This design comes from an exercise in tuning for small area and a short achievable clock period on the open sky130 flow, not from production work. At most, simulation tests tie the RTL to the original design; equivalence was not proved. The series may have gaps, and a smaller design here may also do less where the tests do not look. For runs 2 to 11, only the layout was checked, not whether the RTL still works. Power is estimated from default activity; no workload was simulated.

===== config.mk =====
export PLATFORM = sky130hd
export DESIGN_NAME = fp64_add
export DESIGN_NICKNAME = fp64_add
export VERILOG_FILES = /design/flow/design.v
export SDC_FILE = /design/flow/constraint.sdc
export NUM_CORES = 4
export LEC_CHECK = 0
export CAP_MARGIN = 20
export CORE_MARGIN = 2
export CORE_UTILIZATION = 25
export SLEW_MARGIN = 20

===== design.v =====
module FA_Structural(a,b,cin,sum,cout);
	input a,b,cin;
    output sum,cout;
    wire x,y,z;
    xor(x,a,b);
    xor(sum,x,cin);
    and(y,cin,x);
    and(z,a,b);
    or(cout,y,z);
endmodule
module RPA(a,b,cin,sum,cout);
	input [63:0] a,b;
    input cin;
    output wire [63:0] sum;
    output wire cout;
	wire c0,c1,c2,c3,c4,c5,c6,c7,c8,c9,c10,c11,c12,c13,c14,c15,c16,c17,c18,c19,c20,c21,c22,c23,c24,c25,c26,c27,c28,c29,c30,c31,c32,c33,c34,c35,c36,c37,c38,c39,c40,c41,c42,c43,c44,c45,c46,c47,c48,c49,c50,c51,c52,c53,c54,c55,c56,c57,c58,c59,c60,c61,c62;
	FA_Structural fa1(a[0],b[0],cin,sum[0],c0);
	FA_Structural fa2(a[1],b[1],c0,sum[1],c1);
	FA_Structural fa3(a[2],b[2],c1,sum[2],c2);
	FA_Structural fa4(a[3],b[3],c2,sum[3],c3);
    FA_Structural fa5(a[4],b[4],c3,sum[4],c4);
    FA_Structural fa6(a[5],b[5],c4,sum[5],c5);
    FA_Structural fa7(a[6],b[6],c5,sum[6],c6);
    FA_Structural fa8(a[7],b[7],c6,sum[7],c7);
    FA_Structural fa9(a[8],b[8],c7,sum[8],c8);
    FA_Structural fa10(a[9],b[9],c8,sum[9],c9);
    FA_Structural fa11(a[10],b[10],c9,sum[10],c10);
    FA_Structural fa12(a[11],b[11],c10,sum[11],c11);
    FA_Structural fa13(a[12],b[12],c11,sum[12],c12);
    FA_Structural fa14(a[13],b[13],c12,sum[13],c13);
    FA_Structural fa15(a[14],b[14],c13,sum[14],c14);
    FA_Structural fa16(a[15],b[15],c14,sum[15],c15);
    FA_Structural fa17(a[16],b[16],c15,sum[16],c16);
    FA_Structural fa18(a[17],b[17],c16,sum[17],c17);
    FA_Structural fa19(a[18],b[18],c17,sum[18],c18);
    FA_Structural fa20(a[19],b[19],c18,sum[19],c19);
    FA_Structural fa21(a[20],b[20],c19,sum[20],c20);
    FA_Structural fa22(a[21],b[21],c20,sum[21],c21);
    FA_Structural fa23(a[22],b[22],c21,sum[22],c22);
    FA_Structural fa24(a[23],b[23],c22,sum[23],c23);
    FA_Structural fa25(a[24],b[24],c23,sum[24],c24);
    FA_Structural fa26(a[25],b[25],c24,sum[25],c25);
    FA_Structural fa27(a[26],b[26],c25,sum[26],c26);
    FA_Structural fa28(a[27],b[27],c26,sum[27],c27);
    FA_Structural fa29(a[28],b[28],c27,sum[28],c28);
    FA_Structural fa30(a[29],b[29],c28,sum[29],c29);
    FA_Structural fa31(a[30],b[30],c29,sum[30],c30);
    FA_Structural fa32(a[31],b[31],c30,sum[31],c31);
    FA_Structural fa33(a[32],b[32],c31,sum[32],c32);
    FA_Structural fa34(a[33],b[33],c32,sum[33],c33);
    FA_Structural fa35(a[34],b[34],c33,sum[34],c34);
    FA_Structural fa36(a[35],b[35],c34,sum[35],c35);
    FA_Structural fa37(a[36],b[36],c35,sum[36],c36);	
    FA_Structural fa38(a[37],b[37],c36,sum[37],c37);
    FA_Structural fa39(a[38],b[38],c37,sum[38],c38);
    FA_Structural fa40(a[39],b[39],c38,sum[39],c39);
    FA_Structural fa41(a[40],b[40],c39,sum[40],c40);
    FA_Structural fa42(a[41],b[41],c40,sum[41],c41);
    FA_Structural fa43(a[42],b[42],c41,sum[42],c42);
    FA_Structural fa44(a[43],b[43],c42,sum[43],c43);
    FA_Structural fa45(a[44],b[44],c43,sum[44],c44);
    FA_Structural fa46(a[45],b[45],c44,sum[45],c45);
    FA_Structural fa47(a[46],b[46],c45,sum[46],c46);
    FA_Structural fa48(a[47],b[47],c46,sum[47],c47);
    FA_Structural fa49(a[48],b[48],c47,sum[48],c48);
    FA_Structural fa50(a[49],b[49],c48,sum[49],c49);
    FA_Structural fa51(a[50],b[50],c49,sum[50],c50);
    FA_Structural fa52(a[51],b[51],c50,sum[51],c51);
    FA_Structural fa53(a[52],b[52],c51,sum[52],c52);
    FA_Structural fa54(a[53],b[53],c52,sum[53],c53);
    FA_Structural fa55(a[54],b[54],c53,sum[54],c54);
    FA_Structural fa56(a[55],b[55],c54,sum[55],c55);
    FA_Structural fa57(a[56],b[56],c55,sum[56],c56);
    FA_Structural fa58(a[57],b[57],c56,sum[57],c57);
    FA_Structural fa59(a[58],b[58],c57,sum[58],c58);
    FA_Structural fa60(a[59],b[59],c58,sum[59],c59);
    FA_Structural fa61(a[60],b[60],c59,sum[60],c60);
    FA_Structural fa62(a[61],b[61],c60,sum[61],c61);
    FA_Structural fa63(a[62],b[62],c61,sum[62],c62);
    FA_Structural fa64(a[63],b[63],c62,sum[63],cout);
endmodule
module swap(input [63:0]in1, input [63:0]in2, output reg [63:0]out1, output reg [63:0]out2);
    always @(in1 or in2)
    begin
        if(in2[62:0]>in1[62:0])
        begin
            out2 = in1;
            out1 = in2;
        end
        else
        begin
            out1 = in1;
            out2 = in2;
        end
    end
endmodule
module shifter(input [63:0]A, input [10:0]shift, output [63:0]B);
    assign B = A>>shift;
endmodule
module split(input [63:0]A, output sign, output [10:0]exp, output [51:0]man);
    assign sign = A[63];
    assign exp  = A[62:52];
    assign man  = A[51:0];
endmodule
module dfa(input [63:0] I1, input [63:0] I2, output reg [63:0] Final_exp);
    wire[63:0] A,B;
    swap SW(I1,I2,A,B); 
    wire S1,S2;        
    wire [10:0] E1,E2; 
    wire [51:0] M1,M2; 
    split SP1(A,S1,E1,M1); 
    split SP2(B,S2,E2,M2); 
    wire [10:0]Expdiff; 
    assign Expdiff = E1-E2;
    wire [63:0] T1,T2,T3;  
    assign T1= {|E1,M1};   
    assign T2= {|E2,M2};   
    shifter BS(T2,Expdiff,T3); 
    wire [63:0]T4;
    assign T4 = {64{S1^S2}}^T3; 
    wire [63:0]Sum;
    wire Carry;
    RPA C1(T1,T4,S1^S2,Sum,Carry); 
    reg [51:0] M3,tmp; 
    reg [10:0] E3;
    integer i, j;
    reg found;
    always @(*)
    begin
        i=53;
        j=0;
        found=1'b0;
        tmp=Sum[51:0];
        if(Sum[53]==1)
        begin 
            M3=Sum[52:1];
            E3 = E1 + 1'b1;
        end
        else if(Sum[52]==0)
        begin
            for(j=1;j<=52;j=j+1)
            begin
                if(!found && Sum[52-j]==1'b1)
                begin
                    i=j;
                    found=1'b1;
                end
            end
            E3=E1-i;
            tmp=Sum[51:0];
            M3=tmp<<i;
        end
        else
        begin
            M3=Sum[51:0];
            E3=E1;
        end
    end
    always@(*) begin
        if(&E1 == 1'b1 || &E2 == 1'b1) begin
            Final_exp = 64'b0_11111111111_1111111111111111111111111111111111111111111111111111;	
        end
        else if((|E1== 1'b0) && (|M1[51:0]== 1'b0)) begin
            Final_exp = {S2,E2,M2[51:0]};
        end
        else if((|E2== 1'b0) && (|M2[51:0]== 1'b0)) begin
            Final_exp = {S1,E1,M1[51:0]};
        end
        else if(Sum[63:0] == 63'b0) begin
            Final_exp=64'b0;
        end
        else begin
            Final_exp = {S1,{11{|Sum}} & E3,M3};
        end
    end
endmodule
module fp64_add(input clk, input [63:0] a, input [63:0] b, output reg [63:0] s);
    reg  [63:0] a_q, b_q;
    wire [63:0] sum;
    dfa u_dfa(.I1(a_q), .I2(b_q), .Final_exp(sum));
    always @(posedge clk) begin
        a_q <= a;
        b_q <= b;
        s   <= sum;
    end
endmodule

===== run.sh =====
#!/bin/bash
# synth_recipe.tcl (not shown) runs the flow's synth.tcl, then flattens the netlist and writes it again
# the make line also repeats each setting of config.mk as NAME=value (left out here)
make -C /OpenROAD-flow-scripts/flow DESIGN_CONFIG=/design/flow/config.mk WORK_HOME=/design/flow/orfs CLKGATE_MAP_FILE= SYNTH_SCRIPT=/design/flow/synth_recipe.tcl finish

===== constraint.sdc =====
create_clock -name core_clock -period 30.0 [get_ports {clk}]
set_input_delay 6.0000 -clock core_clock [delete_from_list [all_inputs] [get_ports {clk}]]
set_output_delay 6.0000 -clock core_clock [all_outputs]
set_load 0.01 [all_outputs]

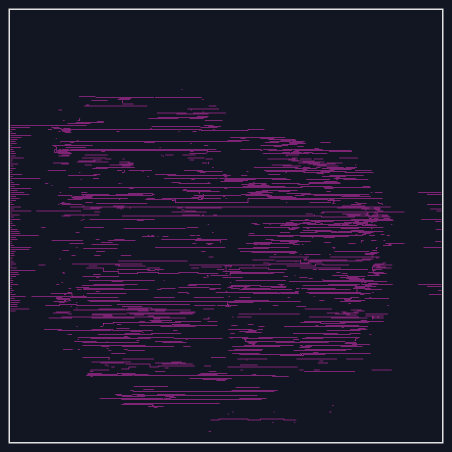
Figure 1: run 1, M3 wires.
(1.5 px per um)
The longest straight run is 213 um. The layer carries 12600 um of wire.

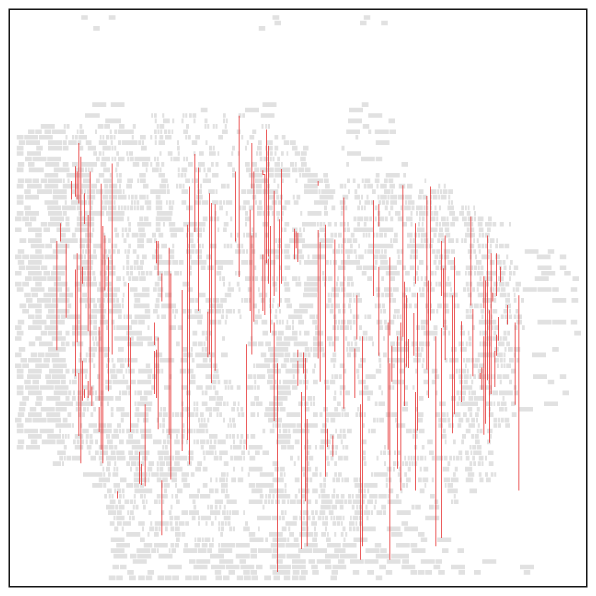
Figure 2: run 1, M4 wires.
(2 px per um) Cells faint in the background.
The layer holds 5.6% of the routed length. 118 nets have wire on it. The layer carries 6530 um of wire. The longest straight run is 153 um. The wires run mostly vertical.
via count: 23900
final WL: 117 mm

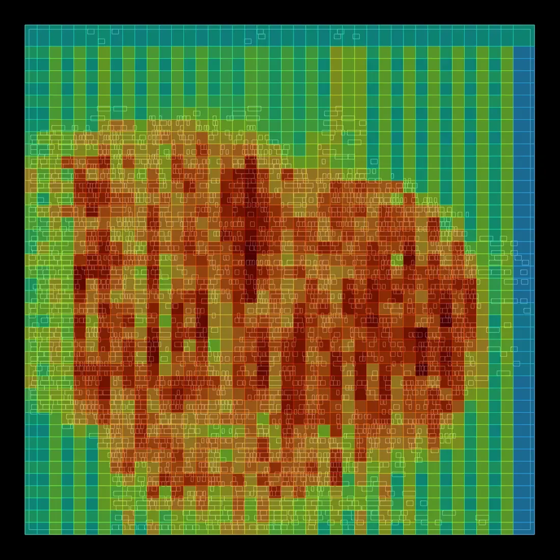
Figure 3: run 1, routing congestion.
met2 usage: 41.3%
Util after Layout: 31.4%
gr usage total: 27.2%
drt wl/cell: 29.2 um
busiest layer in global routing: met2

==> results.tsv, run 1 <==
metric	value	unit
gp_congestion	1.05	
clockBufferDepth	2	
num_rows	104	
yosys.area.top_type	dfxtp_1	
antenna_cells	0	
cts_buffers	17	
synth_area_leaders	dfxtp_1, mux2i_1, nand2_1	
endpoint_kind	flip-flop	
ctsHoldBuffers	0	
yosysSeqAreaShare	19.1	%
dieArea	0.0829	mm^2
grt_pass1_wl	163	mm
crit_type	reg -> reg	
post-route-period-util	97.5	%
cp.arrival	29680	ps
syn-num-nets	2974	
crit_end	s[31]	
internal_power	1.07	mW
clk_latency	520	ps
cpMostUsedCell	fa_1	
ys_async_sr_fraction	0	%
die_height	288	um
fmax	0.0342	GHz
status	finished clean	
yosysUniqueCellTypes	98	
finalWorstSetupSlack	741	ps
path_max_fanout	66	
==> run 1: worst max-delay path: cells and delay by family, from the launching register on <==
family                   cells  cell delay, ps
buffers and inverters        5             860
XOR/XNOR                     1             160
AND/OR/NAND/NOR             13            2470
AO/OA/AOI/OAI               18            4220
multiplexers                 2            1010
flip-flops                   1             390
adder cells (fa/ha/maj)     52           20000
==> run 1: repair_timing <==
action	CTS	global route
buffers inserted	0	15
gates resized for setup	0	45
setup endpoints to repair	0	62
==> run 1: routing by layer <==
| metal | track usage [%] | routed length (um) |
|---|---|---|
| met3 | 5.93 | 12600 |
| met1 | 36.6 | 48000 |
| met2 | 41.3 | 49500 |
| met5 | 0 | 12 |
| met4 | 12.8 | 6530 |
==> run 1: sequential cells by signal, summed over array words and instances (netlist names) <==
| register | flops |
|---|---|
| s | 64 |
| a_q | 64 |
| b_q | 64 |
==> run 1: placed cells by master, fill, tap and decap left out, types with 54 or more instances in the layout <==
master	instances
o21ai_0	169
buf_4	178
dfxtp_1	187
a21oi_1	247
clkdlybuf4s50_1	192
a221oi_1	54
nand3_1	62
mux2i_1	128
inv_1	142
xnor2_1	64
nor2_1	261
nand2_1	340
ha_1	66
==> run 1: worst min path at each step <==
stage | end | cells past startpoint | slack (ps) | start
floorplan | s[0] | 2 | 480 | b_q[0]
global placement | s[7] | 2 | 600 | a_q[7]
detailed placement | s[7] | 2 | 600 | a_q[7]
CTS | s[7] | 2 | 650 | a_q[7]
global route | s[63] | 2 | 690 | a_q[63]
finish | s[7] | 2 | 660 | a_q[7]
==> run 1: kinds of logic (layout without fill, tap and decap cells) <==
| logic type | count (synthesis) | in the layout | synth area share, % |
|---|---|---|---|
| compound gates | 854 | 854 | 28.1 |
| simple gates | 946 | 946 | 21.8 |
| flops | 192 | 192 | 19.1 |
| fa+ha+maj | 126 | 126 | 9.79 |
| buf+inv | 345 | 567 | 6.74 |
| mux | 178 | 178 | 11.1 |
| xor+xnor | 78 | 78 | 3.42 |
==> run 1: cell usage after synthesis (31+ instances only) <==
library cell	instances
nand2_1	341
nor2_1	264
a21oi_1	254
dfxtp_1	192
o21ai_0	173
inv_1	143
clkbuf_1	137
mux2i_1	129
ha_1	73
xnor2_1	67
nand3_1	62
nor4_1	57
a221oi_1	54
fa_1	53
o211ai_1	52
nand4_1	46
nor3_1	44
a211oi_1	34
a31oi_1	32
mux4_2	31
==> run 1: layout make-up <==
type / instances / area [um^2] / share of cell area [%]
clock inverter: 15 / 221 / 0.879
inverter: 149 / 559 / 2.22
sequential: 192 / 3850 / 15.3
tap: 1060 / 1330 / 5.26
clock buffer: 17 / 425 / 1.69
timing repair buffer: 386 / 3510 / 13.9
multi-input combinational: 2182 / 15300 / 60.7
==> run 1: power groups by stage <==
stage | registers (mW) | clock network (mW) | logic [mW]
3_5_place_dp | 0.348 | 0 | 1.68
4_1_cts | 0.343 | 0.264 | 1.69
2_1_floorplan | 0.356 | 0 | 0.943
3_3_place_gp | 0.349 | 0 | 1.70
5_1_grt | 0.347 | 0.272 | 1.84
6_report | 0.342 | 0.258 | 1.78
==> run 1: per-stage QoR <==
stage / util [%] / std cells / cell area [um^2] / hold slack [ps] / power (mW)
6_report: 31.4 / 4001 / 25200 / 664 / 2.38
5_1_grt: 31.4 / 4001 / 25200 / 692 / 2.46
4_1_cts: 31.0 / 3983 / 24900 / 649 / 2.29
3_5_place_dp: 30.2 / 3951 / 24200 / 598 / 2.03
3_3_place_gp: 30.2 / 3949 / 24200 / 601 / 2.05
2_1_floorplan: - / 2719 / 20300 / 483 / 1.30
==> run 2, diff against run 1 <==
==> design.v (replaced) <==
module lzc54(input [53:0] x, output [5:0] n);
    wire [63:0] v = {x, 10'h3ff};    
    wire [31:0] z1;        
    wire [31:0] c1;        
    genvar i;
    generate
        for (i = 0; i < 32; i = i + 1) begin : l1
            assign z1[i] = ~(v[2*i+1] | v[2*i]);
            assign c1[i] = ~v[2*i+1];
        end
    endgenerate
    wire [15:0] z2; wire [31:0] c2;
    generate
        for (i = 0; i < 16; i = i + 1) begin : l2
            assign z2[i] = z1[2*i+1] & z1[2*i];
            assign c2[2*i+1:2*i] = z1[2*i+1] ? {1'b1, c1[2*i]} : {1'b0, c1[2*i+1]};
        end
    endgenerate
    wire [7:0] z3; wire [23:0] c3;
    generate
        for (i = 0; i < 8; i = i + 1) begin : l3
            assign z3[i] = z2[2*i+1] & z2[2*i];
            assign c3[3*i+2:3*i] = z2[2*i+1] ? {1'b1, c2[4*i+1:4*i]} : {1'b0, c2[4*i+3:4*i+2]};
        end
    endgenerate
    wire [3:0] z4; wire [15:0] c4;
    generate
        for (i = 0; i < 4; i = i + 1) begin : l4
            assign z4[i] = z3[2*i+1] & z3[2*i];
            assign c4[4*i+3:4*i] = z3[2*i+1] ? {1'b1, c3[6*i+2:6*i]} : {1'b0, c3[6*i+5:6*i+3]};
        end
    endgenerate
    wire [1:0] z5; wire [9:0] c5;
    generate
        for (i = 0; i < 2; i = i + 1) begin : l5
            assign z5[i] = z4[2*i+1] & z4[2*i];
            assign c5[5*i+4:5*i] = z4[2*i+1] ? {1'b1, c4[8*i+3:8*i]} : {1'b0, c4[8*i+7:8*i+4]};
        end
    endgenerate
    assign n = z5[1] ? {1'b1, c5[4:0]} : {1'b0, c5[9:5]};
endmodule
module sigadd(input [52:0] t1, input [52:0] t3, input sub, output [53:0] sum);
    assign sum = {1'b0, t1} + ({1'b0, t3} ^ {54{sub}}) + {53'd0, sub};
endmodule
module dfa_pre(
    input  [63:0] a, input [63:0] b,
    output        s1,         
    output [10:0] e1,         
    output [51:0] m1,         
    output [52:0] t2,         
    output [5:0]  dsh,        
    output        sub,        
    output        inf,        
    output        lzero,      
    output        zsign       
);
    wire [62:0] ma = a[62:0], mb = b[62:0];
    wire swap = mb > ma;
    wire [10:0] ea = a[62:52], eb = b[62:52];
    wire [10:0] dab = ea - eb, dba = eb - ea;
    wire [10:0] d = swap ? dba : dab;
    assign s1  = swap ? b[63] : a[63];
    assign e1  = swap ? eb : ea;
    assign m1  = swap ? b[51:0] : a[51:0];
    assign t2  = swap ? {|ea, a[51:0]} : {|eb, b[51:0]};
    assign dsh = (|d[10:6]) ? 6'd63 : d[5:0];
    assign sub = a[63] ^ b[63];
    assign inf = (&ea) | (&eb);
    wire az = ~|ma, bz = ~|mb;
    assign lzero = az | bz;
    assign zsign = az & bz & b[63];
endmodule
module dfa_post(
    input         s1, input [10:0] e1, input [51:0] m1, input [52:0] t2,
    input  [5:0]  dsh, input sub, input inf, input lzero, input zsign,
    output [63:0] r
);
    wire [52:0] t1 = {|e1, m1};
    wire [52:0] t3 = t2 >> dsh;
    wire [53:0] sum;
    sigadd u_add(.t1(t1), .t3(t3), .sub(sub), .sum(sum));
    wire [5:0]  lz;
    lzc54 u_lzc(.x(sum), .n(lz));
    wire        zres = sum == 54'd0;
    wire [5:0]  sh = lzero ? 6'd1 : lz;
    wire [53:0] nrm = sum << sh;
    wire [10:0] e = e1 + 11'd1 - {5'd0, sh};
    assign r[63]    = ~inf & (zres ? zsign : s1);
    assign r[62:52] = inf ? 11'h7ff : (zres ? 11'd0 : e);
    assign r[51:0]  = {52{inf}} | nrm[52:1];
endmodule
module fp64_add(input clk, input [63:0] a, input [63:0] b, output reg [63:0] s);
    wire        s1_d, sub_d, inf_d, lzero_d, zsign_d;
    wire [10:0] e1_d;
    wire [51:0] m1_d;
    wire [52:0] t2_d;
    wire [5:0]  dsh_d;
    reg         s1_q, sub_q, inf_q, lzero_q, zsign_q;
    reg  [10:0] e1_q;
    reg  [51:0] m1_q;
    reg  [52:0] t2_q;
    reg  [5:0]  dsh_q;
    wire [63:0] r;
    dfa_pre  u_pre(.a(a), .b(b), .s1(s1_d), .e1(e1_d), .m1(m1_d), .t2(t2_d), .dsh(dsh_d),
                   .sub(sub_d), .inf(inf_d), .lzero(lzero_d), .zsign(zsign_d));
    dfa_post u_post(.s1(s1_q), .e1(e1_q), .m1(m1_q), .t2(t2_q), .dsh(dsh_q), .sub(sub_q),
                    .inf(inf_q), .lzero(lzero_q), .zsign(zsign_q), .r(r));
    always @(posedge clk) begin
        s1_q    <= s1_d;
        e1_q    <= e1_d;
        m1_q    <= m1_d;
        t2_q    <= t2_d;
        dsh_q   <= dsh_d;
        sub_q   <= sub_d;
        inf_q   <= inf_d;
        lzero_q <= lzero_d;
        zsign_q <= zsign_d;
        s       <= r;
    end
endmodule
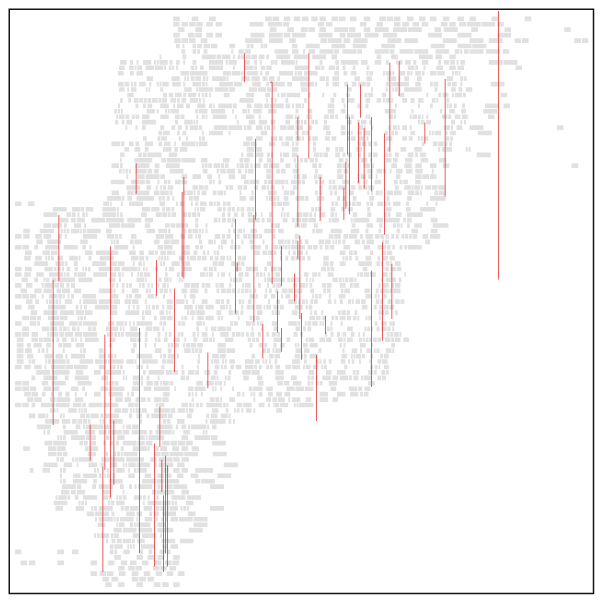
Figure 4: run 2, M4 wires.
(2 px per um) Cells faint in the background.
The longest straight run is 134 um. The layer carries 2190 um of wire. 49 nets have wire on it. The layer holds 2.7% of the routed length. The wires run mostly vertical.
final WL: 81.7 mm
via count: 21300

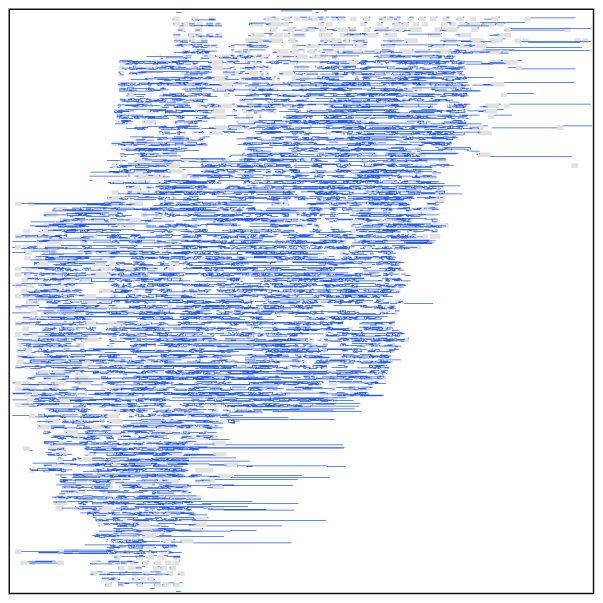
Figure 5: run 2, M1 wires.
(2 px per um) Cells faint in the background.
The longest straight run is 76.8 um. The wires run mostly horizontal. The layer holds 44% of the routed length. The layer carries 36.2 mm of wire. 2879 nets have wire on it.

==> run 2 against run 1 <==
Compared with the run above: via count fell by 11%; power is 29% lower; cell count is 3.6% lower; worst setup slack better by 18000 ps; utilization fell by 2.2 points; clock skew down 16 ps; critical endpoint is now m1_q[10]; highest routed layer is now met4; first-iteration DRC count shrank 48%; sequential power is 4% higher; largest cell class unchanged.
==> results.tsv, run 2 <==
metric	value	unit
status	finished clean	
antenna_cells	0	
yosysSeqAreaShare	18.5	%
syn-num-nets	2978	
grt_usage	18.8	%
crit_type	in -> reg	
layout_common_cells	nand2_1, a21oi_1, o21ai_0	
cp.arrival	11450	ps
ys_async_sr_fraction	0	%
path_max_fanout	101	
largest_reg_flops	64	
place_inst	3824	
top_regs	s: 64 flops, t2_q: 53 flops, m1_q: 52 flops	
start_util	25.2	%
synth_xor_xnor_area_share	4.75	%
multi_input_area	0.0156	mm^2
synth_area_leaders	dfxtp_1, ha_1, mux2i_1	
synthMuxAreaShare	14.9	%
synth_top_family_by_area	compound AO/OA/AOI/OAI gates	
clockBufferDepth	2	
yosys.area.top_type	dfxtp_1	
cts_setup_buffers	0	
synthSimpleGateAreaFrac	19.2	%
grt_pass1_wl	125	mm
cts_resized	0	
cpMostUsedCell	o21a_1	
slowest_delay	850	ps
yosysMostFrequentCell	nand2_1	
synth_fa_ha_area_share	9.42	%
num_rows	105	
yosysUniqueCellTypes	106	
clk_latency	500	ps
fmax	0.0902	GHz
synth_common_cells	nand2_1, o21ai_0, a21oi_1	
gp_congestion	0.962	
cts_buffers	17	
final_common_cell	nand2_1	
die_height	291	um
regMostFlops	s	
regArea	0.00382	mm^2
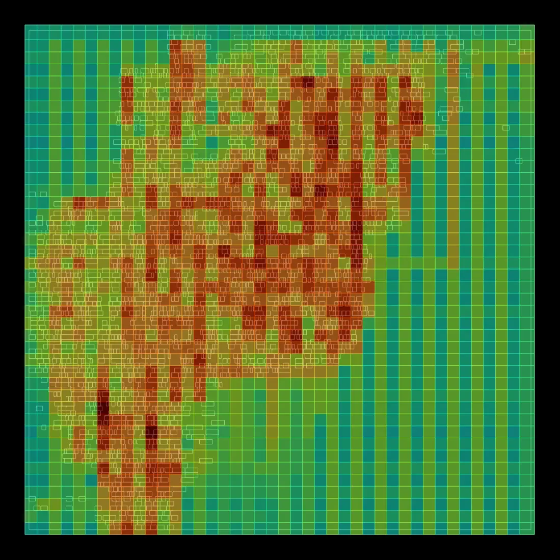
Figure 6: run 2, routing congestion.
GR Util met1: 24.6%
drt wl/cell: 21.2 um
Util after Layout: 29.3%

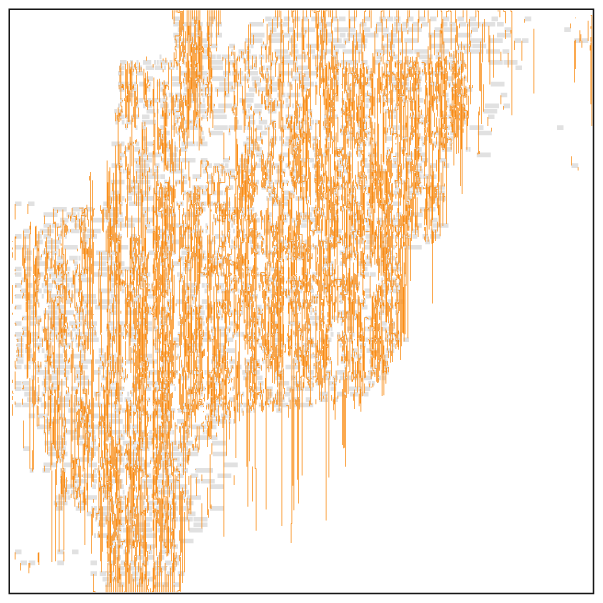
Figure 7: run 2, metal 2.
(2 px per um) Cells faint in the background.
The layer carries 38.6 mm of wire. The layer holds 47% of the routed length.
met2 usage: 31.8%

[run 2: cell count changes in the layout (fill, tap and decap cells not counted), moves of 42 or more]
cell      previous run  this run
nor2_1             261       193
a221oi_1            54        12
fa_1                46         4
mux2_2              12       104
ha_1                66       149
nand2_1            340       264
buf_4              178        30
a21o_1              20        74
[run 2: cell type report]
class | count | share of cell area (%)
Multi-Input combinational cell | 2206 | 65.0
Sequential cell | 191 | 15.9
Timing Repair Buffer | 222 | 8.95
Tap cell | 1070 | 5.58
Inverter | 135 | 2.12
Clock buffer | 18 | 1.79
Clock inverter | 14 | 0.610
[run 2: routing by layer]
metal,vias up,wire length [um],global-route usage [%]
met5,-,0,0
met4,0,2190,5.92
met3,123,4760,2.50
met2,819,38600,31.8
met1,10100,36200,24.6
li1,10200,-,-
[run 2: critical path: cells and delay by family]
| kind | cells | cell delay [ps] |
|---|---|---|
| compound gates | 11 | 2240 |
| buf+inv | 4 | 2210 |
| mux | 1 | 430 |
| fa+ha+maj | 1 | 320 |
| simple gates | 1 | 140 |
[run 2: per-stage QoR]
stage	instance area (um^2)	hold slack (ps)	setup WS (ps)
floorplan	20600	437	20120
global placement	23400	491	18470
detailed placement	23400	492	18460
CTS	24000	517	18970
global route	24000	557	18610
finish	24000	505	18920
[run 2: kinds of logic (layout without fill, tap and decap cells)]
group / count (synthesis) / count (layout)
AO/OA/AOI/OAI: 862 / 862
XOR/XNOR: 112 / 112
adder cells (fa/ha/maj): 153 / 153
buffers and inverters: 299 / 389
flip-flops: 191 / 191
multiplexers: 262 / 262
AND/OR/NAND/NOR: 817 / 817
[run 2: report_power, final]
part / total [mW] / internal [mW] / switching (mW)
logic: 1.12 / 0.451 / 0.665
registers: 0.356 / 0.322 / 0.0338
clock network: 0.227 / 0.111 / 0.116
[run 2: worst paths after layout]
| check | start | to | slack [ps] |
|---|---|---|---|
| setup / recovery | a[1] | m1_q[10] | 18920 |
| hold / removal | s1_q | s[63] | 500 |
| setup reg to reg | dsh_q[1] | s[62] | 19390 |
| hold reg to reg | s1_q | s[63] | 500 |
==> run 3, diff against run 2 <==
==> flow/run.sh (new file) <==
#!/bin/bash
# Layout flow: the standard flow with an area-oriented ABC mapping script
# (flow/abc.script replaces ORFS's abc_speed.script; registers unchanged).
set -euo pipefail
cp -r "$FLOW_HOME/scripts" scripts_mod
cp flow/abc.script scripts_mod/abc_speed.script
bash standard.sh SCRIPTS_DIR="$PWD/scripts_mod" finish > standard.log 2>&1
==> flow/abc.script (new file) <==
strash
dch
map -a
topo
stime -c
==> standard.sh (new file) <==
#!/bin/bash
# synth_recipe.tcl (not shown) runs the flow's synth.tcl, then flattens the netlist and writes it again
# the make line also repeats each setting of config.mk as NAME=value (left out here)
make -C /OpenROAD-flow-scripts/flow DESIGN_CONFIG=/design/flow/config.mk WORK_HOME=/design/flow/orfs CLKGATE_MAP_FILE= SYNTH_SCRIPT=/design/flow/synth_recipe.tcl "${@:-finish}"
removed: run.sh
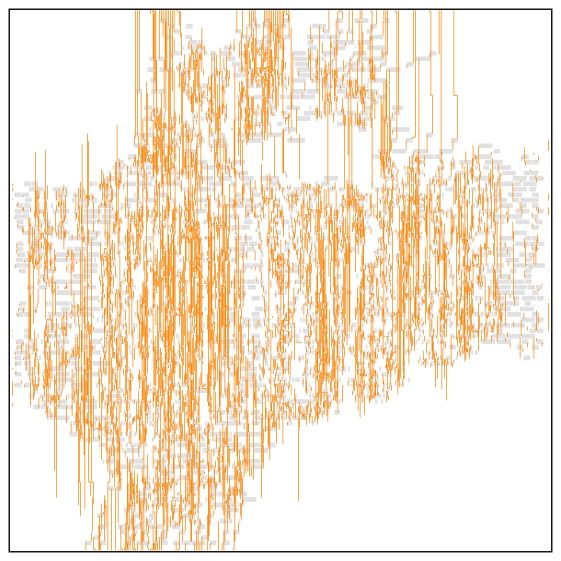
Figure 8: run 3, metal 2.
(2 px per um) Cells faint in the background.
The wires run mostly vertical. The layer carries 30.9 mm of wire. 2638 nets have wire on it.

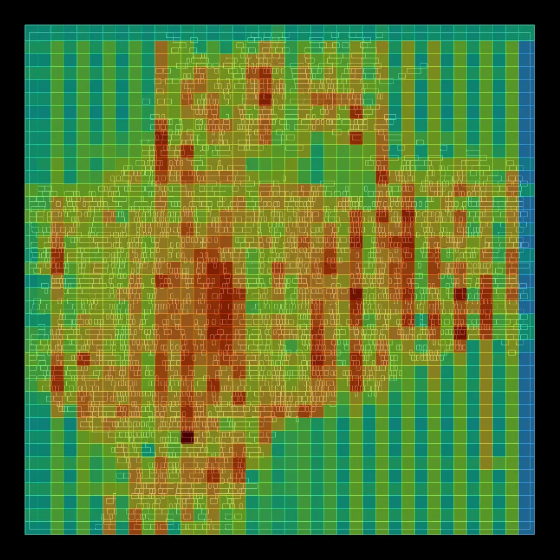
Figure 9: run 3, routing congestion.
met2 usage: 30.1%
met3 GRT Util: 1.97%
gr usage total: 17.7%
drt wl/cell: 16.3 um

==> run 3 against run 2 <==
Compared with the run above: utilization up 1.7 points; sequential power about the same; cell count up 5.5%; synthesized cell count up 6.7%; highest routed layer unchanged; power down 2.6%; clock skew down 5.1 ps; critical endpoint is now s[62]; clock-buffer cell count unchanged; design area down 9.5%; still clean on timing, DRC and antenna.
==> results.tsv, run 3 <==
metric	value	unit
path_delay_family	compound AO/OA/AOI/OAI gates	
endpoint_kind	flip-flop	
reg2reg_from	dsh_q[0]	
path_max_fanout	98	
power	1.65	mW
syn-num-nets	3159	
gp_congestion	0.949	
post-route-period-util	38.4	%
ys_warn_count	1	
place_ws	17980	ps
hold_ws	520	ps
clk_latency	490	ps
yosysUniqueCellTypes	41	
worst-path-buf-inv	7	
port_buffers	192	
ys_ff_latch	191	
antenna_cells	0	
synth_area_leaders	dfxtp_1, nand2_1, o21ai_0	
fill_cells	7994	
ctsHoldBuffers	0	
slowest_delay	890	ps
grt_pass1_vias	17800	
crit_type	reg -> reg	
yosys.area.top_type	dfxtp_1	
largest_reg_flops	64	
cts_buffers	17	
status	finished clean	
fin_nets	3398	
cts_resized	0	
yosysMostFrequentCell	nand2_1	
crit_start	dsh_q[0]	
cts_setup_buffers	0	
r2r_setup_slack	18470	ps
fmax	0.0868	GHz
cp.arrival	11880	ps
via_per_inst	4.77	
top_regs	s: 64 flops, t2_q: 53 flops, m1_q: 52 flops	
num_rows	97	
clockBufferDepth	2	
final_common_cell	nand2_1	
grt_pass1_wl	101	mm
yosysSeqAreaShare	21.5	%
start_util	25.3	%
grt.busiest_layer	met2	
ant_nets	0	
layout_common_cells	nand2_1, o21ai_0, nor2_1	
ys_async_sr_fraction	0	%
die_height	271	um
regMostFlops	s	
whs_path_depth	2	
hp-start	zsign_q	
rr_endpoint	s[62]	
dieArea	0.0732	mm^2
finalWorstSetupSlack	18470	ps
synth_common_cells	nand2_1, o21ai_0, nor2_1	
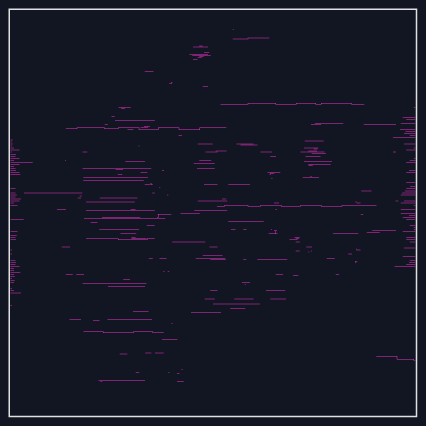
Figure 10: run 3, M3 wires.
(1.5 px per um)
The layer holds 3.6% of the routed length. The layer carries 2370 um of wire. The longest straight run is 53.8 um.
final WL: 66.2 mm
via count: 19400

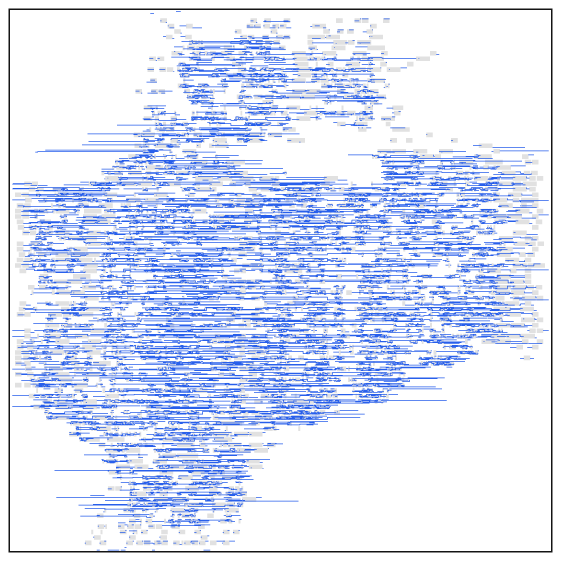
Figure 11: run 3, M1 wires.
(2 px per um) Cells faint in the background.
The wires run mostly horizontal. The longest straight run is 70.8 um. 3164 nets have wire on it.
GR Util met1: 23.4%

## run 3: changes by cell type after synthesis, sizes merged, moves of 107 or more
cell    change
nand2     +440
clkinv    +347
o21ai     +188
nor2      +160
inv       -132
clkbuf    -108
mux2      -107
mux2i     -107
## run 3: worst reg2reg max path: cells and delay by family (launching register included)
kind	cells	cell delay, ps
buffers and inverters	7	2360
xor gates and xnor gates	3	560
and+or+nand+nor	19	2330
adders and majority gates	3	1380
DFF	1	310
AOI/OAI and AO/OA	21	4470
## run 3: kinds of logic after synthesis
| group | Yosys count | share of synthesized area, % |
|---|---|---|
| fa+ha+maj | 153 | 10.9 |
| compound gates | 815 | 25.1 |
| buf+inv | 350 | 7.40 |
| simple gates | 1224 | 27.7 |
| xor+xnor | 121 | 5.97 |
| mux | 23 | 1.30 |
| flops | 191 | 21.5 |
## run 3: layout make-up
| cell class | count | area [um^2] | share of cell area, % |
|---|---|---|---|
| multi-input cells | 2336 | 12700 | 58.3 |
| flip-flops and latches | 191 | 3820 | 17.6 |
| repair buffers | 220 | 2130 | 9.81 |
| inverters | 350 | 1310 | 6.05 |
| well taps | 940 | 1180 | 5.41 |
| clock buffers | 18 | 439 | 2.02 |
| clock inverters | 14 | 173 | 0.795 |
## run 3: worst max path at each step
stage                     cells after the start  slack [ps]  endpoint
after global placement                       20       17120  dsh_q[1]
after detailed placement                     20       17980  dsh_q[1]
after CTS                                    20       18500  dsh_q[1]
after global routing                         53       17040     s[61]
after floorplan                              54       13110     s[62]
final                                        53       18470     s[62]
## run 3: through the flow
step | cells | area, um^2 | util [%]
detailed placement | 4037 | 21100 | 30.1
finish | 4069 | 21700 | 31.0
CTS | 4069 | 21700 | 31.0
floorplan | 2877 | 17800 | -
global route | 4069 | 21700 | 31.0
global placement | 4037 | 21100 | 30.1
## run 3: power by group
part / internal [mW] / total, mW / leakage (nW) / switching (mW)
registers: 0.327 / 0.356 / 1.61 / 0.0290
logic: 0.383 / 1.06 / 6.77 / 0.680
clock network: 0.128 / 0.236 / 0.292 / 0.109
total: 0.837 / 1.65 / 8.67 / 0.818
## run 3: per-layer routing
| metal | up-vias | share of wire, % |
|---|---|---|
| li1 | 10300 | - |
| met1 | 8713 | 47 |
| met2 | 408 | 47 |
| met3 | 50 | 3.6 |
| met4 | 0 | 2.3 |
| met5 | - | 0 |
==> run 4, diff against run 3 <==
==> flow/abc.script (replaced) <==
strash
dch -f
amap
topo
stime -c
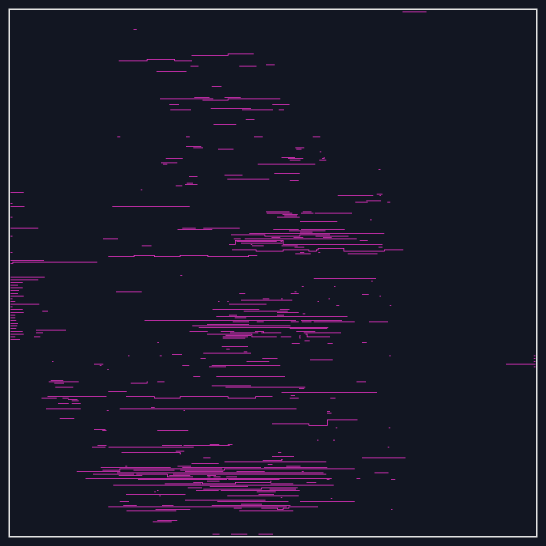
Figure 12: run 4, M3 wires.
(2 px per um)
257 nets have wire on it. The longest straight run is 123 um.

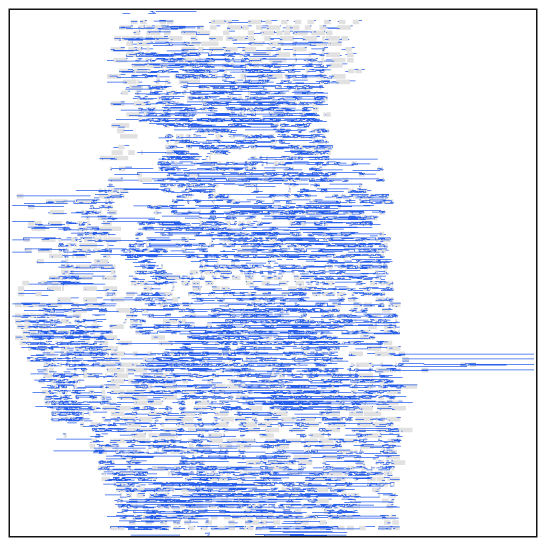
Figure 13: run 4, M1 wires.
(2 px per um) Cells faint in the background.
The layer carries 29.7 mm of wire. The layer holds 43% of the routed length. The wires run mostly horizontal.

==> run 4 against run 3 <==
Compared with the run above: clock skew is 3.6 ps lower; utilization is 0.26 points higher; worst setup slack worse by 910 ps; synthesized cell count is 17% lower; sequential power hardly changed; sequential share of layout area is 0.92 points higher; area after synthesis is 5.5% lower; first-iteration DRC count is 32% higher; still clean; hold slack worse by 29 ps; routed wire length is 3.8% higher; power is 12% lower.
==> results.tsv, run 4 <==
metric	value	unit
grt_pass1_wl	106	mm
hold_ws	491	ps
layout_common_cells	nor2_1, a21oi_1, o22a_1, clkdlybuf4s50_1, nand2_1	
port_buffers	192	
fin_nets	2899	
clk_latency	470	ps
worst-path-buf-inv	9	
start_util	25.4	%
ys_ff_latch	191	
cp.arrival	12780	ps
hp-start	zsign_q	
path_max_fanout	54	
clockBufferDepth	2	
reg2reg_from	dsh_q[1]	
synth-compound-area-share	40.4	%
top_regs	s: 64 flops, t2_q: 53 flops, m1_q: 52 flops	
yosys.area.top_type	dfxtp_1	
dieArea	0.0692	mm^2
fmax	0.0804	GHz
largest_reg_flops	64	
whs_endpoint	s[63]	
yosysMostFrequentCell	nor2_1	
status	finished clean	
ctsHoldBuffers	0	
rr_endpoint	s[49]	
synth_common_cells	nor2_1, a21oi_1, o22a_1	
endpoint_kind	flip-flop	
cts_buffers	17	
final_common_cell	nor2_1	
cts_setup_buffers	0	
grt_pass1_vias	18000	
post-route-period-util	41.4	%
synthMuxAreaShare	0	%
gp_congestion	0.973	
die_height	263	um
regMostFlops	s	
crit_type	reg -> reg	
yosysSeqAreaShare	22.8	%
synthSimpleGateAreaFrac	21.7	%
via_per_inst	5.50	
ys_async_sr_fraction	0	%
path_delay_family	compound AO/OA/AOI/OAI gates	
slowest_delay	650	ps
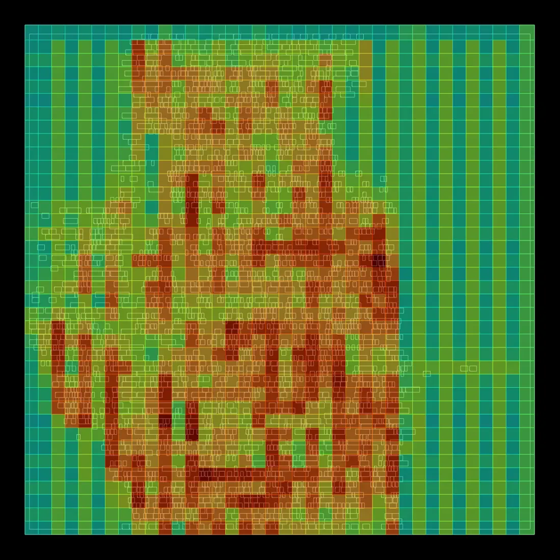
Figure 14: run 4, routing congestion.
met3 GRT Util: 4.77%
met2 usage: 32.3%
gr usage total: 19.4%
Util after Layout: 31.2%

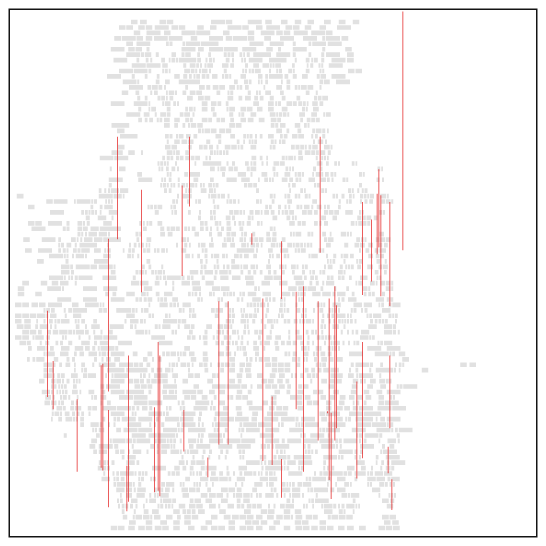
Figure 15: run 4, M4 wires.
(2 px per um) Cells faint in the background.
The wires run mostly vertical. The layer carries 2220 um of wire. 43 nets have wire on it. The layer holds 3.2% of the routed length.
via count: 19200
final WL: 68.7 mm

## run 4: cell count changes after synthesis, moves of 24 or more
cell      before  now
o22a_1         0  192
or2_0          0   41
o21ai_0      409  157
nor2_1       354  418
xor2_1       102    2
a31oi_1       49   11
nand4_1       31   55
a21oi_1      247  352
o22ai_1        4  144
o21a_1         8   61
nand2_1      705  191
nand3_1       47   16
clkinv_1     350  154
## run 4: cell type report
type | instances | area, um^2
Fill cell | 7240 | 45500
Clock buffer | 18 | 429
Multi-Input combinational cell | 2034 | 12400
Sequential cell | 191 | 3820
Tap cell | 864 | 1080
Clock inverter | 11 | 161
Inverter | 154 | 581
Timing Repair Buffer | 219 | 2120
## run 4: cells by family after synthesis
kind of cell,count (synthesis)
adder cells (fa/ha/maj),153
AO/OA/AOI/OAI,1050
XOR/XNOR,2
buffers and inverters,154
AND/OR/NAND/NOR,829
flip-flops,191
## run 4: how the worst max path moves through the flow
stage                         from        to  slack (ps)  cells after the start
after floorplan               a[2]  dsh_q[1]        7880                     26
after global placement    dsh_q[1]     s[41]       17290                     46
after detailed placement  dsh_q[1]     s[41]       17900                     45
after CTS                 dsh_q[1]     s[41]       17840                     45
after global routing      dsh_q[1]     s[41]       16120                     47
final                     dsh_q[1]     s[49]       17570                     45
## run 4: per-layer routing
layer | up-vias | GRT usage [%] | wire [um]
met1 | 8903 | 24.3 | 29700
met4 | 0 | 6.89 | 2220
met3 | 100 | 4.77 | 4740
met5 | - | 0 | 0
met2 | 600 | 32.3 | 32000
li1 | 9591 | - | -
## run 4: power breakdown
| part | total, mW | switching, mW | internal [mW] |
|---|---|---|---|
| Sequential | 0.354 | 0.0318 | 0.322 |
| Combinational | 0.874 | 0.512 | 0.363 |
| Clock | 0.234 | 0.103 | 0.131 |
| Total | 1.46 | 0.646 | 0.816 |
## run 4: through the flow
| stage | setup slack (ps) | instances | power, mW | instance area, um^2 |
|---|---|---|---|---|
| 2_1_floorplan | 7880 | 2379 | 0.916 | 16800 |
| 3_3_place_gp | 17290 | 3462 | 1.22 | 20000 |
| 3_5_place_dp | 17900 | 3462 | 1.22 | 20000 |
| 4_1_cts | 17840 | 3491 | 1.46 | 20600 |
| 5_1_grt | 16120 | 3491 | 1.57 | 20600 |
| 6_report | 17570 | 3491 | 1.46 | 20600 |
## run 4: worst reg2reg max path: cells and delay by family, from the launching register on
family / cells / cell delay (ps)
compound gates: 24 / 6720
buf+inv: 9 / 3140
simple gates: 11 / 1880
flops: 1 / 310
fa+ha+maj: 1 / 280
==> run 5, diff against run 4 <==
--- a/design.v
+++ b/design.v
@@ -44,2 +44,35 @@
 endmodule
+module magcmp63(input [62:0] a, input [62:0] b, output gt);
+    wire [63:0] g0 = {1'b0, b & ~a};
+    wire [63:0] e0 = {1'b1, ~(a ^ b)};
+    wire [31:0] g1, e1;
+    wire [15:0] g2, e2;
+    wire [7:0]  g3, e3;
+    wire [3:0]  g4, e4;
+    wire [1:0]  g5, e5;
+    genvar i;
+    generate
+        for (i = 0; i < 32; i = i + 1) begin : l1
+            assign g1[i] = g0[2*i+1] | (e0[2*i+1] & g0[2*i]);
+            assign e1[i] = e0[2*i+1] & e0[2*i];
+        end
+        for (i = 0; i < 16; i = i + 1) begin : l2
+            assign g2[i] = g1[2*i+1] | (e1[2*i+1] & g1[2*i]);
+            assign e2[i] = e1[2*i+1] & e1[2*i];
+        end
+        for (i = 0; i < 8; i = i + 1) begin : l3
+            assign g3[i] = g2[2*i+1] | (e2[2*i+1] & g2[2*i]);
+            assign e3[i] = e2[2*i+1] & e2[2*i];
+        end
+        for (i = 0; i < 4; i = i + 1) begin : l4
+            assign g4[i] = g3[2*i+1] | (e3[2*i+1] & g3[2*i]);
+            assign e4[i] = e3[2*i+1] & e3[2*i];
+        end
+        for (i = 0; i < 2; i = i + 1) begin : l5
+            assign g5[i] = g4[2*i+1] | (e4[2*i+1] & g4[2*i]);
+            assign e5[i] = e4[2*i+1] & e4[2*i];
+        end
+    endgenerate
+    assign gt = g5[1] | (e5[1] & g5[0]);
+endmodule
 module dfa_pre(
@@ -57,3 +90,4 @@
     wire [62:0] ma = a[62:0], mb = b[62:0];
-    wire swap = mb > ma;
+    wire swap;
+    magcmp63 u_cmp(.a(ma), .b(mb), .gt(swap));
     wire [10:0] ea = a[62:52], eb = b[62:52];
@@ -81,8 +115,10 @@
     sigadd u_add(.t1(t1), .t3(t3), .sub(sub), .sum(sum));
-    wire [5:0]  lz;
-    lzc54 u_lzc(.x(sum), .n(lz));
+    wire [5:0]  sh;
+    lzc54 u_lzc(.x({sum[53], sum[52] | lzero, sum[51:0]}), .n(sh));
     wire        zres = sum == 54'd0;
-    wire [5:0]  sh = lzero ? 6'd1 : lz;
     wire [53:0] nrm = sum << sh;
-    wire [10:0] e = e1 + 11'd1 - {5'd0, sh};
+    wire [10:0] e1p = e1 + 11'd1;
+    wire [4:0]  eh1 = e1p[10:6] - 5'd1;
+    wire [6:0]  el  = {1'b0, e1p[5:0]} - {1'b0, sh};
+    wire [10:0] e   = {el[6] ? eh1 : e1p[10:6], el[5:0]};
     assign r[63]    = ~inf & (zres ? zsign : s1);
==> flow/run.sh (replaced) <==
#!/bin/bash
# Layout flow: the standard flow with an area-oriented ABC mapping script
# (flow/abc.script replaces ORFS's abc_speed.script; registers unchanged),
# plain buffers on the ports and a denser floorplan.
set -euo pipefail
cp -r "$FLOW_HOME/scripts" scripts_mod
cp flow/abc.script scripts_mod/abc_speed.script
bash standard.sh SCRIPTS_DIR="$PWD/scripts_mod" \
  "BUFFER_PORTS_ARGS=-buffer_cell sky130_fd_sc_hd__buf_1" \
  CORE_UTILIZATION=50 finish > standard.log 2>&1
==> flow/abc.script (replaced) <==
strash
dch
map -a
topo
stime -c
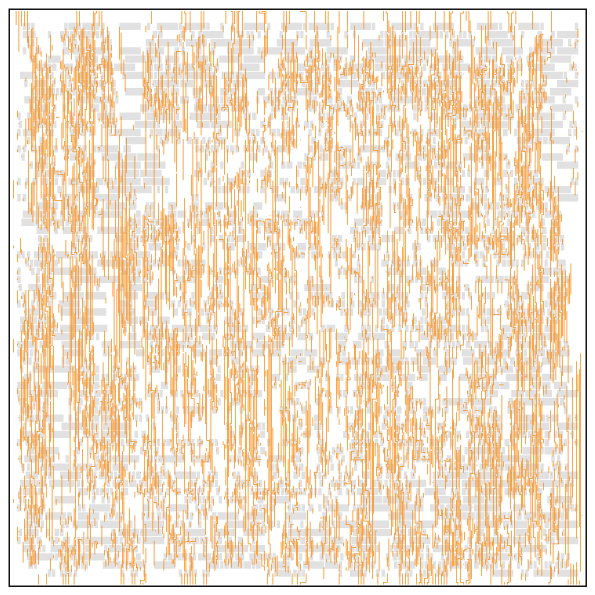
Figure 16: run 5, metal 2.
(3 px per um) Cells faint in the background.
The layer carries 26.6 mm of wire. 2768 nets have wire on it. The layer holds 43% of the routed length. The wires run mostly vertical. The longest straight run is 90.8 um.
via count: 20100
met2 usage: 53.1%
final WL: 61.7 mm

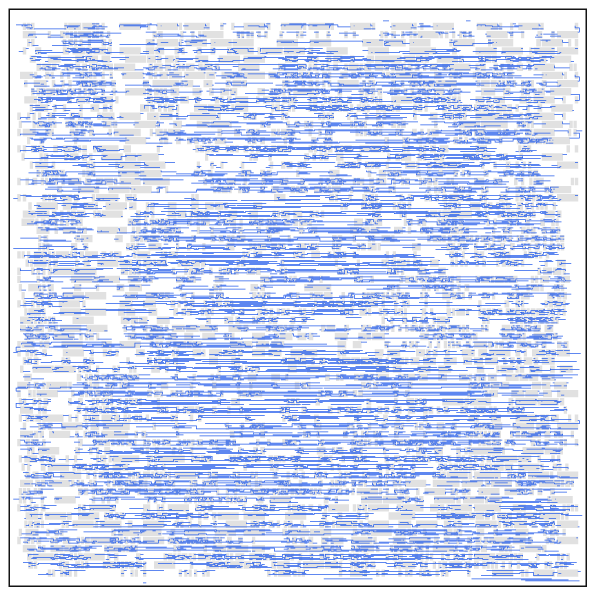
Figure 17: run 5, M1 wires.
(3 px per um) Cells faint in the background.
The layer holds 46% of the routed length. The longest straight run is 58.0 um. The wires run mostly horizontal. The layer carries 28.7 mm of wire. 3103 nets have wire on it.
GR Util met1: 46.3%

==> run 5 against run 4 <==
Compared with the run above: clock power about the same; power is 5.5% higher; largest power group unchanged; sequential power hardly changed; largest cell class unchanged; register-to-register slack gained 340 ps.
==> results.tsv, run 5 <==
metric	value	unit
status	finished clean	
fin_nets	3368	
ant_nets	0	
crit_type	reg -> reg	
synth_area_leaders	dfxtp_1, nand2_1, o21ai_0	
yosys.area.top_type	dfxtp_1	
cts_setup_buffers	0	
cp.arrival	12400	ps
die_height	192	um
endpoint_kind	flip-flop	
yosysSeqAreaShare	21.7	%
slowest_delay	740	ps
ys_async_sr_fraction	0	%
regMostFlops	s	
post-route-period-util	40.3	%
ys_ff_latch	191	
clk_latency	460	ps
clockBufferDepth	2	
path_max_fanout	52	
cts_buffers	17	
num_rows	68	
dieArea	0.0368	mm^2
fmax	0.0827	GHz
stdcell_count	3568	
syn-num-nets	3129	
yosysUniqueCellTypes	40	
gp_congestion	0.984	
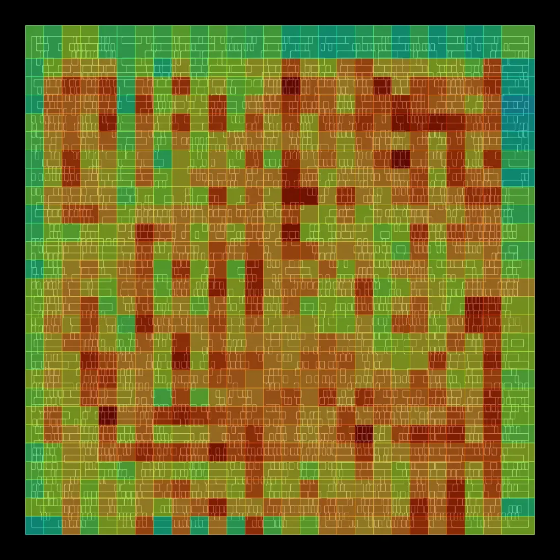
Figure 18: run 5, routing congestion.
drt wl/cell: 17.3 um
Util after Layout: 57.1%
met3 GRT Util: 6.49%
gr usage total: 33.7%

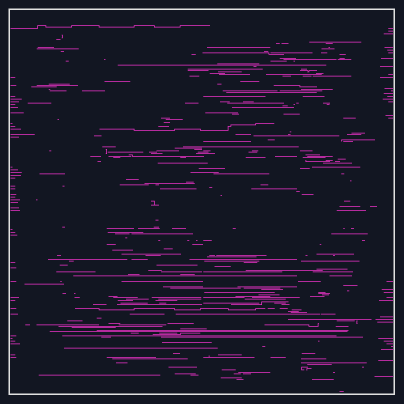
Figure 19: run 5, M3 wires.
(2 px per um)
The layer carries 4840 um of wire. The layer holds 7.8% of the routed length. 310 nets have wire on it. The longest straight run is 149 um.

## run 5: critical path, delay by kind of cell, from the launching register on
kind	cells	cell delay (ps)
AO/OA/AOI/OAI	15	2810
XOR/XNOR	3	980
adder cells (fa/ha/maj)	2	720
buffers and inverters	12	3480
flip-flops	1	350
AND/OR/NAND/NOR	23	3500
## run 5: per-stage QoR
step	power [mW]	hold WS, ps	util (%)	cell area, um^2	setup WS, ps
floorplan	1.02	431	-	17600	16710
global placement	1.28	511	55.3	19100	18350
detailed placement	1.29	508	55.3	19100	18270
CTS	1.53	522	57.0	19700	18250
global route	1.69	557	57.1	19800	16990
finish	1.54	515	57.1	19800	17900
## run 5: per-layer routing
metal / part of all wire, % / track usage [%]
met2: 43 / 53.1
met3: 7.8 / 6.49
met1: 46 / 46.3
met4: 2.6 / 9.97
met5: 0 / 0
## run 5: cell type report
type / count / area, um^2
inverters: 357 / 1340
repair buffers: 220 / 951
clock buffers: 18 / 439
diodes: 1 / 2.50
flip-flops and latches: 191 / 3820
multi-input cells: 2312 / 12500
fillers: 3588 / 14900
clock inverters: 14 / 151
well taps: 455 / 569
## run 5: cell families after synthesis
logic type / share of synthesized area [%]
AND/OR/NAND/NOR: 27.4
AO/OA/AOI/OAI: 25.5
buffers and inverters: 7.60
flip-flops: 21.7
adder cells (fa/ha/maj): 10.1
XOR/XNOR: 6.56
multiplexers: 1.25
## run 5: path summary, 6_finish.rpt
path | cells past startpoint | slack [ps] | endpoint | from
max | 55 | 17900 | s[62] | dsh_q[1]
min | 2 | 520 | s[63] | s1_q
max reg2reg | 55 | 17900 | s[62] | dsh_q[1]
min reg2reg | 2 | 520 | s[63] | s1_q
## run 5: report_power, final
group	switching (mW)	internal, mW	leakage, nW	total (mW)
logic	0.658	0.302	6.22	0.961
registers	0.0268	0.324	1.61	0.351
clock network	0.111	0.120	0.285	0.231
total	0.796	0.747	8.11	1.54
==> run 6, diff against run 5 <==
--- a/flow/run.sh
+++ b/flow/run.sh
@@ -9,2 +9,2 @@
   "BUFFER_PORTS_ARGS=-buffer_cell sky130_fd_sc_hd__buf_1" \
-  CORE_UTILIZATION=50 finish > standard.log 2>&1
+  CORE_UTILIZATION=50 SETUP_SLACK_MARGIN=21 finish > standard.log 2>&1
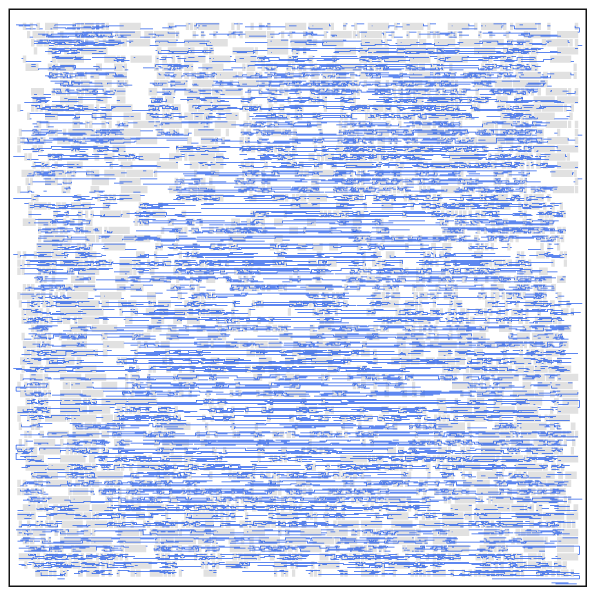
Figure 20: run 6, M1 wires.
(3 px per um) Cells faint in the background.
The layer holds 44% of the routed length. The longest straight run is 80.5 um.

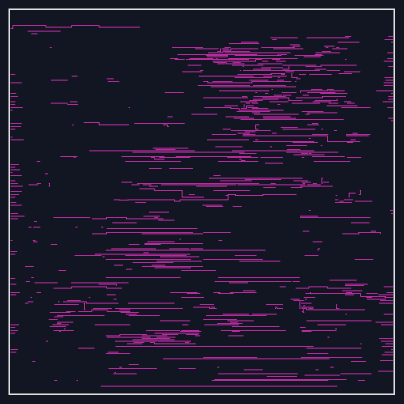
Figure 21: run 6, M3 wires.
(2 px per um)
The wires run mostly horizontal. The layer carries 6170 um of wire. The layer holds 9.1% of the routed length.
final WL: 67.8 mm
via count: 21000

==> run 6 against run 5 <==
Compared with the run above: via count increased by 4.5%; clock-buffer cell count decreased by 1; global-route usage grew 2.2 points; register-to-register slack improved by 3400 ps; combinational power increased by 6%; sequential cell count unchanged; die area did not move; non-clock buffer count increased by 31; fmax grew 35%; still clean; design area increased by 5.3%.
==> results.tsv, run 6 <==
metric	value	unit
ys_ff_latch	191	
clock-sinks	191	
endpoint_kind	flip-flop	
gp_congestion	1.00	
grt_pass1_vias	19200	
cp.arrival	9320	ps
ant_nets	0	
stdcell_count	3605	
port_buffers	192	
layout_common_cells	nand2_1, o21ai_0, clkinv_1	
htreeDepth	4	
start_util	50.9	%
yosysSeqAreaShare	21.7	%
antenna_cells	0	
synth_area_leaders	dfxtp_1, nand2_1, o21ai_0	
clockBufferDepth	2	
r2r_setup_slack	21300	ps
path_max_fanout	6	
drv_slew	0	
final_common_cell	nand2_1	
ctsHoldBuffers	0	
slowest_delay	470	ps
clk_pin_slew	80	ps
io_pins	193	
clk_latency	480	ps
dieArea	0.0368	mm^2
num_rows	68	
crit_type	in -> reg	
post-route-period-util	30.0	%
regMostFlops	s	
syn-num-nets	3129	
area_growth_syn_to_layout	18.1	%
finalWorstSetupSlack	21010	ps
status	finished clean	
r2r_cells	50	
ys_warn_count	1	
fmax	0.111	GHz
ys_async_sr_fraction	0	%
place_inst	3519	
cts_buffers	17	
place_ws	18420	ps
antenna_found_initial	2	
top_regs	s: 64 flops, t2_q: 53 flops, m1_q: 52 flops	
die_height	192	um
yosysUniqueCellTypes	40	
largest_reg_flops	64	
setup_tns	0	ps
synth_common_cells	nand2_1, o21ai_0, clkinv_1	
whs_path_depth	2	
grt_pass1_wl	103	mm
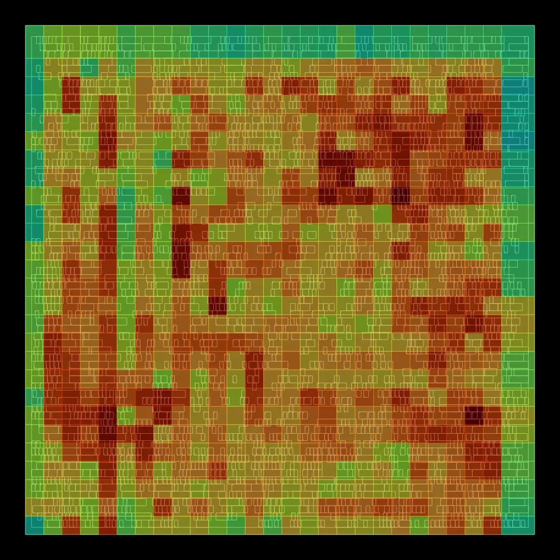
Figure 22: run 6, routing congestion.
gr usage total: 35.9%
met2 usage: 57.7%
Util after Layout: 60.2%
drt wl/cell: 18.8 um

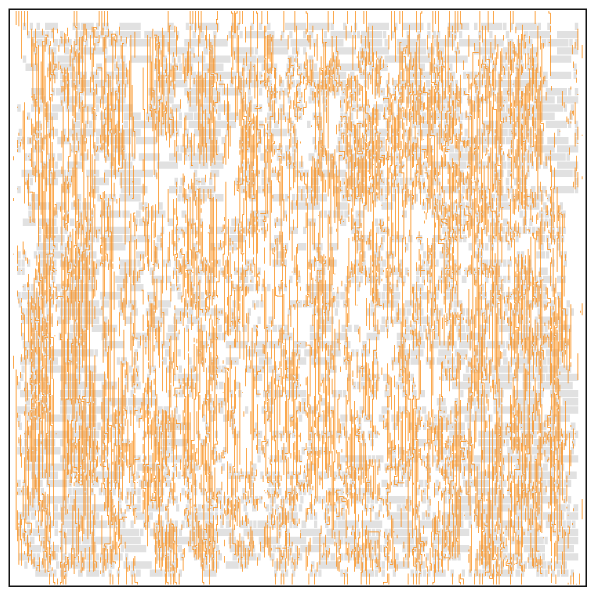
Figure 23: run 6, metal 2.
(3 px per um) Cells faint in the background.
2841 nets have wire on it. The layer holds 44% of the routed length. The wires run mostly vertical.

-- run 6: cell counts after synthesis --
Identical to the previous run, type by type.
-- run 6: per-layer routing --
layer | track usage, % | share of wire, % | wire [um] | vias to the layer above
li1 | - | - | - | 10300
met1 | 48.8 | 44 | 30100 | 9631
met2 | 57.7 | 44 | 29600 | 997
met3 | 6.40 | 9.1 | 6170 | 116
met4 | 10.9 | 2.9 | 2000 | 0
met5 | 0 | 0 | 0 | -
-- run 6: final cells by class --
| type | count | area, um^2 |
|---|---|---|
| timing repair inverter | 1 | 8.76 |
| tap | 455 | 569 |
| clock inverter | 15 | 168 |
| timing repair buffer | 251 | 1370 |
| multi-input combinational | 2318 | 13000 |
| clock buffer | 17 | 425 |
| sequential | 191 | 3840 |
| inverter | 357 | 1440 |
| fill | 3449 | 13800 |
-- run 6: repair_timing --
action / 4_1_cts / 5_1_grt
setup endpoints to repair: 138 / 167
resized for setup: 90 / 77
buffers inserted: 22 / 23
pin swaps: 26 / 25
gates cloned: 6 / 3
-- run 6: power by group --
group / internal, mW / switching, mW / leakage [nW]
clock network: 0.112 / 0.121 / 0.286
logic: 0.324 / 0.697 / 6.65
registers: 0.324 / 0.0294 / 1.61
-- run 6: through the flow --
| step | instance area, um^2 | hold slack [ps] |
|---|---|---|
| final | 20800 | 507 |
| after global routing | 20800 | 549 |
| after CTS | 20300 | 521 |
| after detailed placement | 19200 | 498 |
| after global placement | 19200 | 506 |
| after floorplan | 17800 | 431 |
-- run 6: logic make-up after synthesis --
group / share of synthesized area (%)
AOI/OAI and AO/OA: 25.5
xor gates and xnor gates: 6.56
adders and majority gates: 10.1
buffers and inverters: 7.60
DFF: 21.7
muxes: 1.25
and+or+nand+nor: 27.4
-- run 6: critical path, delay by kind of cell --
family	cells	cell delay [ps]
AOI/OAI and AO/OA	7	1060
buffers and inverters	5	860
and+or+nand+nor	6	740
adders and majority gates	1	470
xor gates and xnor gates	1	170
-- run 6: final timing paths --
kind,startpoint,endpoint
max,a[10],dsh_q[1]
min,s1_q,s[63]
max reg2reg,dsh_q[0],s[62]
min reg2reg,s1_q,s[63]
--- run 7 (changed files replaced; the others as in run 6) ---
==> design.v <==
module lzc54(input [53:0] x, output [5:0] n);
    wire [63:0] v = {x, 10'h3ff};    
    wire [31:0] z1;        
    wire [31:0] c1;        
    genvar i;
    generate
        for (i = 0; i < 32; i = i + 1) begin : l1
            assign z1[i] = ~(v[2*i+1] | v[2*i]);
            assign c1[i] = ~v[2*i+1];
        end
    endgenerate
    wire [15:0] z2; wire [31:0] c2;
    generate
        for (i = 0; i < 16; i = i + 1) begin : l2
            assign z2[i] = z1[2*i+1] & z1[2*i];
            assign c2[2*i+1:2*i] = z1[2*i+1] ? {1'b1, c1[2*i]} : {1'b0, c1[2*i+1]};
        end
    endgenerate
    wire [7:0] z3; wire [23:0] c3;
    generate
        for (i = 0; i < 8; i = i + 1) begin : l3
            assign z3[i] = z2[2*i+1] & z2[2*i];
            assign c3[3*i+2:3*i] = z2[2*i+1] ? {1'b1, c2[4*i+1:4*i]} : {1'b0, c2[4*i+3:4*i+2]};
        end
    endgenerate
    wire [3:0] z4; wire [15:0] c4;
    generate
        for (i = 0; i < 4; i = i + 1) begin : l4
            assign z4[i] = z3[2*i+1] & z3[2*i];
            assign c4[4*i+3:4*i] = z3[2*i+1] ? {1'b1, c3[6*i+2:6*i]} : {1'b0, c3[6*i+5:6*i+3]};
        end
    endgenerate
    wire [1:0] z5; wire [9:0] c5;
    generate
        for (i = 0; i < 2; i = i + 1) begin : l5
            assign z5[i] = z4[2*i+1] & z4[2*i];
            assign c5[5*i+4:5*i] = z4[2*i+1] ? {1'b1, c4[8*i+3:8*i]} : {1'b0, c4[8*i+7:8*i+4]};
        end
    endgenerate
    assign n = z5[1] ? {1'b1, c5[4:0]} : {1'b0, c5[9:5]};
endmodule
module pfx_add #(parameter N = 54, parameter KIND = 0) (input [N-1:0] x, input [N-1:0] y, input cin, output [N-1:0] s);
    localparam L = $clog2(N);
    wire [N-1:0] g0 = x & y;
    wire [N-1:0] p0 = x ^ y;
    wire [N-1:0] G [0:L];
    wire [N-1:0] P [0:L];
    assign G[0] = {g0[N-1:1], g0[0] | (p0[0] & cin)};
    assign P[0] = p0;
    genvar l, i;
    generate
        if (KIND == 0) begin : sk   
            for (l = 0; l < L; l = l + 1) begin : lv
                for (i = 0; i < N; i = i + 1) begin : b
                    if ((i >> l) & 1) begin
                        localparam integer j = ((i >> l) << l) - 1;
                        assign G[l+1][i] = G[l][i] | (P[l][i] & G[l][j]);
                        assign P[l+1][i] = P[l][i] & P[l][j];
                    end else begin
                        assign G[l+1][i] = G[l][i];
                        assign P[l+1][i] = P[l][i];
                    end
                end
            end
        end else begin : ks   
            for (l = 0; l < L; l = l + 1) begin : lv
                for (i = 0; i < N; i = i + 1) begin : b
                    if (i >= (1 << l)) begin
                        assign G[l+1][i] = G[l][i] | (P[l][i] & G[l][i - (1 << l)]);
                        assign P[l+1][i] = P[l][i] & P[l][i - (1 << l)];
                    end else begin
                        assign G[l+1][i] = G[l][i];
                        assign P[l+1][i] = P[l][i];
                    end
                end
            end
        end
    endgenerate
    wire [N-1:0] c = {G[L][N-2:0], cin};
    assign s = p0 ^ c;
endmodule
module sigadd(input [53:0] x, input [53:0] y, input cin, output [53:0] sum);
    pfx_add #(.N(54), .KIND(0)) u_pfx(.x(x), .y(y), .cin(cin), .s(sum));
endmodule
module magcmp63(input [62:0] a, input [62:0] b, output gt);
    wire [63:0] g0 = {1'b0, b & ~a};
    wire [63:0] e0 = {1'b1, ~(a ^ b)};
    wire [31:0] g1, e1;
    wire [15:0] g2, e2;
    wire [7:0]  g3, e3;
    wire [3:0]  g4, e4;
    wire [1:0]  g5, e5;
    genvar i;
    generate
        for (i = 0; i < 32; i = i + 1) begin : l1
            assign g1[i] = g0[2*i+1] | (e0[2*i+1] & g0[2*i]);
            assign e1[i] = e0[2*i+1] & e0[2*i];
        end
        for (i = 0; i < 16; i = i + 1) begin : l2
            assign g2[i] = g1[2*i+1] | (e1[2*i+1] & g1[2*i]);
            assign e2[i] = e1[2*i+1] & e1[2*i];
        end
        for (i = 0; i < 8; i = i + 1) begin : l3
            assign g3[i] = g2[2*i+1] | (e2[2*i+1] & g2[2*i]);
            assign e3[i] = e2[2*i+1] & e2[2*i];
        end
        for (i = 0; i < 4; i = i + 1) begin : l4
            assign g4[i] = g3[2*i+1] | (e3[2*i+1] & g3[2*i]);
            assign e4[i] = e3[2*i+1] & e3[2*i];
        end
        for (i = 0; i < 2; i = i + 1) begin : l5
            assign g5[i] = g4[2*i+1] | (e4[2*i+1] & g4[2*i]);
            assign e5[i] = e4[2*i+1] & e4[2*i];
        end
    endgenerate
    assign gt = g5[1] | (e5[1] & g5[0]);
endmodule
module dfa_pre(
    input  [63:0] a, input [63:0] b,
    output        s1,         
    output [10:0] ex,         
    output [51:0] mx,         
    output [52:0] ty,         
    output [5:0]  dsh,        
    output        sub,        
    output        invx,       
    output        invy,       
    output        inf,        
    output        lzero,      
    output        zsign       
);
    wire [62:0] ma = a[62:0], mb = b[62:0];
    wire [10:0] ea = a[62:52], eb = b[62:52];
    wire [11:0] dab, dba;
    pfx_add #(.N(12), .KIND(0)) u_dab(.x({1'b0, ea}), .y({1'b1, ~eb}), .cin(1'b1), .s(dab));
    pfx_add #(.N(12), .KIND(0)) u_dba(.x({1'b0, eb}), .y({1'b1, ~ea}), .cin(1'b1), .s(dba));
    wire        swe = dab[11];                  
    wire [10:0] d   = swe ? dba[10:0] : dab[10:0];
    wire        swap;                           
    magcmp63 u_cmp(.a(ma), .b(mb), .gt(swap));
    wire        tie = swap & ~swe;              
    assign s1   = swap ? b[63] : a[63];
    assign ex   = swe ? eb : ea;
    assign mx   = swe ? b[51:0] : a[51:0];
    assign ty   = swe ? {|ea, a[51:0]} : {|eb, b[51:0]};
    assign dsh  = (|d[10:6]) ? 6'd63 : d[5:0];
    assign sub  = a[63] ^ b[63];
    assign invx = sub & tie;
    assign invy = sub & ~tie;
    assign inf  = (&ea) | (&eb);
    wire az = ~|ma, bz = ~|mb;
    assign lzero = az | bz;
    assign zsign = az & bz & b[63];
endmodule
module dfa_post(
    input         s1, input [10:0] ex, input [51:0] mx, input [52:0] ty,
    input  [5:0]  dsh, input sub, input invx, input invy, input inf,
    input         lzero, input zsign,
    output [63:0] r
);
    wire [52:0] tx = {|ex, mx};
    wire [52:0] t3 = ty >> dsh;
    wire [53:0] sum;
    sigadd u_add(.x({invx, tx ^ {53{invx}}}), .y({invy, t3 ^ {53{invy}}}), .cin(sub), .sum(sum));
    wire [5:0]  sh;
    lzc54 u_lzc(.x({sum[53], sum[52] | lzero, sum[51:0]}), .n(sh));
    wire        zres = sum == 54'd0;
    wire [53:0] nrm = sum << sh;
    wire [10:0] e1p = ex + 11'd1;
    wire [4:0]  eh1 = e1p[10:6] - 5'd1;
    wire [6:0]  el  = {1'b0, e1p[5:0]} - {1'b0, sh};
    wire [10:0] e   = {el[6] ? eh1 : e1p[10:6], el[5:0]};
    assign r[63]    = ~inf & (zres ? zsign : s1);
    assign r[62:52] = inf ? 11'h7ff : (zres ? 11'd0 : e);
    assign r[51:0]  = {52{inf}} | nrm[52:1];
endmodule
module fp64_add(input clk, input [63:0] a, input [63:0] b, output reg [63:0] s);
    wire        s1_d, sub_d, invx_d, invy_d, inf_d, lzero_d, zsign_d;
    wire [10:0] ex_d;
    wire [51:0] mx_d;
    wire [52:0] ty_d;
    wire [5:0]  dsh_d;
    reg         s1_q, sub_q, invx_q, invy_q, inf_q, lzero_q, zsign_q;
    reg  [10:0] ex_q;
    reg  [51:0] mx_q;
    reg  [52:0] ty_q;
    reg  [5:0]  dsh_q;
    wire [63:0] r;
    dfa_pre  u_pre(.a(a), .b(b), .s1(s1_d), .ex(ex_d), .mx(mx_d), .ty(ty_d), .dsh(dsh_d),
                   .sub(sub_d), .invx(invx_d), .invy(invy_d), .inf(inf_d), .lzero(lzero_d),
                   .zsign(zsign_d));
    dfa_post u_post(.s1(s1_q), .ex(ex_q), .mx(mx_q), .ty(ty_q), .dsh(dsh_q), .sub(sub_q),
                    .invx(invx_q), .invy(invy_q), .inf(inf_q), .lzero(lzero_q),
                    .zsign(zsign_q), .r(r));
    always @(posedge clk) begin
        s1_q    <= s1_d;
        ex_q    <= ex_d;
        mx_q    <= mx_d;
        ty_q    <= ty_d;
        dsh_q   <= dsh_d;
        sub_q   <= sub_d;
        invx_q  <= invx_d;
        invy_q  <= invy_d;
        inf_q   <= inf_d;
        lzero_q <= lzero_d;
        zsign_q <= zsign_d;
        s       <= r;
    end
endmodule
==> flow/run.sh <==
#!/bin/bash
# Layout flow: the standard flow with an area-oriented ABC mapping script
# (flow/abc.script replaces ORFS's abc_speed.script; registers unchanged),
# plain buffers on the ports, a denser floorplan, and timing repair that
# aims for setup slack of 23 ns at the design's clock.
set -euo pipefail
cp -r "$FLOW_HOME/scripts" scripts_mod
cp flow/abc.script scripts_mod/abc_speed.script
bash standard.sh SCRIPTS_DIR="$PWD/scripts_mod" \
  "BUFFER_PORTS_ARGS=-buffer_cell sky130_fd_sc_hd__buf_1" \
  CORE_UTILIZATION=50 SETUP_SLACK_MARGIN=23 finish > standard.log 2>&1
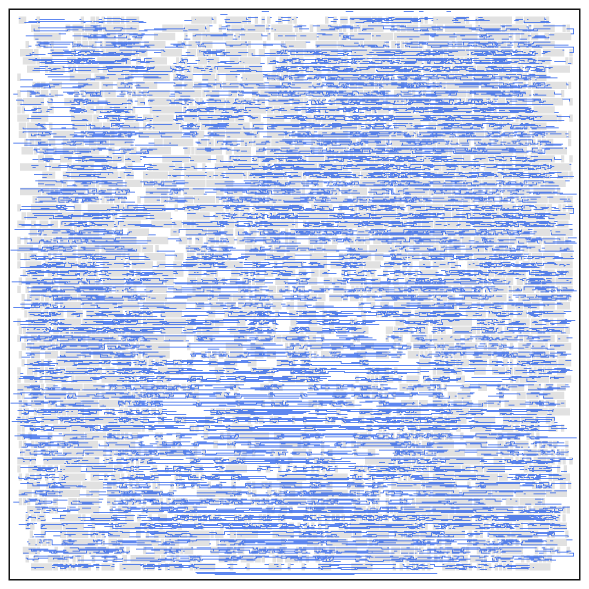
Figure 24: run 7, M1 wires.
(3 px per um) Cells faint in the background.
The layer holds 37% of the routed length. The longest straight run is 80.0 um.
final WL: 86.9 mm
via count: 23400

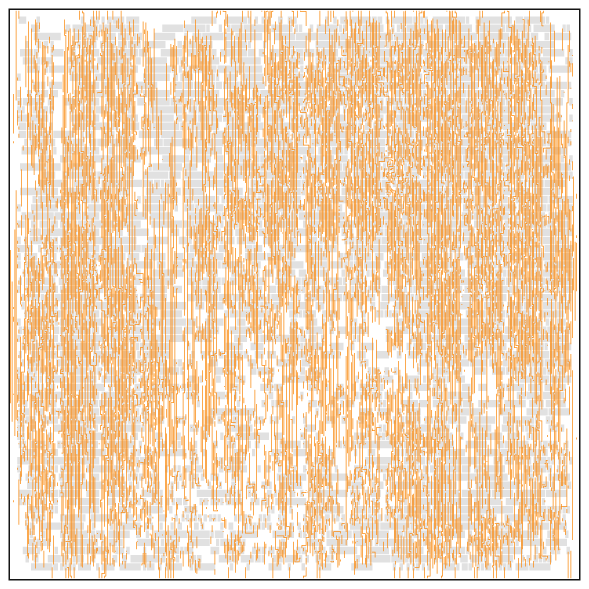
Figure 25: run 7, metal 2.
(3 px per um) Cells faint in the background.
3080 nets have wire on it. The wires run mostly vertical. The longest straight run is 86.0 um.
met2 usage: 67.0%

==> run 7 against run 6 <==
Compared with the run above: the layout now fails its checks (capacitance limit, slew limit); cell count rose by 3.4%; clock skew rose by 3.6 ps; non-clock buffer count rose by 270; worst setup slack improved by 140 ps; register-to-register slack got worse by 140 ps; clock-buffer cell count rose by 2; design area rose by 29%; clock power rose by 4%.
==> results.tsv, run 7 <==
metric	value	unit
layout_common_cells	nand2_1, clkinv_1, nor2_1	
fill_cells	2317	
final_util	78.1	%
peakVddDrop	93.3	uV
top_regs	s: 64 flops, ty_q: 53 flops, mx_q: 52 flops	
status	failed layout checks	
syn-num-nets	2956	
slew_headroom	-9.24	%
endpoint_kind	flip-flop	
clk_pin_slew	80	ps
synth_area_leaders	dfxtp_1, nand2_1, o21ai_0	
cpMostUsedCell	nand2_1	
ys_async_sr_fraction	0	%
ctsHoldBuffers	0	
grt_pass1_vias	20900	
yosysMostFrequentCell	nand2_1	
hp-class	reg -> reg	
io_pins	193	
clock-sinks	193	
cp.arrival	9240	ps
port_buffers	192	
path_max_fanout	7	
avgRoutedWirePerCell	23.3	um
crit_type	reg -> reg	
violatedChecks	capacitance limit, slew limit	
clk_latency	480	ps
final_cell_area	0.0268	mm^2
synth_common_cells	nand2_1, o21ai_0, clkinv_1	
gp_congestion	0.965	
antenna_found_initial	5	
fin_nets	3537	
yosys.area.top_type	dfxtp_1	
dieArea	0.0360	mm^2
final_common_cell	nand2_1	
grt_pass1_wl	117	mm
rsz0062_at_grt	true	
setup_tns	0	ps
ant_nets	0	
num_rows	68	
grt_usage	41.7	%
yosysSeqAreaShare	22.4	%
die_height	190	um
first_pass_iters	16	
start_util	50.3	%
fmax	0.113	GHz
htreeDepth	4	
regMostFlops	s	
cts_buffers	17	
placed_area	0.0193	mm^2
clockBufferDepth	2	
drv_slew	3	
yosysUniqueCellTypes	39	
ys_warn_count	3	
via_per_inst	6.29	
worstMarginPinSlew	1620	ps
slowest_delay	1290	ps
largest_reg_flops	64	
cap_viol_max_count	1	
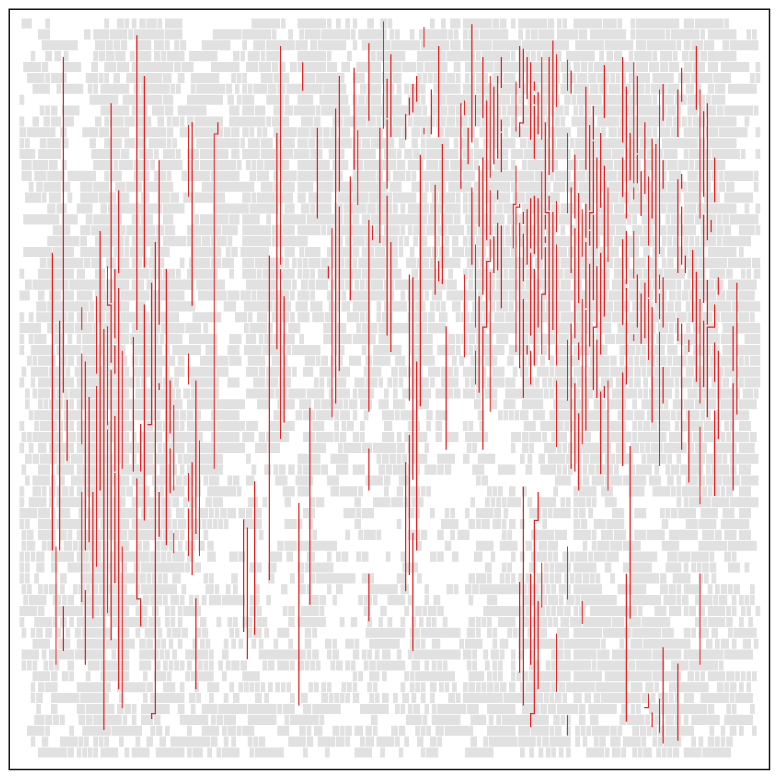
Figure 26: run 7, M4 wires.
(4 px per um) Cells faint in the background.
The longest straight run is 118 um. The layer holds 7.8% of the routed length. 240 nets have wire on it. The layer carries 6770 um of wire. The wires run mostly vertical.

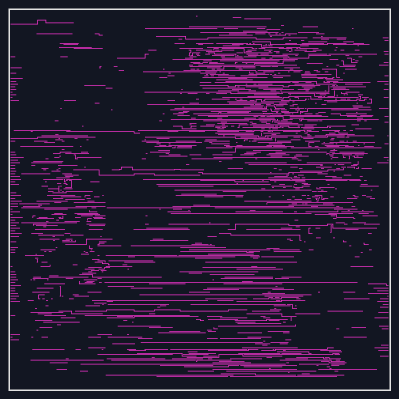
Figure 27: run 7, M3 wires.
(2 px per um)
The longest straight run is 126 um. The layer carries 11100 um of wire. The wires run mostly horizontal.
met3 GRT Util: 10.0%

==> run 7: changes by cell type in the layout (fill, tap and decap cells not counted), sizes merged, moves of 36 or more <==
| cell | previous run | this run |
|---|---|---|
| a21oi | 242 | 177 |
| buf | 245 | 501 |
| clkinv | 355 | 314 |
| nor2 | 322 | 270 |
| o21ai | 419 | 366 |
| xor2 | 117 | 153 |
==> run 7: what timing repair did <==
| action | in CTS | in global routing |
|---|---|---|
| buffers inserted | 205 | 76 |
| cloned | 54 | 19 |
| pin swaps | 200 | 135 |
| setup endpoints to repair | 191 | 192 |
| resized for setup | 655 | 285 |
==> run 7: stage by stage <==
| stage | total power, mW | hold slack (ps) | setup slack, ps | instances |
|---|---|---|---|---|
| final | 2.92 | 538 | 21160 | 3727 |
| after global routing | 3.04 | 579 | 20920 | 3726 |
| after CTS | 2.43 | 549 | 21840 | 3630 |
| after detailed placement | 1.63 | 532 | 20210 | 3341 |
| after global placement | 1.62 | 523 | 20300 | 3341 |
| after floorplan | 1.29 | 431 | 20820 | 2678 |
==> run 7: worst max-delay path: cells and delay by family (launching register included) <==
family,cells,cell delay (ps)
flops,1,430
compound gates,15,4320
fa+ha+maj,1,310
simple gates,15,2070
xor+xnor,1,240
buf+inv,7,1340
==> run 7: final timing paths <==
kind            start     to  slack [ps]  cells after the start
max reg2reg  dsh_q[0]  s[47]       21160                     39
min reg2reg      s1_q  s[63]         540                      2
max          dsh_q[0]  s[47]       21160                     39
min              s1_q  s[63]         540                      2
==> run 7: area by class of cell <==
class	count	area [um^2]	area share, %
Inverter	338	1530	5.71
Antenna cell	2	5.00	0.0187
Timing Repair inverter	3	33.8	0.126
Clock buffer	19	433	1.62
Sequential cell	193	3880	14.5
Tap cell	455	569	2.13
Timing Repair Buffer	521	4690	17.5
Multi-Input combinational cell	2185	15500	57.8
Clock inverter	11	155	0.579
==> run 7: kinds of logic after synthesis <==
logic type | Yosys count | synth area share [%]
adders and majority gates | 149 | 11.5
muxes | 27 | 1.57
and+or+nand+nor | 1101 | 25.8
xor gates and xnor gates | 170 | 8.64
AOI/OAI and AO/OA | 700 | 22.7
DFF | 193 | 22.4
buffers and inverters | 338 | 7.36
==> run 7: layer usage <==
metal / global-route usage [%] / part of all wire (%)
met5: 0 / 0.14
met2: 67.0 / 42
met4: 18.8 / 7.8
met1: 53.2 / 37
met3: 10.0 / 13
==> run 7: report_power, final <==
group	leakage [nW]	switching (mW)	internal, mW	total, mW
clock	0.278	0.110	0.131	0.241
combinational	9.51	1.42	0.899	2.32
sequential	1.62	0.0308	0.331	0.362
==> run 8, diff against run 7 <==
--- a/flow/run.sh
+++ b/flow/run.sh
@@ -4,3 +4,3 @@
 # plain buffers on the ports, a denser floorplan, and timing repair that
-# aims for setup slack of 23 ns at the design's clock.
+# aims for setup slack of 22 ns at the design's clock.
 set -euo pipefail
@@ -10,2 +10,2 @@
   "BUFFER_PORTS_ARGS=-buffer_cell sky130_fd_sc_hd__buf_1" \
-  CORE_UTILIZATION=50 SETUP_SLACK_MARGIN=23 finish > standard.log 2>&1
+  CORE_UTILIZATION=50 SETUP_SLACK_MARGIN=22 finish > standard.log 2>&1
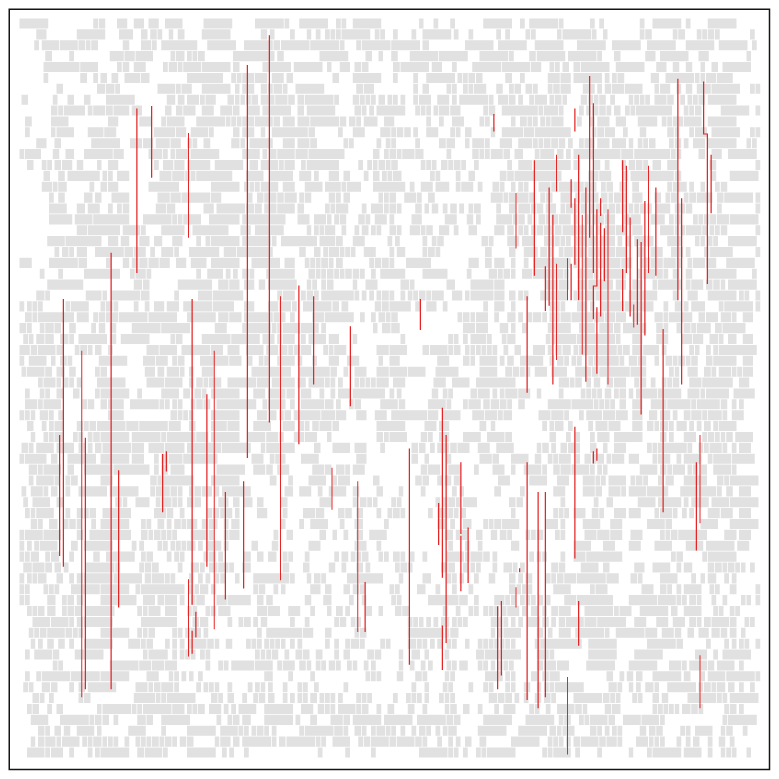
Figure 28: run 8, M4 wires.
(4 px per um) Cells faint in the background.
The longest straight run is 109 um. The wires run mostly vertical.
via count: 20400
final WL: 68.1 mm

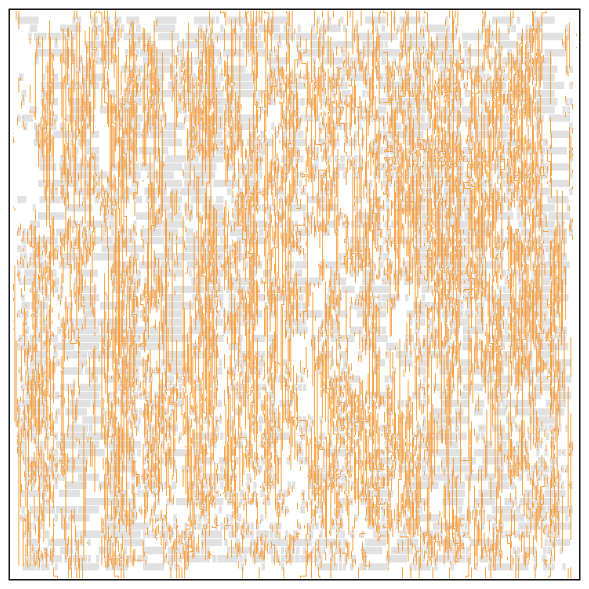
Figure 29: run 8, metal 2.
(3 px per um) Cells faint in the background.
The layer carries 29.9 mm of wire. 2767 nets have wire on it. The wires run mostly vertical.

==> run 8 against run 7 <==
Compared with the run above: critical path depth down 26; clock-buffer cell count up 1; routed wire length down 22%; register-to-register slack better by 920 ps; largest cell class unchanged; the run now finishes clean; combinational power down 36%; clock skew down 9.2 ps; critical path type is now in -> reg; clock power about the same; via count down 13%.
==> results.tsv, run 8 <==
metric	value	unit
largest_reg_flops	64	
antenna_found_initial	2	
met2_usage	57.1	%
syn-num-nets	2956	
num_rows	68	
io_pins	193	
worstMarginPinSlew	1290	ps
grt_pass1_vias	18600	
final_common_cell	nand2_1	
setup_tns	0	ps
status	finished clean	
rr_endpoint	s[50]	
gp_congestion	0.988	
yosysUniqueCellTypes	39	
clockBufferDepth	2	
finalWorstSetupSlack	21810	ps
ys_warn_count	3	
cap_viol_max_count	0	
cts_buffers	17	
reg2reg_from	dsh_q[0]	
area_growth_syn_to_layout	27.8	%
yosysSeqAreaShare	22.4	%
post-route-period-util	27.3	%
gr-usage-met3	9.13	%
first_pass_iters	6	
r2r_cells	47	
hp-start	inf_q	
fill_cells	3277	
regMostFlops	s	
via_per_inst	5.82	
synth_area_leaders	dfxtp_1, nand2_1, o21ai_0	
clock-sinks	193	
grt_usage	36.0	%
crit_type	in -> reg	
regArea	0.00388	mm^2
clk_pin_slew	70	ps
ys_ff_latch	193	
avgRoutedWirePerCell	19.4	um
peakVddDrop	60.9	uV
grt.busiest_layer	met2	
rsz0062_at_grt	true	
fin_nets	3318	
endpoint_kind	flip-flop	
die_height	190	um
multi_input_area	0.0134	mm^2
top_regs	s: 64 flops, ty_q: 53 flops, mx_q: 52 flops	
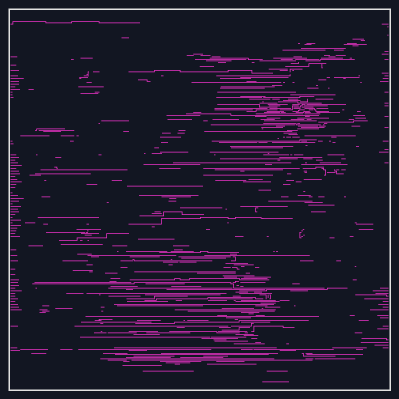
Figure 30: run 8, M3 wires.
(2 px per um)
The layer carries 6720 um of wire. The wires run mostly horizontal. 389 nets have wire on it. The longest straight run is 116 um.

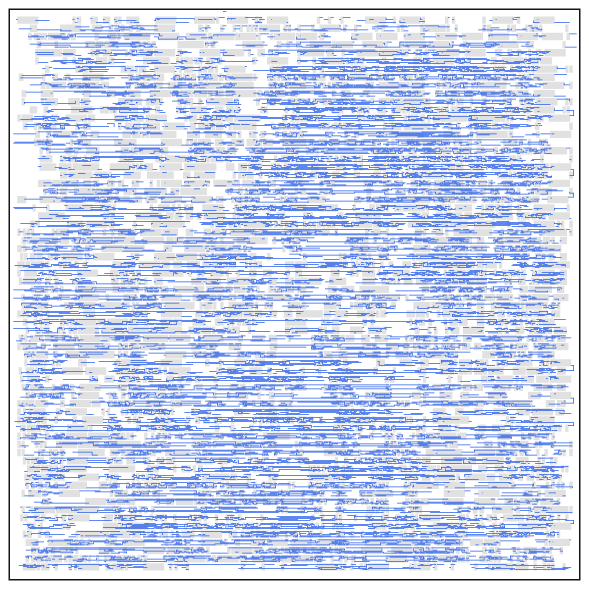
Figure 31: run 8, M1 wires.
(3 px per um) Cells faint in the background.
The wires run mostly horizontal. The layer holds 42% of the routed length. The layer carries 28.7 mm of wire. The longest straight run is 74.1 um.
GR Util met1: 46.9%

[run 8: cell counts after synthesis]
No cell type changed its count.
[run 8: worst max-delay path by stage]
stage	end	slack [ps]	cells after the start
finish	dsh_q[2]	21810	13
global route	s[43]	21650	52
CTS	dsh_q[2]	21800	18
detailed placement	dsh_q[2]	20070	15
global placement	dsh_q[2]	20180	15
floorplan	dsh_q[2]	20820	16
[run 8: cell type report]
cell class / instances / share of cell area [%]
tap: 455 / 2.58
clock inverter: 11 / 0.676
sequential: 193 / 17.6
multi-input combinational: 2164 / 61.0
inverter: 338 / 6.49
antenna: 1 / 0.0114
clock buffer: 20 / 2.12
timing repair buffer: 326 / 9.47
[run 8: per-layer routing]
metal  share of wire [%]  routed length, um  vias to the layer above
met1                  42              28700                     9452
li1                    -                  -                     9827
met3                 9.9               6720                      194
met4                 4.0               2730                        2
met2                  44              29900                      944
met5               0.018                 12                        -
[run 8: repair_timing]
item,4_1_cts,5_1_grt
setup endpoints to repair,187,173
setup buffers,48,65
cloned,15,10
pin swaps,33,69
resized for setup,125,257
hold buffers,0,0
[run 8: cells by family after synthesis]
kind of cell,count (synthesis),share of synthesized area [%]
xor+xnor,170,8.64
flops,193,22.4
fa+ha+maj,149,11.5
compound gates,700,22.7
simple gates,1101,25.8
buf+inv,338,7.36
mux,27,1.57
[run 8: worst max-delay path, cell delays in order]
cell and delay, ps:
buf_4 110, clkinv_1 90, ha_1 210, fa_2 380, o21ai_2 190, a21oi_2 100, fa_1 490, mux2i_1 60
a21oi_1 150, o21ai_2 110, nor4_4 260, buf_4 180, o211ai_1 150
[run 8: where the power goes]
| part | total, mW | switching [mW] | internal [mW] |
|---|---|---|---|
| Combinational | 1.49 | 0.978 | 0.516 |
| Clock | 0.242 | 0.103 | 0.138 |
| Sequential | 0.357 | 0.0257 | 0.331 |
[run 8: stage by stage]
| stage | hold WS, ps | instances | utilization, % | total power, mW | instance area, um^2 |
|---|---|---|---|---|---|
| 2_1_floorplan | 431 | 2678 | - | 1.20 | 17600 |
| 3_3_place_gp | 509 | 3338 | 55.3 | 1.54 | 19000 |
| 3_5_place_dp | 500 | 3338 | 55.3 | 1.55 | 19000 |
| 4_1_cts | 512 | 3432 | 60.1 | 1.87 | 20600 |
| 5_1_grt | 557 | 3507 | 64.2 | 2.25 | 22000 |
| 6_report | 522 | 3508 | 64.2 | 2.09 | 22000 |
==> run 9, diff against run 8 <==
--- a/design.v
+++ b/design.v
@@ -84,5 +84,5 @@
 endmodule
-module magcmp63(input [62:0] a, input [62:0] b, output gt);
-    wire [63:0] g0 = {1'b0, b & ~a};
-    wire [63:0] e0 = {1'b1, ~(a ^ b)};
+module magcmp52(input [51:0] a, input [51:0] b, output gt);
+    wire [63:0] g0 = {12'd0, b & ~a};
+    wire [63:0] e0 = {12'hfff, ~(a ^ b)};
     wire [31:0] g1, e1;
@@ -127,7 +127,4 @@
     output        invy,       
-    output        inf,        
-    output        lzero,      
-    output        zsign       
+    output        lzero       
 );
-    wire [62:0] ma = a[62:0], mb = b[62:0];
     wire [10:0] ea = a[62:52], eb = b[62:52];
@@ -138,6 +135,7 @@
     wire [10:0] d   = swe ? dba[10:0] : dab[10:0];
-    wire        swap;                           
-    magcmp63 u_cmp(.a(ma), .b(mb), .gt(swap));
-    wire        tie = swap & ~swe;              
-    assign s1   = swap ? b[63] : a[63];
+    wire        mgt;                            
+    magcmp52 u_cmp(.a(a[51:0]), .b(b[51:0]), .gt(mgt));
+    wire        tie = (ea == eb) & mgt;         
+    wire        az = ~|a[62:0], bz = ~|b[62:0];
+    assign s1   = (swe | tie | (az & bz)) ? b[63] : a[63];
     assign ex   = swe ? eb : ea;
@@ -149,6 +147,3 @@
     assign invy = sub & ~tie;
-    assign inf  = (&ea) | (&eb);
-    wire az = ~|ma, bz = ~|mb;
     assign lzero = az | bz;
-    assign zsign = az & bz & b[63];
 endmodule
@@ -156,6 +151,6 @@
     input         s1, input [10:0] ex, input [51:0] mx, input [52:0] ty,
-    input  [5:0]  dsh, input sub, input invx, input invy, input inf,
-    input         lzero, input zsign,
+    input  [5:0]  dsh, input sub, input invx, input invy, input lzero,
     output [63:0] r
 );
+    wire        inf = &ex;                      
     wire [52:0] tx = {|ex, mx};
@@ -166,3 +161,3 @@
     lzc54 u_lzc(.x({sum[53], sum[52] | lzero, sum[51:0]}), .n(sh));
-    wire        zres = sum == 54'd0;
+    wire        zres = sh[5] & sh[4] & sh[2] & sh[1];    
     wire [53:0] nrm = sum << sh;
@@ -172,3 +167,3 @@
     wire [10:0] e   = {el[6] ? eh1 : e1p[10:6], el[5:0]};
-    assign r[63]    = ~inf & (zres ? zsign : s1);
+    assign r[63]    = ~inf & ~zres & s1;
     assign r[62:52] = inf ? 11'h7ff : (zres ? 11'd0 : e);
@@ -177,3 +172,3 @@
 module fp64_add(input clk, input [63:0] a, input [63:0] b, output reg [63:0] s);
-    wire        s1_d, sub_d, invx_d, invy_d, inf_d, lzero_d, zsign_d;
+    wire        s1_d, sub_d, invx_d, invy_d, lzero_d;
     wire [10:0] ex_d;
@@ -182,3 +177,3 @@
     wire [5:0]  dsh_d;
-    reg         s1_q, sub_q, invx_q, invy_q, inf_q, lzero_q, zsign_q;
+    reg         s1_q, sub_q, invx_q, invy_q, lzero_q;
     reg  [10:0] ex_q;
@@ -189,7 +184,5 @@
     dfa_pre  u_pre(.a(a), .b(b), .s1(s1_d), .ex(ex_d), .mx(mx_d), .ty(ty_d), .dsh(dsh_d),
-                   .sub(sub_d), .invx(invx_d), .invy(invy_d), .inf(inf_d), .lzero(lzero_d),
-                   .zsign(zsign_d));
+                   .sub(sub_d), .invx(invx_d), .invy(invy_d), .lzero(lzero_d));
     dfa_post u_post(.s1(s1_q), .ex(ex_q), .mx(mx_q), .ty(ty_q), .dsh(dsh_q), .sub(sub_q),
-                    .invx(invx_q), .invy(invy_q), .inf(inf_q), .lzero(lzero_q),
-                    .zsign(zsign_q), .r(r));
+                    .invx(invx_q), .invy(invy_q), .lzero(lzero_q), .r(r));
     always @(posedge clk) begin
@@ -203,5 +196,3 @@
         invy_q  <= invy_d;
-        inf_q   <= inf_d;
         lzero_q <= lzero_d;
-        zsign_q <= zsign_d;
         s       <= r;
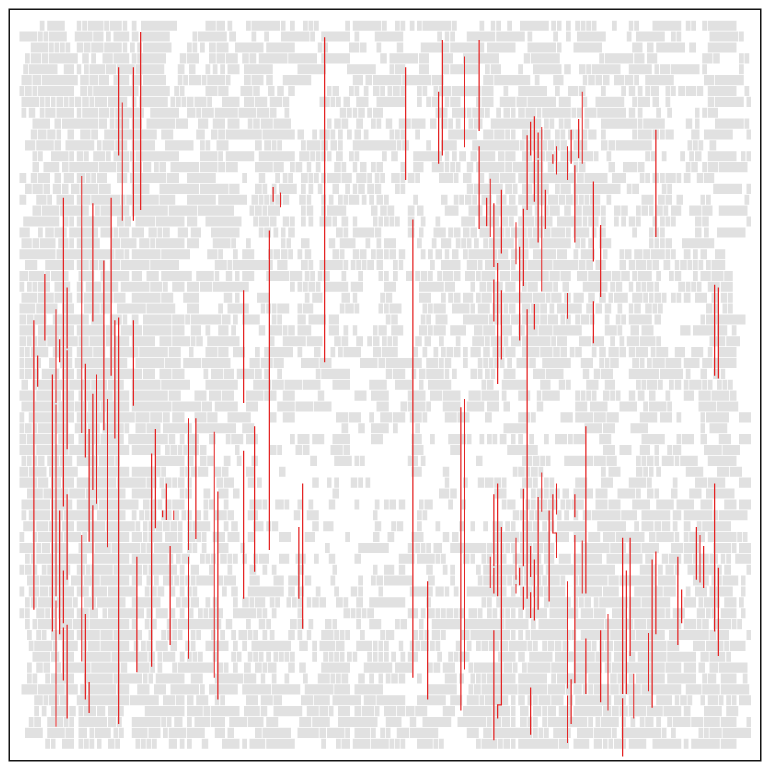
Figure 32: run 9, M4 wires.
(4 px per um) Cells faint in the background.
The longest straight run is 114 um. The layer carries 3650 um of wire. The layer holds 5.0% of the routed length. The wires run mostly vertical. 129 nets have wire on it.

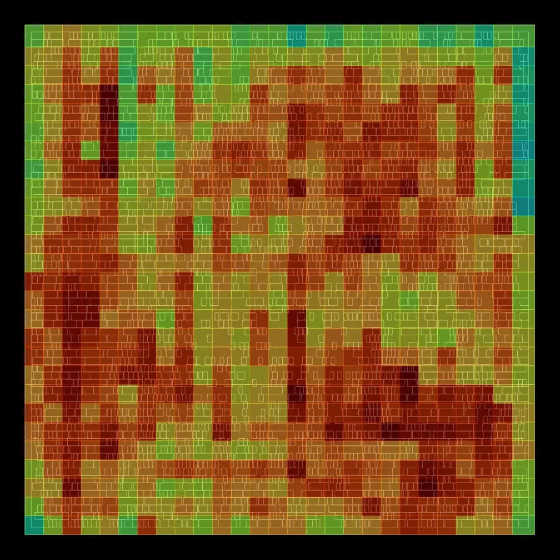
Figure 33: run 9, routing congestion.
met3 GRT Util: 6.72%
GR Util met1: 49.1%
Util after Layout: 71.8%
gr usage total: 36.8%
met2 usage: 59.6%

==> run 9 against run 8 <==
Compared with the run above: critical endpoint unchanged; clock skew is 2.9 ps higher; design area up 8.7%; area after synthesis fell by 2.3%; global-route usage rose by 0.83 points; still clean on timing, DRC and antenna; worst setup slack worse by 440 ps; utilization increased by 7.5 points; via count is 3.7% higher.
==> results.tsv, run 9 <==
metric	value	unit
antenna_found_initial	1	
final_common_cell	nand2_1	
endpoint_kind	flip-flop	
slowest_delay	370	ps
drv_slew	0	
path_max_fanout	6	
dieArea	0.0352	mm^2
ys_async_sr_fraction	0	%
port_buffers	192	
yosysMostFrequentCell	nand2_1	
stdcell_count	3480	
clk_pin_slew	70	ps
gp_congestion	0.956	
yosysSeqAreaShare	22.7	%
slowest_stage	fa_2	
status	finished clean	
peakVddDrop	51.5	uV
place_inst	3255	
synth_common_cells	nand2_1, o21ai_0, clkinv_1	
slew_headroom	12.7	%
avgRoutedWirePerCell	21.2	um
layout_common_cells	nand2_1, clkinv_1, o21ai_0	
yosysUniqueCellTypes	40	
finalWorstSetupSlack	21370	ps
fmax	0.116	GHz
ys_ff_latch	191	
worst-path-buf-inv	4	
yosys.area.top_type	dfxtp_1	
first_pass_iters	8	
multi_input_area	0.0141	mm^2
clock-sinks	191	
num_rows	67	
setup_tns	0	ps
start_util	50.5	%
syn-num-nets	2872	
top_regs	s: 64 flops, ty_q: 53 flops, mx_q: 52 flops	
ys_warn_count	3	
fin_nets	3295	
clk_latency	480	ps
via_per_inst	6.08	
rsz0062_at_grt	true	
io_pins	193	
clockBufferDepth	2	
regMostFlops	s	
htreeDepth	4	
area_growth_syn_to_layout	42.2	%
place_ws	19040	ps
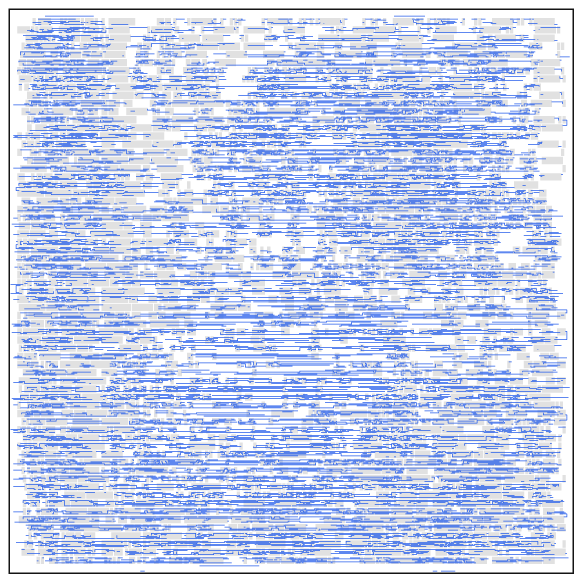
Figure 34: run 9, M1 wires.
(3 px per um) Cells faint in the background.
The layer holds 40% of the routed length. The layer carries 29.6 mm of wire. The longest straight run is 70.8 um.
final WL: 73.8 mm
via count: 21200

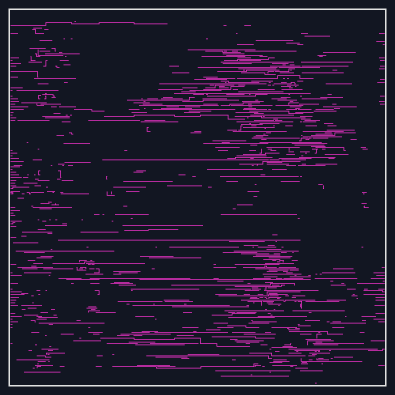
Figure 35: run 9, M3 wires.
(2 px per um)
The longest straight run is 121 um. 522 nets have wire on it.

[run 9: cell types whose count changed after synthesis, sizes merged, moves of 5 or more]
cell	before	now
o211ai	32	46
a221oi	21	11
a21o	8	3
nand3	72	53
clkinv	338	296
a21oi	177	171
nand2	654	662
xor2	153	147
nor2	270	258
[run 9: area by class of cell]
type / instances / share of cell area [%]
Clock inverter: 9 / 0.465
Clock buffer: 23 / 1.91
Timing Repair Buffer: 388 / 14.7
Antenna cell: 1 / 0.0105
Multi-Input combinational cell: 2120 / 59.0
Tap cell: 448 / 2.34
Timing Repair inverter: 4 / 0.152
Sequential cell: 191 / 16.0
Inverter: 296 / 5.45
[run 9: report_power, final]
group / leakage (nW) / internal (mW) / total [mW] / switching [mW]
Combinational: 8.30 / 0.410 / 1.13 / 0.720
Sequential: 1.61 / 0.323 / 0.350 / 0.0267
Clock: 0.271 / 0.125 / 0.230 / 0.106
[run 9: timing repair]
action / CTS / global route
setup buffers: 61 / 76
gates cloned: 39 / 16
endpoints found under the setup margin: 188 / 188
resized for setup: 296 / 515
endpoints found under the hold margin: 0 / 0
pin swaps: 40 / 77
[run 9: final timing paths]
| check | depth (start not counted) | start | end |
|---|---|---|---|
| worst max-delay path | 21 | a[52] | dsh_q[2] |
| worst min-delay path | 1 | s1_q | s[63] |
| worst max register to register | 47 | dsh_q[0] | s[50] |
| worst min register to register | 1 | s1_q | s[63] |
[run 9: worst reg2reg max path: cells and delay by family (launching register included)]
kind / cells / cell delay [ps]
compound gates: 13 / 2840
xor+xnor: 2 / 470
fa+ha+maj: 1 / 280
buf+inv: 15 / 1830
flops: 1 / 390
mux: 1 / 240
simple gates: 15 / 1770
[run 9: metal layers]
metal  vias up  part of all wire, %
li1       9720                    -
met2      1302                   46
met3       304                  9.4
met4         0                  4.9
met1      9839                   40
met5         -                    0
[run 9: cells by family after synthesis]
| group | after synthesis | synth area share (%) |
|---|---|---|
| AOI/OAI and AO/OA | 691 | 23.0 |
| xor gates and xnor gates | 167 | 8.68 |
| adders and majority gates | 148 | 11.7 |
| buffers and inverters | 296 | 6.60 |
| DFF | 191 | 22.7 |
| muxes | 28 | 1.67 |
| and+or+nand+nor | 1074 | 25.7 |
[run 9: stage by stage]
| step | total power [mW] | area (um^2) |
|---|---|---|
| 6_report | 1.71 | 23900 |
| 5_1_grt | 1.82 | 23900 |
| 4_1_cts | 1.53 | 21500 |
| 3_5_place_dp | 1.19 | 18500 |
| 3_3_place_gp | 1.19 | 18500 |
| 2_1_floorplan | 0.949 | 17000 |
==> run 10, diff against run 9 <==
--- a/design.v
+++ b/design.v
@@ -124,2 +124,3 @@
     output [5:0]  dsh,        
+    output        big,        
     output        sub,        
@@ -143,3 +144,4 @@
     assign ty   = swe ? {|ea, a[51:0]} : {|eb, b[51:0]};
-    assign dsh  = (|d[10:6]) ? 6'd63 : d[5:0];
+    assign dsh  = d[5:0];
+    assign big  = |d[10:6];
     assign sub  = a[63] ^ b[63];
@@ -151,3 +153,3 @@
     input         s1, input [10:0] ex, input [51:0] mx, input [52:0] ty,
-    input  [5:0]  dsh, input sub, input invx, input invy, input lzero,
+    input  [5:0]  dsh, input big, input sub, input invx, input invy, input lzero,
     output [63:0] r
@@ -156,3 +158,3 @@
     wire [52:0] tx = {|ex, mx};
-    wire [52:0] t3 = ty >> dsh;
+    wire [52:0] t3 = ty >> (dsh | {6{big}});     
     wire [53:0] sum;
@@ -172,3 +174,3 @@
 module fp64_add(input clk, input [63:0] a, input [63:0] b, output reg [63:0] s);
-    wire        s1_d, sub_d, invx_d, invy_d, lzero_d;
+    wire        s1_d, big_d, sub_d, invx_d, invy_d, lzero_d;
     wire [10:0] ex_d;
@@ -177,3 +179,3 @@
     wire [5:0]  dsh_d;
-    reg         s1_q, sub_q, invx_q, invy_q, lzero_q;
+    reg         s1_q, big_q, sub_q, invx_q, invy_q, lzero_q;
     reg  [10:0] ex_q;
@@ -183,5 +185,5 @@
     wire [63:0] r;
-    dfa_pre  u_pre(.a(a), .b(b), .s1(s1_d), .ex(ex_d), .mx(mx_d), .ty(ty_d), .dsh(dsh_d),
+    dfa_pre  u_pre(.a(a), .b(b), .s1(s1_d), .ex(ex_d), .mx(mx_d), .ty(ty_d), .dsh(dsh_d), .big(big_d),
                    .sub(sub_d), .invx(invx_d), .invy(invy_d), .lzero(lzero_d));
-    dfa_post u_post(.s1(s1_q), .ex(ex_q), .mx(mx_q), .ty(ty_q), .dsh(dsh_q), .sub(sub_q),
+    dfa_post u_post(.s1(s1_q), .ex(ex_q), .mx(mx_q), .ty(ty_q), .dsh(dsh_q), .big(big_q), .sub(sub_q),
                     .invx(invx_q), .invy(invy_q), .lzero(lzero_q), .r(r));
@@ -193,2 +195,3 @@
         dsh_q   <= dsh_d;
+        big_q   <= big_d;
         sub_q   <= sub_d;
--- a/flow/run.sh
+++ b/flow/run.sh
@@ -10,2 +10,2 @@
   "BUFFER_PORTS_ARGS=-buffer_cell sky130_fd_sc_hd__buf_1" \
-  CORE_UTILIZATION=50 SETUP_SLACK_MARGIN=22 finish > standard.log 2>&1
+  CORE_UTILIZATION=50 SETUP_SLACK_MARGIN=22 CTS_BUF_LIST=sky130_fd_sc_hd__clkbuf_8 ADDER_MAP_FILE= finish > standard.log 2>&1
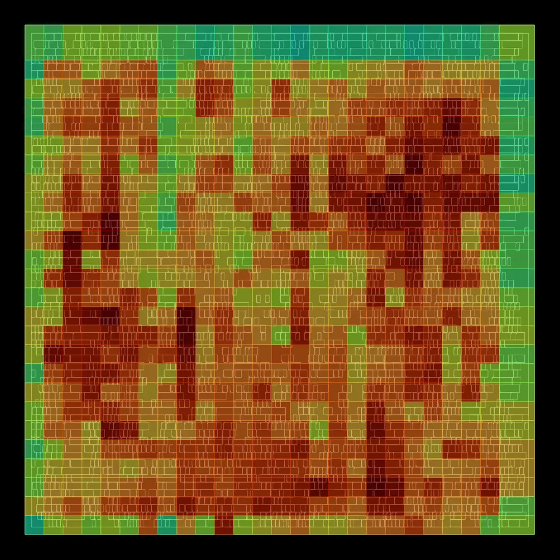
Figure 36: run 10, routing congestion.
met3 GRT Util: 8.77%
GR Util met1: 47.1%

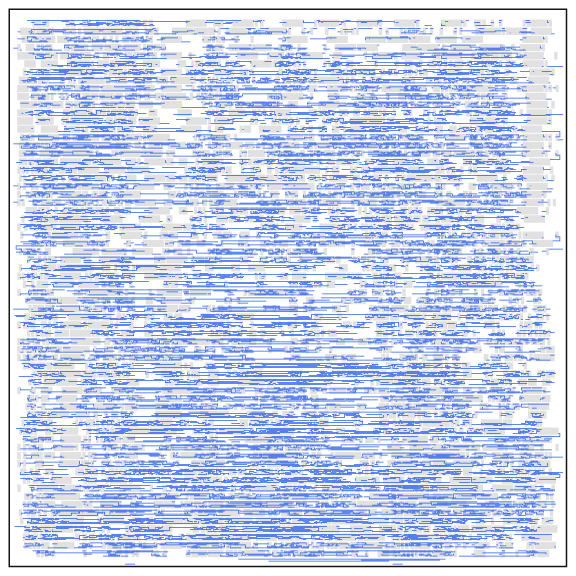
Figure 37: run 10, M1 wires.
(3 px per um) Cells faint in the background.
The wires run mostly horizontal. 3117 nets have wire on it. The layer carries 28.8 mm of wire. The longest straight run is 73.6 um. The layer holds 39% of the routed length.
via count: 22000
final WL: 73.1 mm

==> run 10 against run 9 <==
Compared with the run above: still clean on timing, DRC and antenna; die area is 2.4% lower; power down 6.3%; worst setup slack better by 200 ps; routed wire length fell by 0.96%; critical endpoint is now s1_q; largest cell class unchanged; largest power group unchanged.
==> results.tsv, run 10 <==
metric	value	unit
synth_fa_ha_area_share	0	%
rsz0062_at_grt	true	
setup_tns	0	ps
gp_congestion	1.01	
power	1.60	mW
fin_nets	3357	
synth-compound-area-share	25.8	%
ys_warn_count	3	
slew_headroom	41.4	%
dieArea	0.0343	mm^2
io_pins	193	
synth_top_family_by_area	simple AND/OR/NAND/NOR gates	
path_max_fanout	7	
synthMuxAreaShare	1.41	%
top_regs	s: 64 flops, ty_q: 53 flops, mx_q: 52 flops	
drv_slew	0	
worstMarginPinSlew	873	ps
yosys.area.top_type	dfxtp_1	
hp-class	reg -> reg	
antenna_found_initial	0	
ys_async_sr_fraction	0	%
die_height	185	um
regMostFlops	s	
slowest_delay	470	ps
ant_nets	0	
fmax	0.119	GHz
syn-num-nets	2958	
area_growth_syn_to_layout	41.1	%
post-route-period-util	28.1	%
synthSimpleGateAreaFrac	31.9	%
slowest_stage	a2111o_1	
status	finished clean	
start_util	50.6	%
ys_ff_latch	192	
synth_area_leaders	dfxtp_1, nand2_1, o21ai_0	
final_common_cell	nand2_1	
largest_reg_flops	64	
avgRoutedWirePerCell	19.8	um
yosysSeqAreaShare	23.4	%
first_pass_iters	8	
cap_viol_max_count	0	
antenna_cells	0	
layout_common_cells	nand2_1, nor2_1, clkinv_1	
cts_buffers	17	
path_cells	buf_1 > a221oi_1 > o221ai_1 > a211oi_2 > nand3_1 > a31oi_4 > o21ai_4 > a2111o_1 > a21oi_2 > nor2_1 > mux2_4	
grt_pass1_vias	18600	
path_delay_family	compound AO/OA/AOI/OAI gates	
clk_latency	530	ps
grt_usage	36.2	%
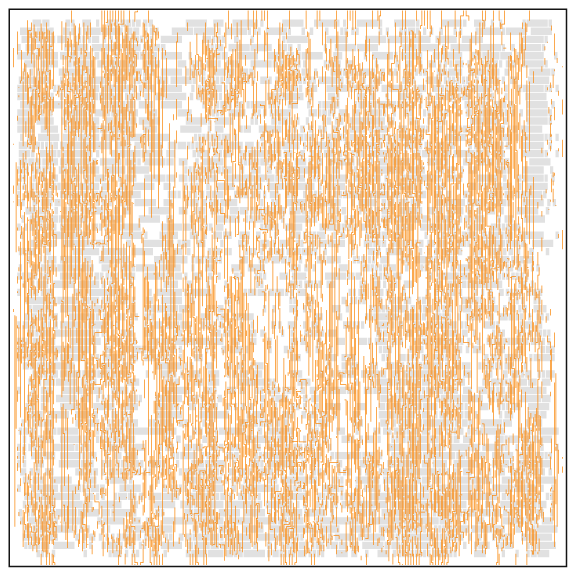
Figure 38: run 10, metal 2.
(3 px per um) Cells faint in the background.
The wires run mostly vertical. The layer holds 44% of the routed length. 2876 nets have wire on it. The longest straight run is 80.9 um. The layer carries 31.9 mm of wire.

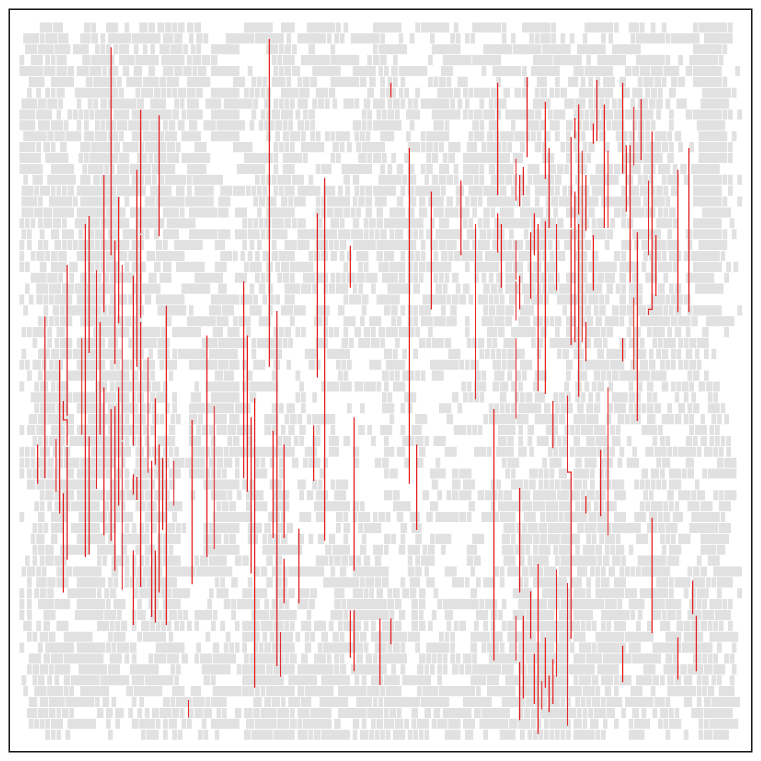
Figure 39: run 10, M4 wires.
(4 px per um) Cells faint in the background.
The wires run mostly vertical. 122 nets have wire on it. The layer holds 5.2% of the routed length. The longest straight run is 90.4 um.

==> run 10: report_power, final <==
| group | switching (mW) | leakage [nW] | internal, mW | total [mW] |
|---|---|---|---|---|
| registers | 0.0268 | 1.62 | 0.324 | 0.351 |
| logic | 0.698 | 7.30 | 0.375 | 1.07 |
| clock network | 0.0999 | 0.201 | 0.0782 | 0.178 |
| total | 0.825 | 9.12 | 0.777 | 1.60 |
==> run 10: metal layers <==
metal  track usage [%]  part of all wire (%)
met5                 0                     0
met4              13.1                   5.2
met3              8.77                    12
met2              58.1                    44
met1              47.1                    39
==> run 10: final cells by class <==
class | count | area (um^2)
clock buffer | 19 | 262
clock inverter | 13 | 139
fill | 2767 | 9280
inverter | 369 | 1580
multi-input combinational | 2278 | 13600
sequential | 192 | 3850
tap | 442 | 553
timing repair buffer | 369 | 3220
timing repair inverter | 1 | 5.00
==> run 10: what timing repair did <==
item | in CTS | in global routing
hold buffers | 0 | 0
gates cloned | 18 | 39
setup buffers | 39 | 75
gates resized for setup | 175 | 644
setup endpoints to repair | 188 | 187
pin swaps | 51 | 98
==> run 10: stage by stage <==
step	util (%)	instances	setup WS, ps	area [um^2]	hold WS, ps
2_1_floorplan	-	2829	19260	16800	410
3_3_place_gp	56.2	3480	19830	18200	459
3_5_place_dp	56.2	3480	19560	18200	461
4_1_cts	61.4	3569	21590	19900	482
5_1_grt	71.4	3683	21540	23200	492
6_report	71.4	3683	21580	23200	476
==> run 10: worst register-to-register path, delay by kind of cell (launching register included) <==
kind / cells / cell delay [ps]
and+or+nand+nor: 21 / 2630
AOI/OAI and AO/OA: 12 / 2510
buffers and inverters: 12 / 1570
xor gates and xnor gates: 2 / 480
DFF: 1 / 380
muxes: 1 / 140
==> run 10: logic make-up (layout without fill, tap and decap cells) <==
kind of cell / Yosys count / in the layout
and+or+nand+nor: 1311 / 1319
AOI/OAI and AO/OA: 763 / 765
buffers and inverters: 369 / 771
DFF: 192 / 192
xor gates and xnor gates: 171 / 171
muxes: 23 / 23
==> run 10: worst paths after layout <==
kind / depth (start not counted) / end / startpoint / slack, ps
setup / recovery: 11 / s1_q / a[23] / 21580
hold / removal: 2 / s[63] / s1_q / 480
setup reg to reg: 48 / s[46] / big_q / 22130
hold reg to reg: 2 / s[63] / s1_q / 480
==> run 11, diff against run 10 <==
--- a/flow/run.sh
+++ b/flow/run.sh
@@ -4,3 +4,3 @@
 # plain buffers on the ports, a denser floorplan, and timing repair that
-# aims for setup slack of 22 ns at the design's clock.
+# aims for setup slack of 21.5 ns at the design's clock.
 set -euo pipefail
@@ -10,2 +10,2 @@
   "BUFFER_PORTS_ARGS=-buffer_cell sky130_fd_sc_hd__buf_1" \
-  CORE_UTILIZATION=50 SETUP_SLACK_MARGIN=22 CTS_BUF_LIST=sky130_fd_sc_hd__clkbuf_8 ADDER_MAP_FILE= finish > standard.log 2>&1
+  CORE_UTILIZATION=45 SETUP_SLACK_MARGIN=21.5 CTS_BUF_LIST=sky130_fd_sc_hd__clkbuf_8 ADDER_MAP_FILE= finish > standard.log 2>&1
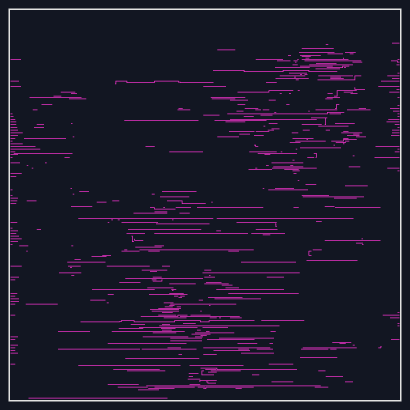
Figure 40: run 11, M3 wires.
(2 px per um)
337 nets have wire on it. The layer holds 7.1% of the routed length. The wires run mostly horizontal. The longest straight run is 86.9 um. The layer carries 4410 um of wire.
via count: 19900
met3 GRT Util: 5.04%
final WL: 62.0 mm

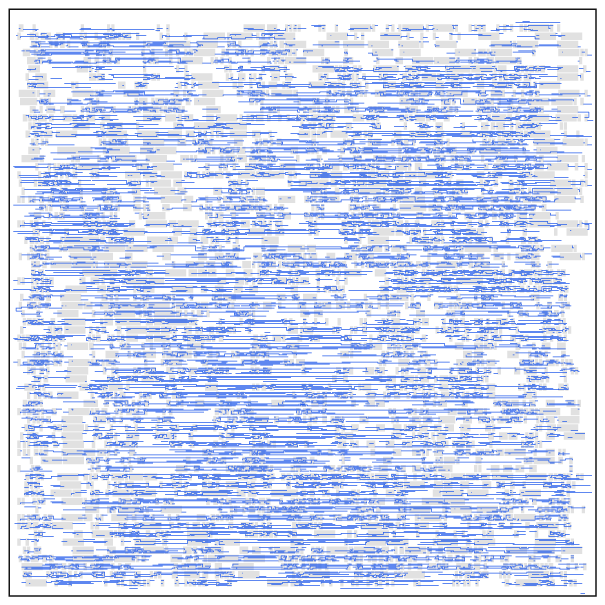
Figure 41: run 11, M1 wires.
(3 px per um) Cells faint in the background.
The longest straight run is 74.5 um. The layer carries 28.4 mm of wire. 3040 nets have wire on it. The layer holds 46% of the routed length. The wires run mostly horizontal.

==> run 11 against run 10 <==
Compared with the run above: clock-buffer cell count is 2 lower; synthesized cell count stayed put; routed wire length is 15% lower; first-iteration DRC count is 28% lower.
==> results.tsv, run 11 <==
metric	value	unit
layout_common_cells	nand2_1, nor2_1, o21ai_0	
finalWorstSetupSlack	21500	ps
antenna_found_initial	1	
dieArea	0.0380	mm^2
hp-class	reg -> reg	
place_inst	3500	
antenna_cells	0	
final_common_cell	nand2_1	
path_max_fanout	7	
power	1.43	mW
r2r_cells	52	
clock-sinks	192	
first_pass_iters	6	
grt_pass1_vias	17900	
avgRoutedWirePerCell	17.2	um
endpoint_kind	flip-flop	
status	finished clean	
clockBufferDepth	2	
r2r_setup_slack	21860	ps
whs_endpoint	s[63]	
yosysMostFrequentCell	nand2_1	
cap_viol_max_count	0	
regArea	0.00385	mm^2
stdcell_count	3597	
ys_warn_count	3	
ant_nets	0	
htreeDepth	4	
via_per_inst	5.55	
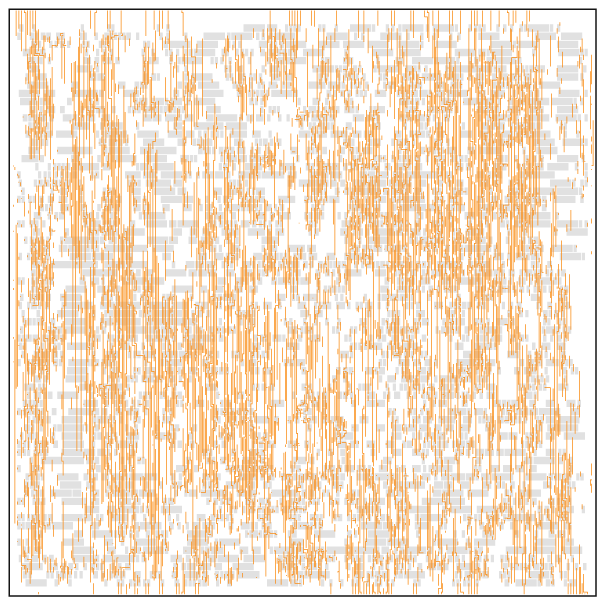
Figure 42: run 11, metal 2.
(3 px per um) Cells faint in the background.
The layer holds 45% of the routed length. The layer carries 27.6 mm of wire.
met2 usage: 50.6%

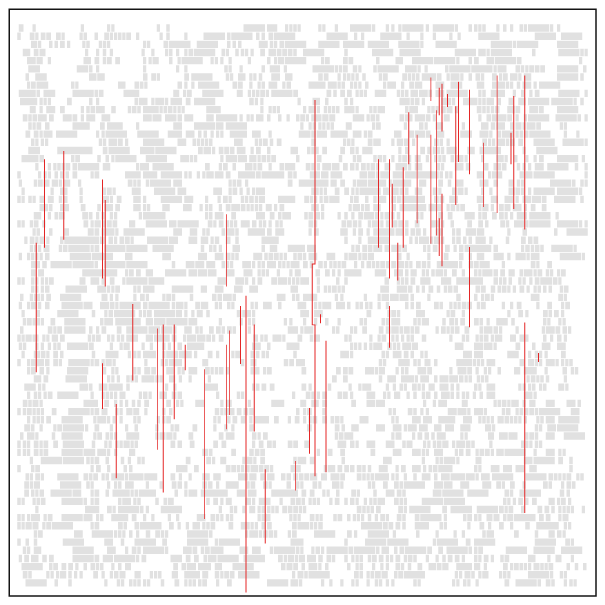
Figure 43: run 11, M4 wires.
(3 px per um) Cells faint in the background.
The wires run mostly vertical. 48 nets have wire on it. The layer carries 1540 um of wire.

==> run 11: stage by stage <==
step                      util [%]  area, um^2
final                         55.7       19900
after detailed placement      50.9       18200
after global placement        50.9       18200
after floorplan                  -       16700
after CTS                     53.1       19000
after global routing          55.7       19900
==> run 11: critical path: stages <==
cell      delay (ps)
buf_1             80
clkinv_1         230
a221oi_1         360
o221ai_1         210
a211oi_2         250
buf_4            180
nand3_1          130
a31oi_4          340
o21ai_4          100
a2111o_1         490
a21oi_2          180
nor2_1            70
mux2_4           290
==> run 11: repair_timing <==
item                                    4_1_cts  5_1_grt
cloned                                        6        5
endpoints found under the setup margin      184       89
setup buffers                                12       43
resized for setup                            68      130
pin swaps                                    22       35
==> run 11: worst max-delay path by stage <==
stage,startpoint,end,slack [ps]
after floorplan,a[54],s1_q,19260
after global placement,a[54],mx_q[3],19840
after detailed placement,dsh_q[2],s[59],19660
after CTS,b[2],s1_q,21460
after global routing,dsh_q[1],s[51],21410
final,b[23],s1_q,21500
==> run 11: layout make-up <==
cell class              instances  share of cell area, %
clock buffers                  17                   1.18
clock inverters                14                  0.547
inverters                     369                   7.70
multi-input cells            2271                   59.9
flip-flops and latches        192                   19.3
well taps                     461                   2.90
repair buffers                273                   8.48
==> run 11: layer usage <==
metal  share of wire (%)  track usage (%)
met4                 2.5             9.61
met2                  45             50.6
met3                 7.1             5.04
met5               0.021                0
met1                  46             43.9
==> run 11: cells by family (layout without fill, tap and decap cells) <==
kind of cell,count (synthesis),count (layout),share of synthesized area [%]
DFF,192,192,23.4
and+or+nand+nor,1311,1314,31.9
muxes,23,23,1.41
AOI/OAI and AO/OA,763,763,25.8
buffers and inverters,369,673,8.43
xor gates and xnor gates,171,171,9.12
==> run 11: report_power, final <==
part / internal (mW) / switching (mW) / leakage, nW
logic: 0.307 / 0.612 / 5.95
clock network: 0.0584 / 0.0994 / 0.180
registers: 0.324 / 0.0287 / 1.62

[what the ideal ports hide]
Ports are ideal in the flow. The routed layouts listed here were re-timed in OpenROAD.
Step 1 (the two cells are an assumption about what drives the block):
set clk [get_ports {clk}]
set_driving_cell -lib_cell sky130_fd_sc_hd__clkbuf_16 $clk
set_driving_cell -lib_cell sky130_fd_sc_hd__buf_2 [delete_from_list [all_inputs] $clk]
Step 2, shift: input delay + t, output delay - t, t = (earliest + latest rising clock arrival at the registers) / 2. This alone moves slack from input paths to output paths.
Slacks: ideal ports / drivers / drivers and shift; pairs: ideal ports / drivers.
run	t, ns	slack for setup (ns)	slew at the worst register clock pin (ns)	pins driven straight from the clock port
run 1	0.575	0.741 / 0.741 / 0.741	0.10 / 0.10	1
run 2	0.548	18.918 / 18.958 / 18.410	0.08 / 0.08	1
run 3	0.543	18.475 / 18.475 / 18.087	0.08 / 0.08	1
run 4	0.522	17.566 / 17.566 / 17.566	0.07 / 0.07	1
run 5	0.515	17.902 / 17.902 / 17.902	0.08 / 0.08	1
run 6	0.528	21.013 / 21.045 / 20.517	0.09 / 0.09	1
run 7	0.529	21.157 / 21.157 / 21.157	0.09 / 0.09	1
run 8	0.518	21.808 / 21.818 / 21.300	0.08 / 0.08	1
run 9	0.528	21.372 / 21.354 / 20.825	0.08 / 0.08	1
run 10	0.572	21.575 / 21.609 / 21.037	0.10 / 0.10	1
run 11	0.562	21.501 / 21.529 / 20.967	0.11 / 0.11	1
The setup slack of run 9, which loses most, moves by -0.018 ns with the drivers and by -0.547 ns with both steps.
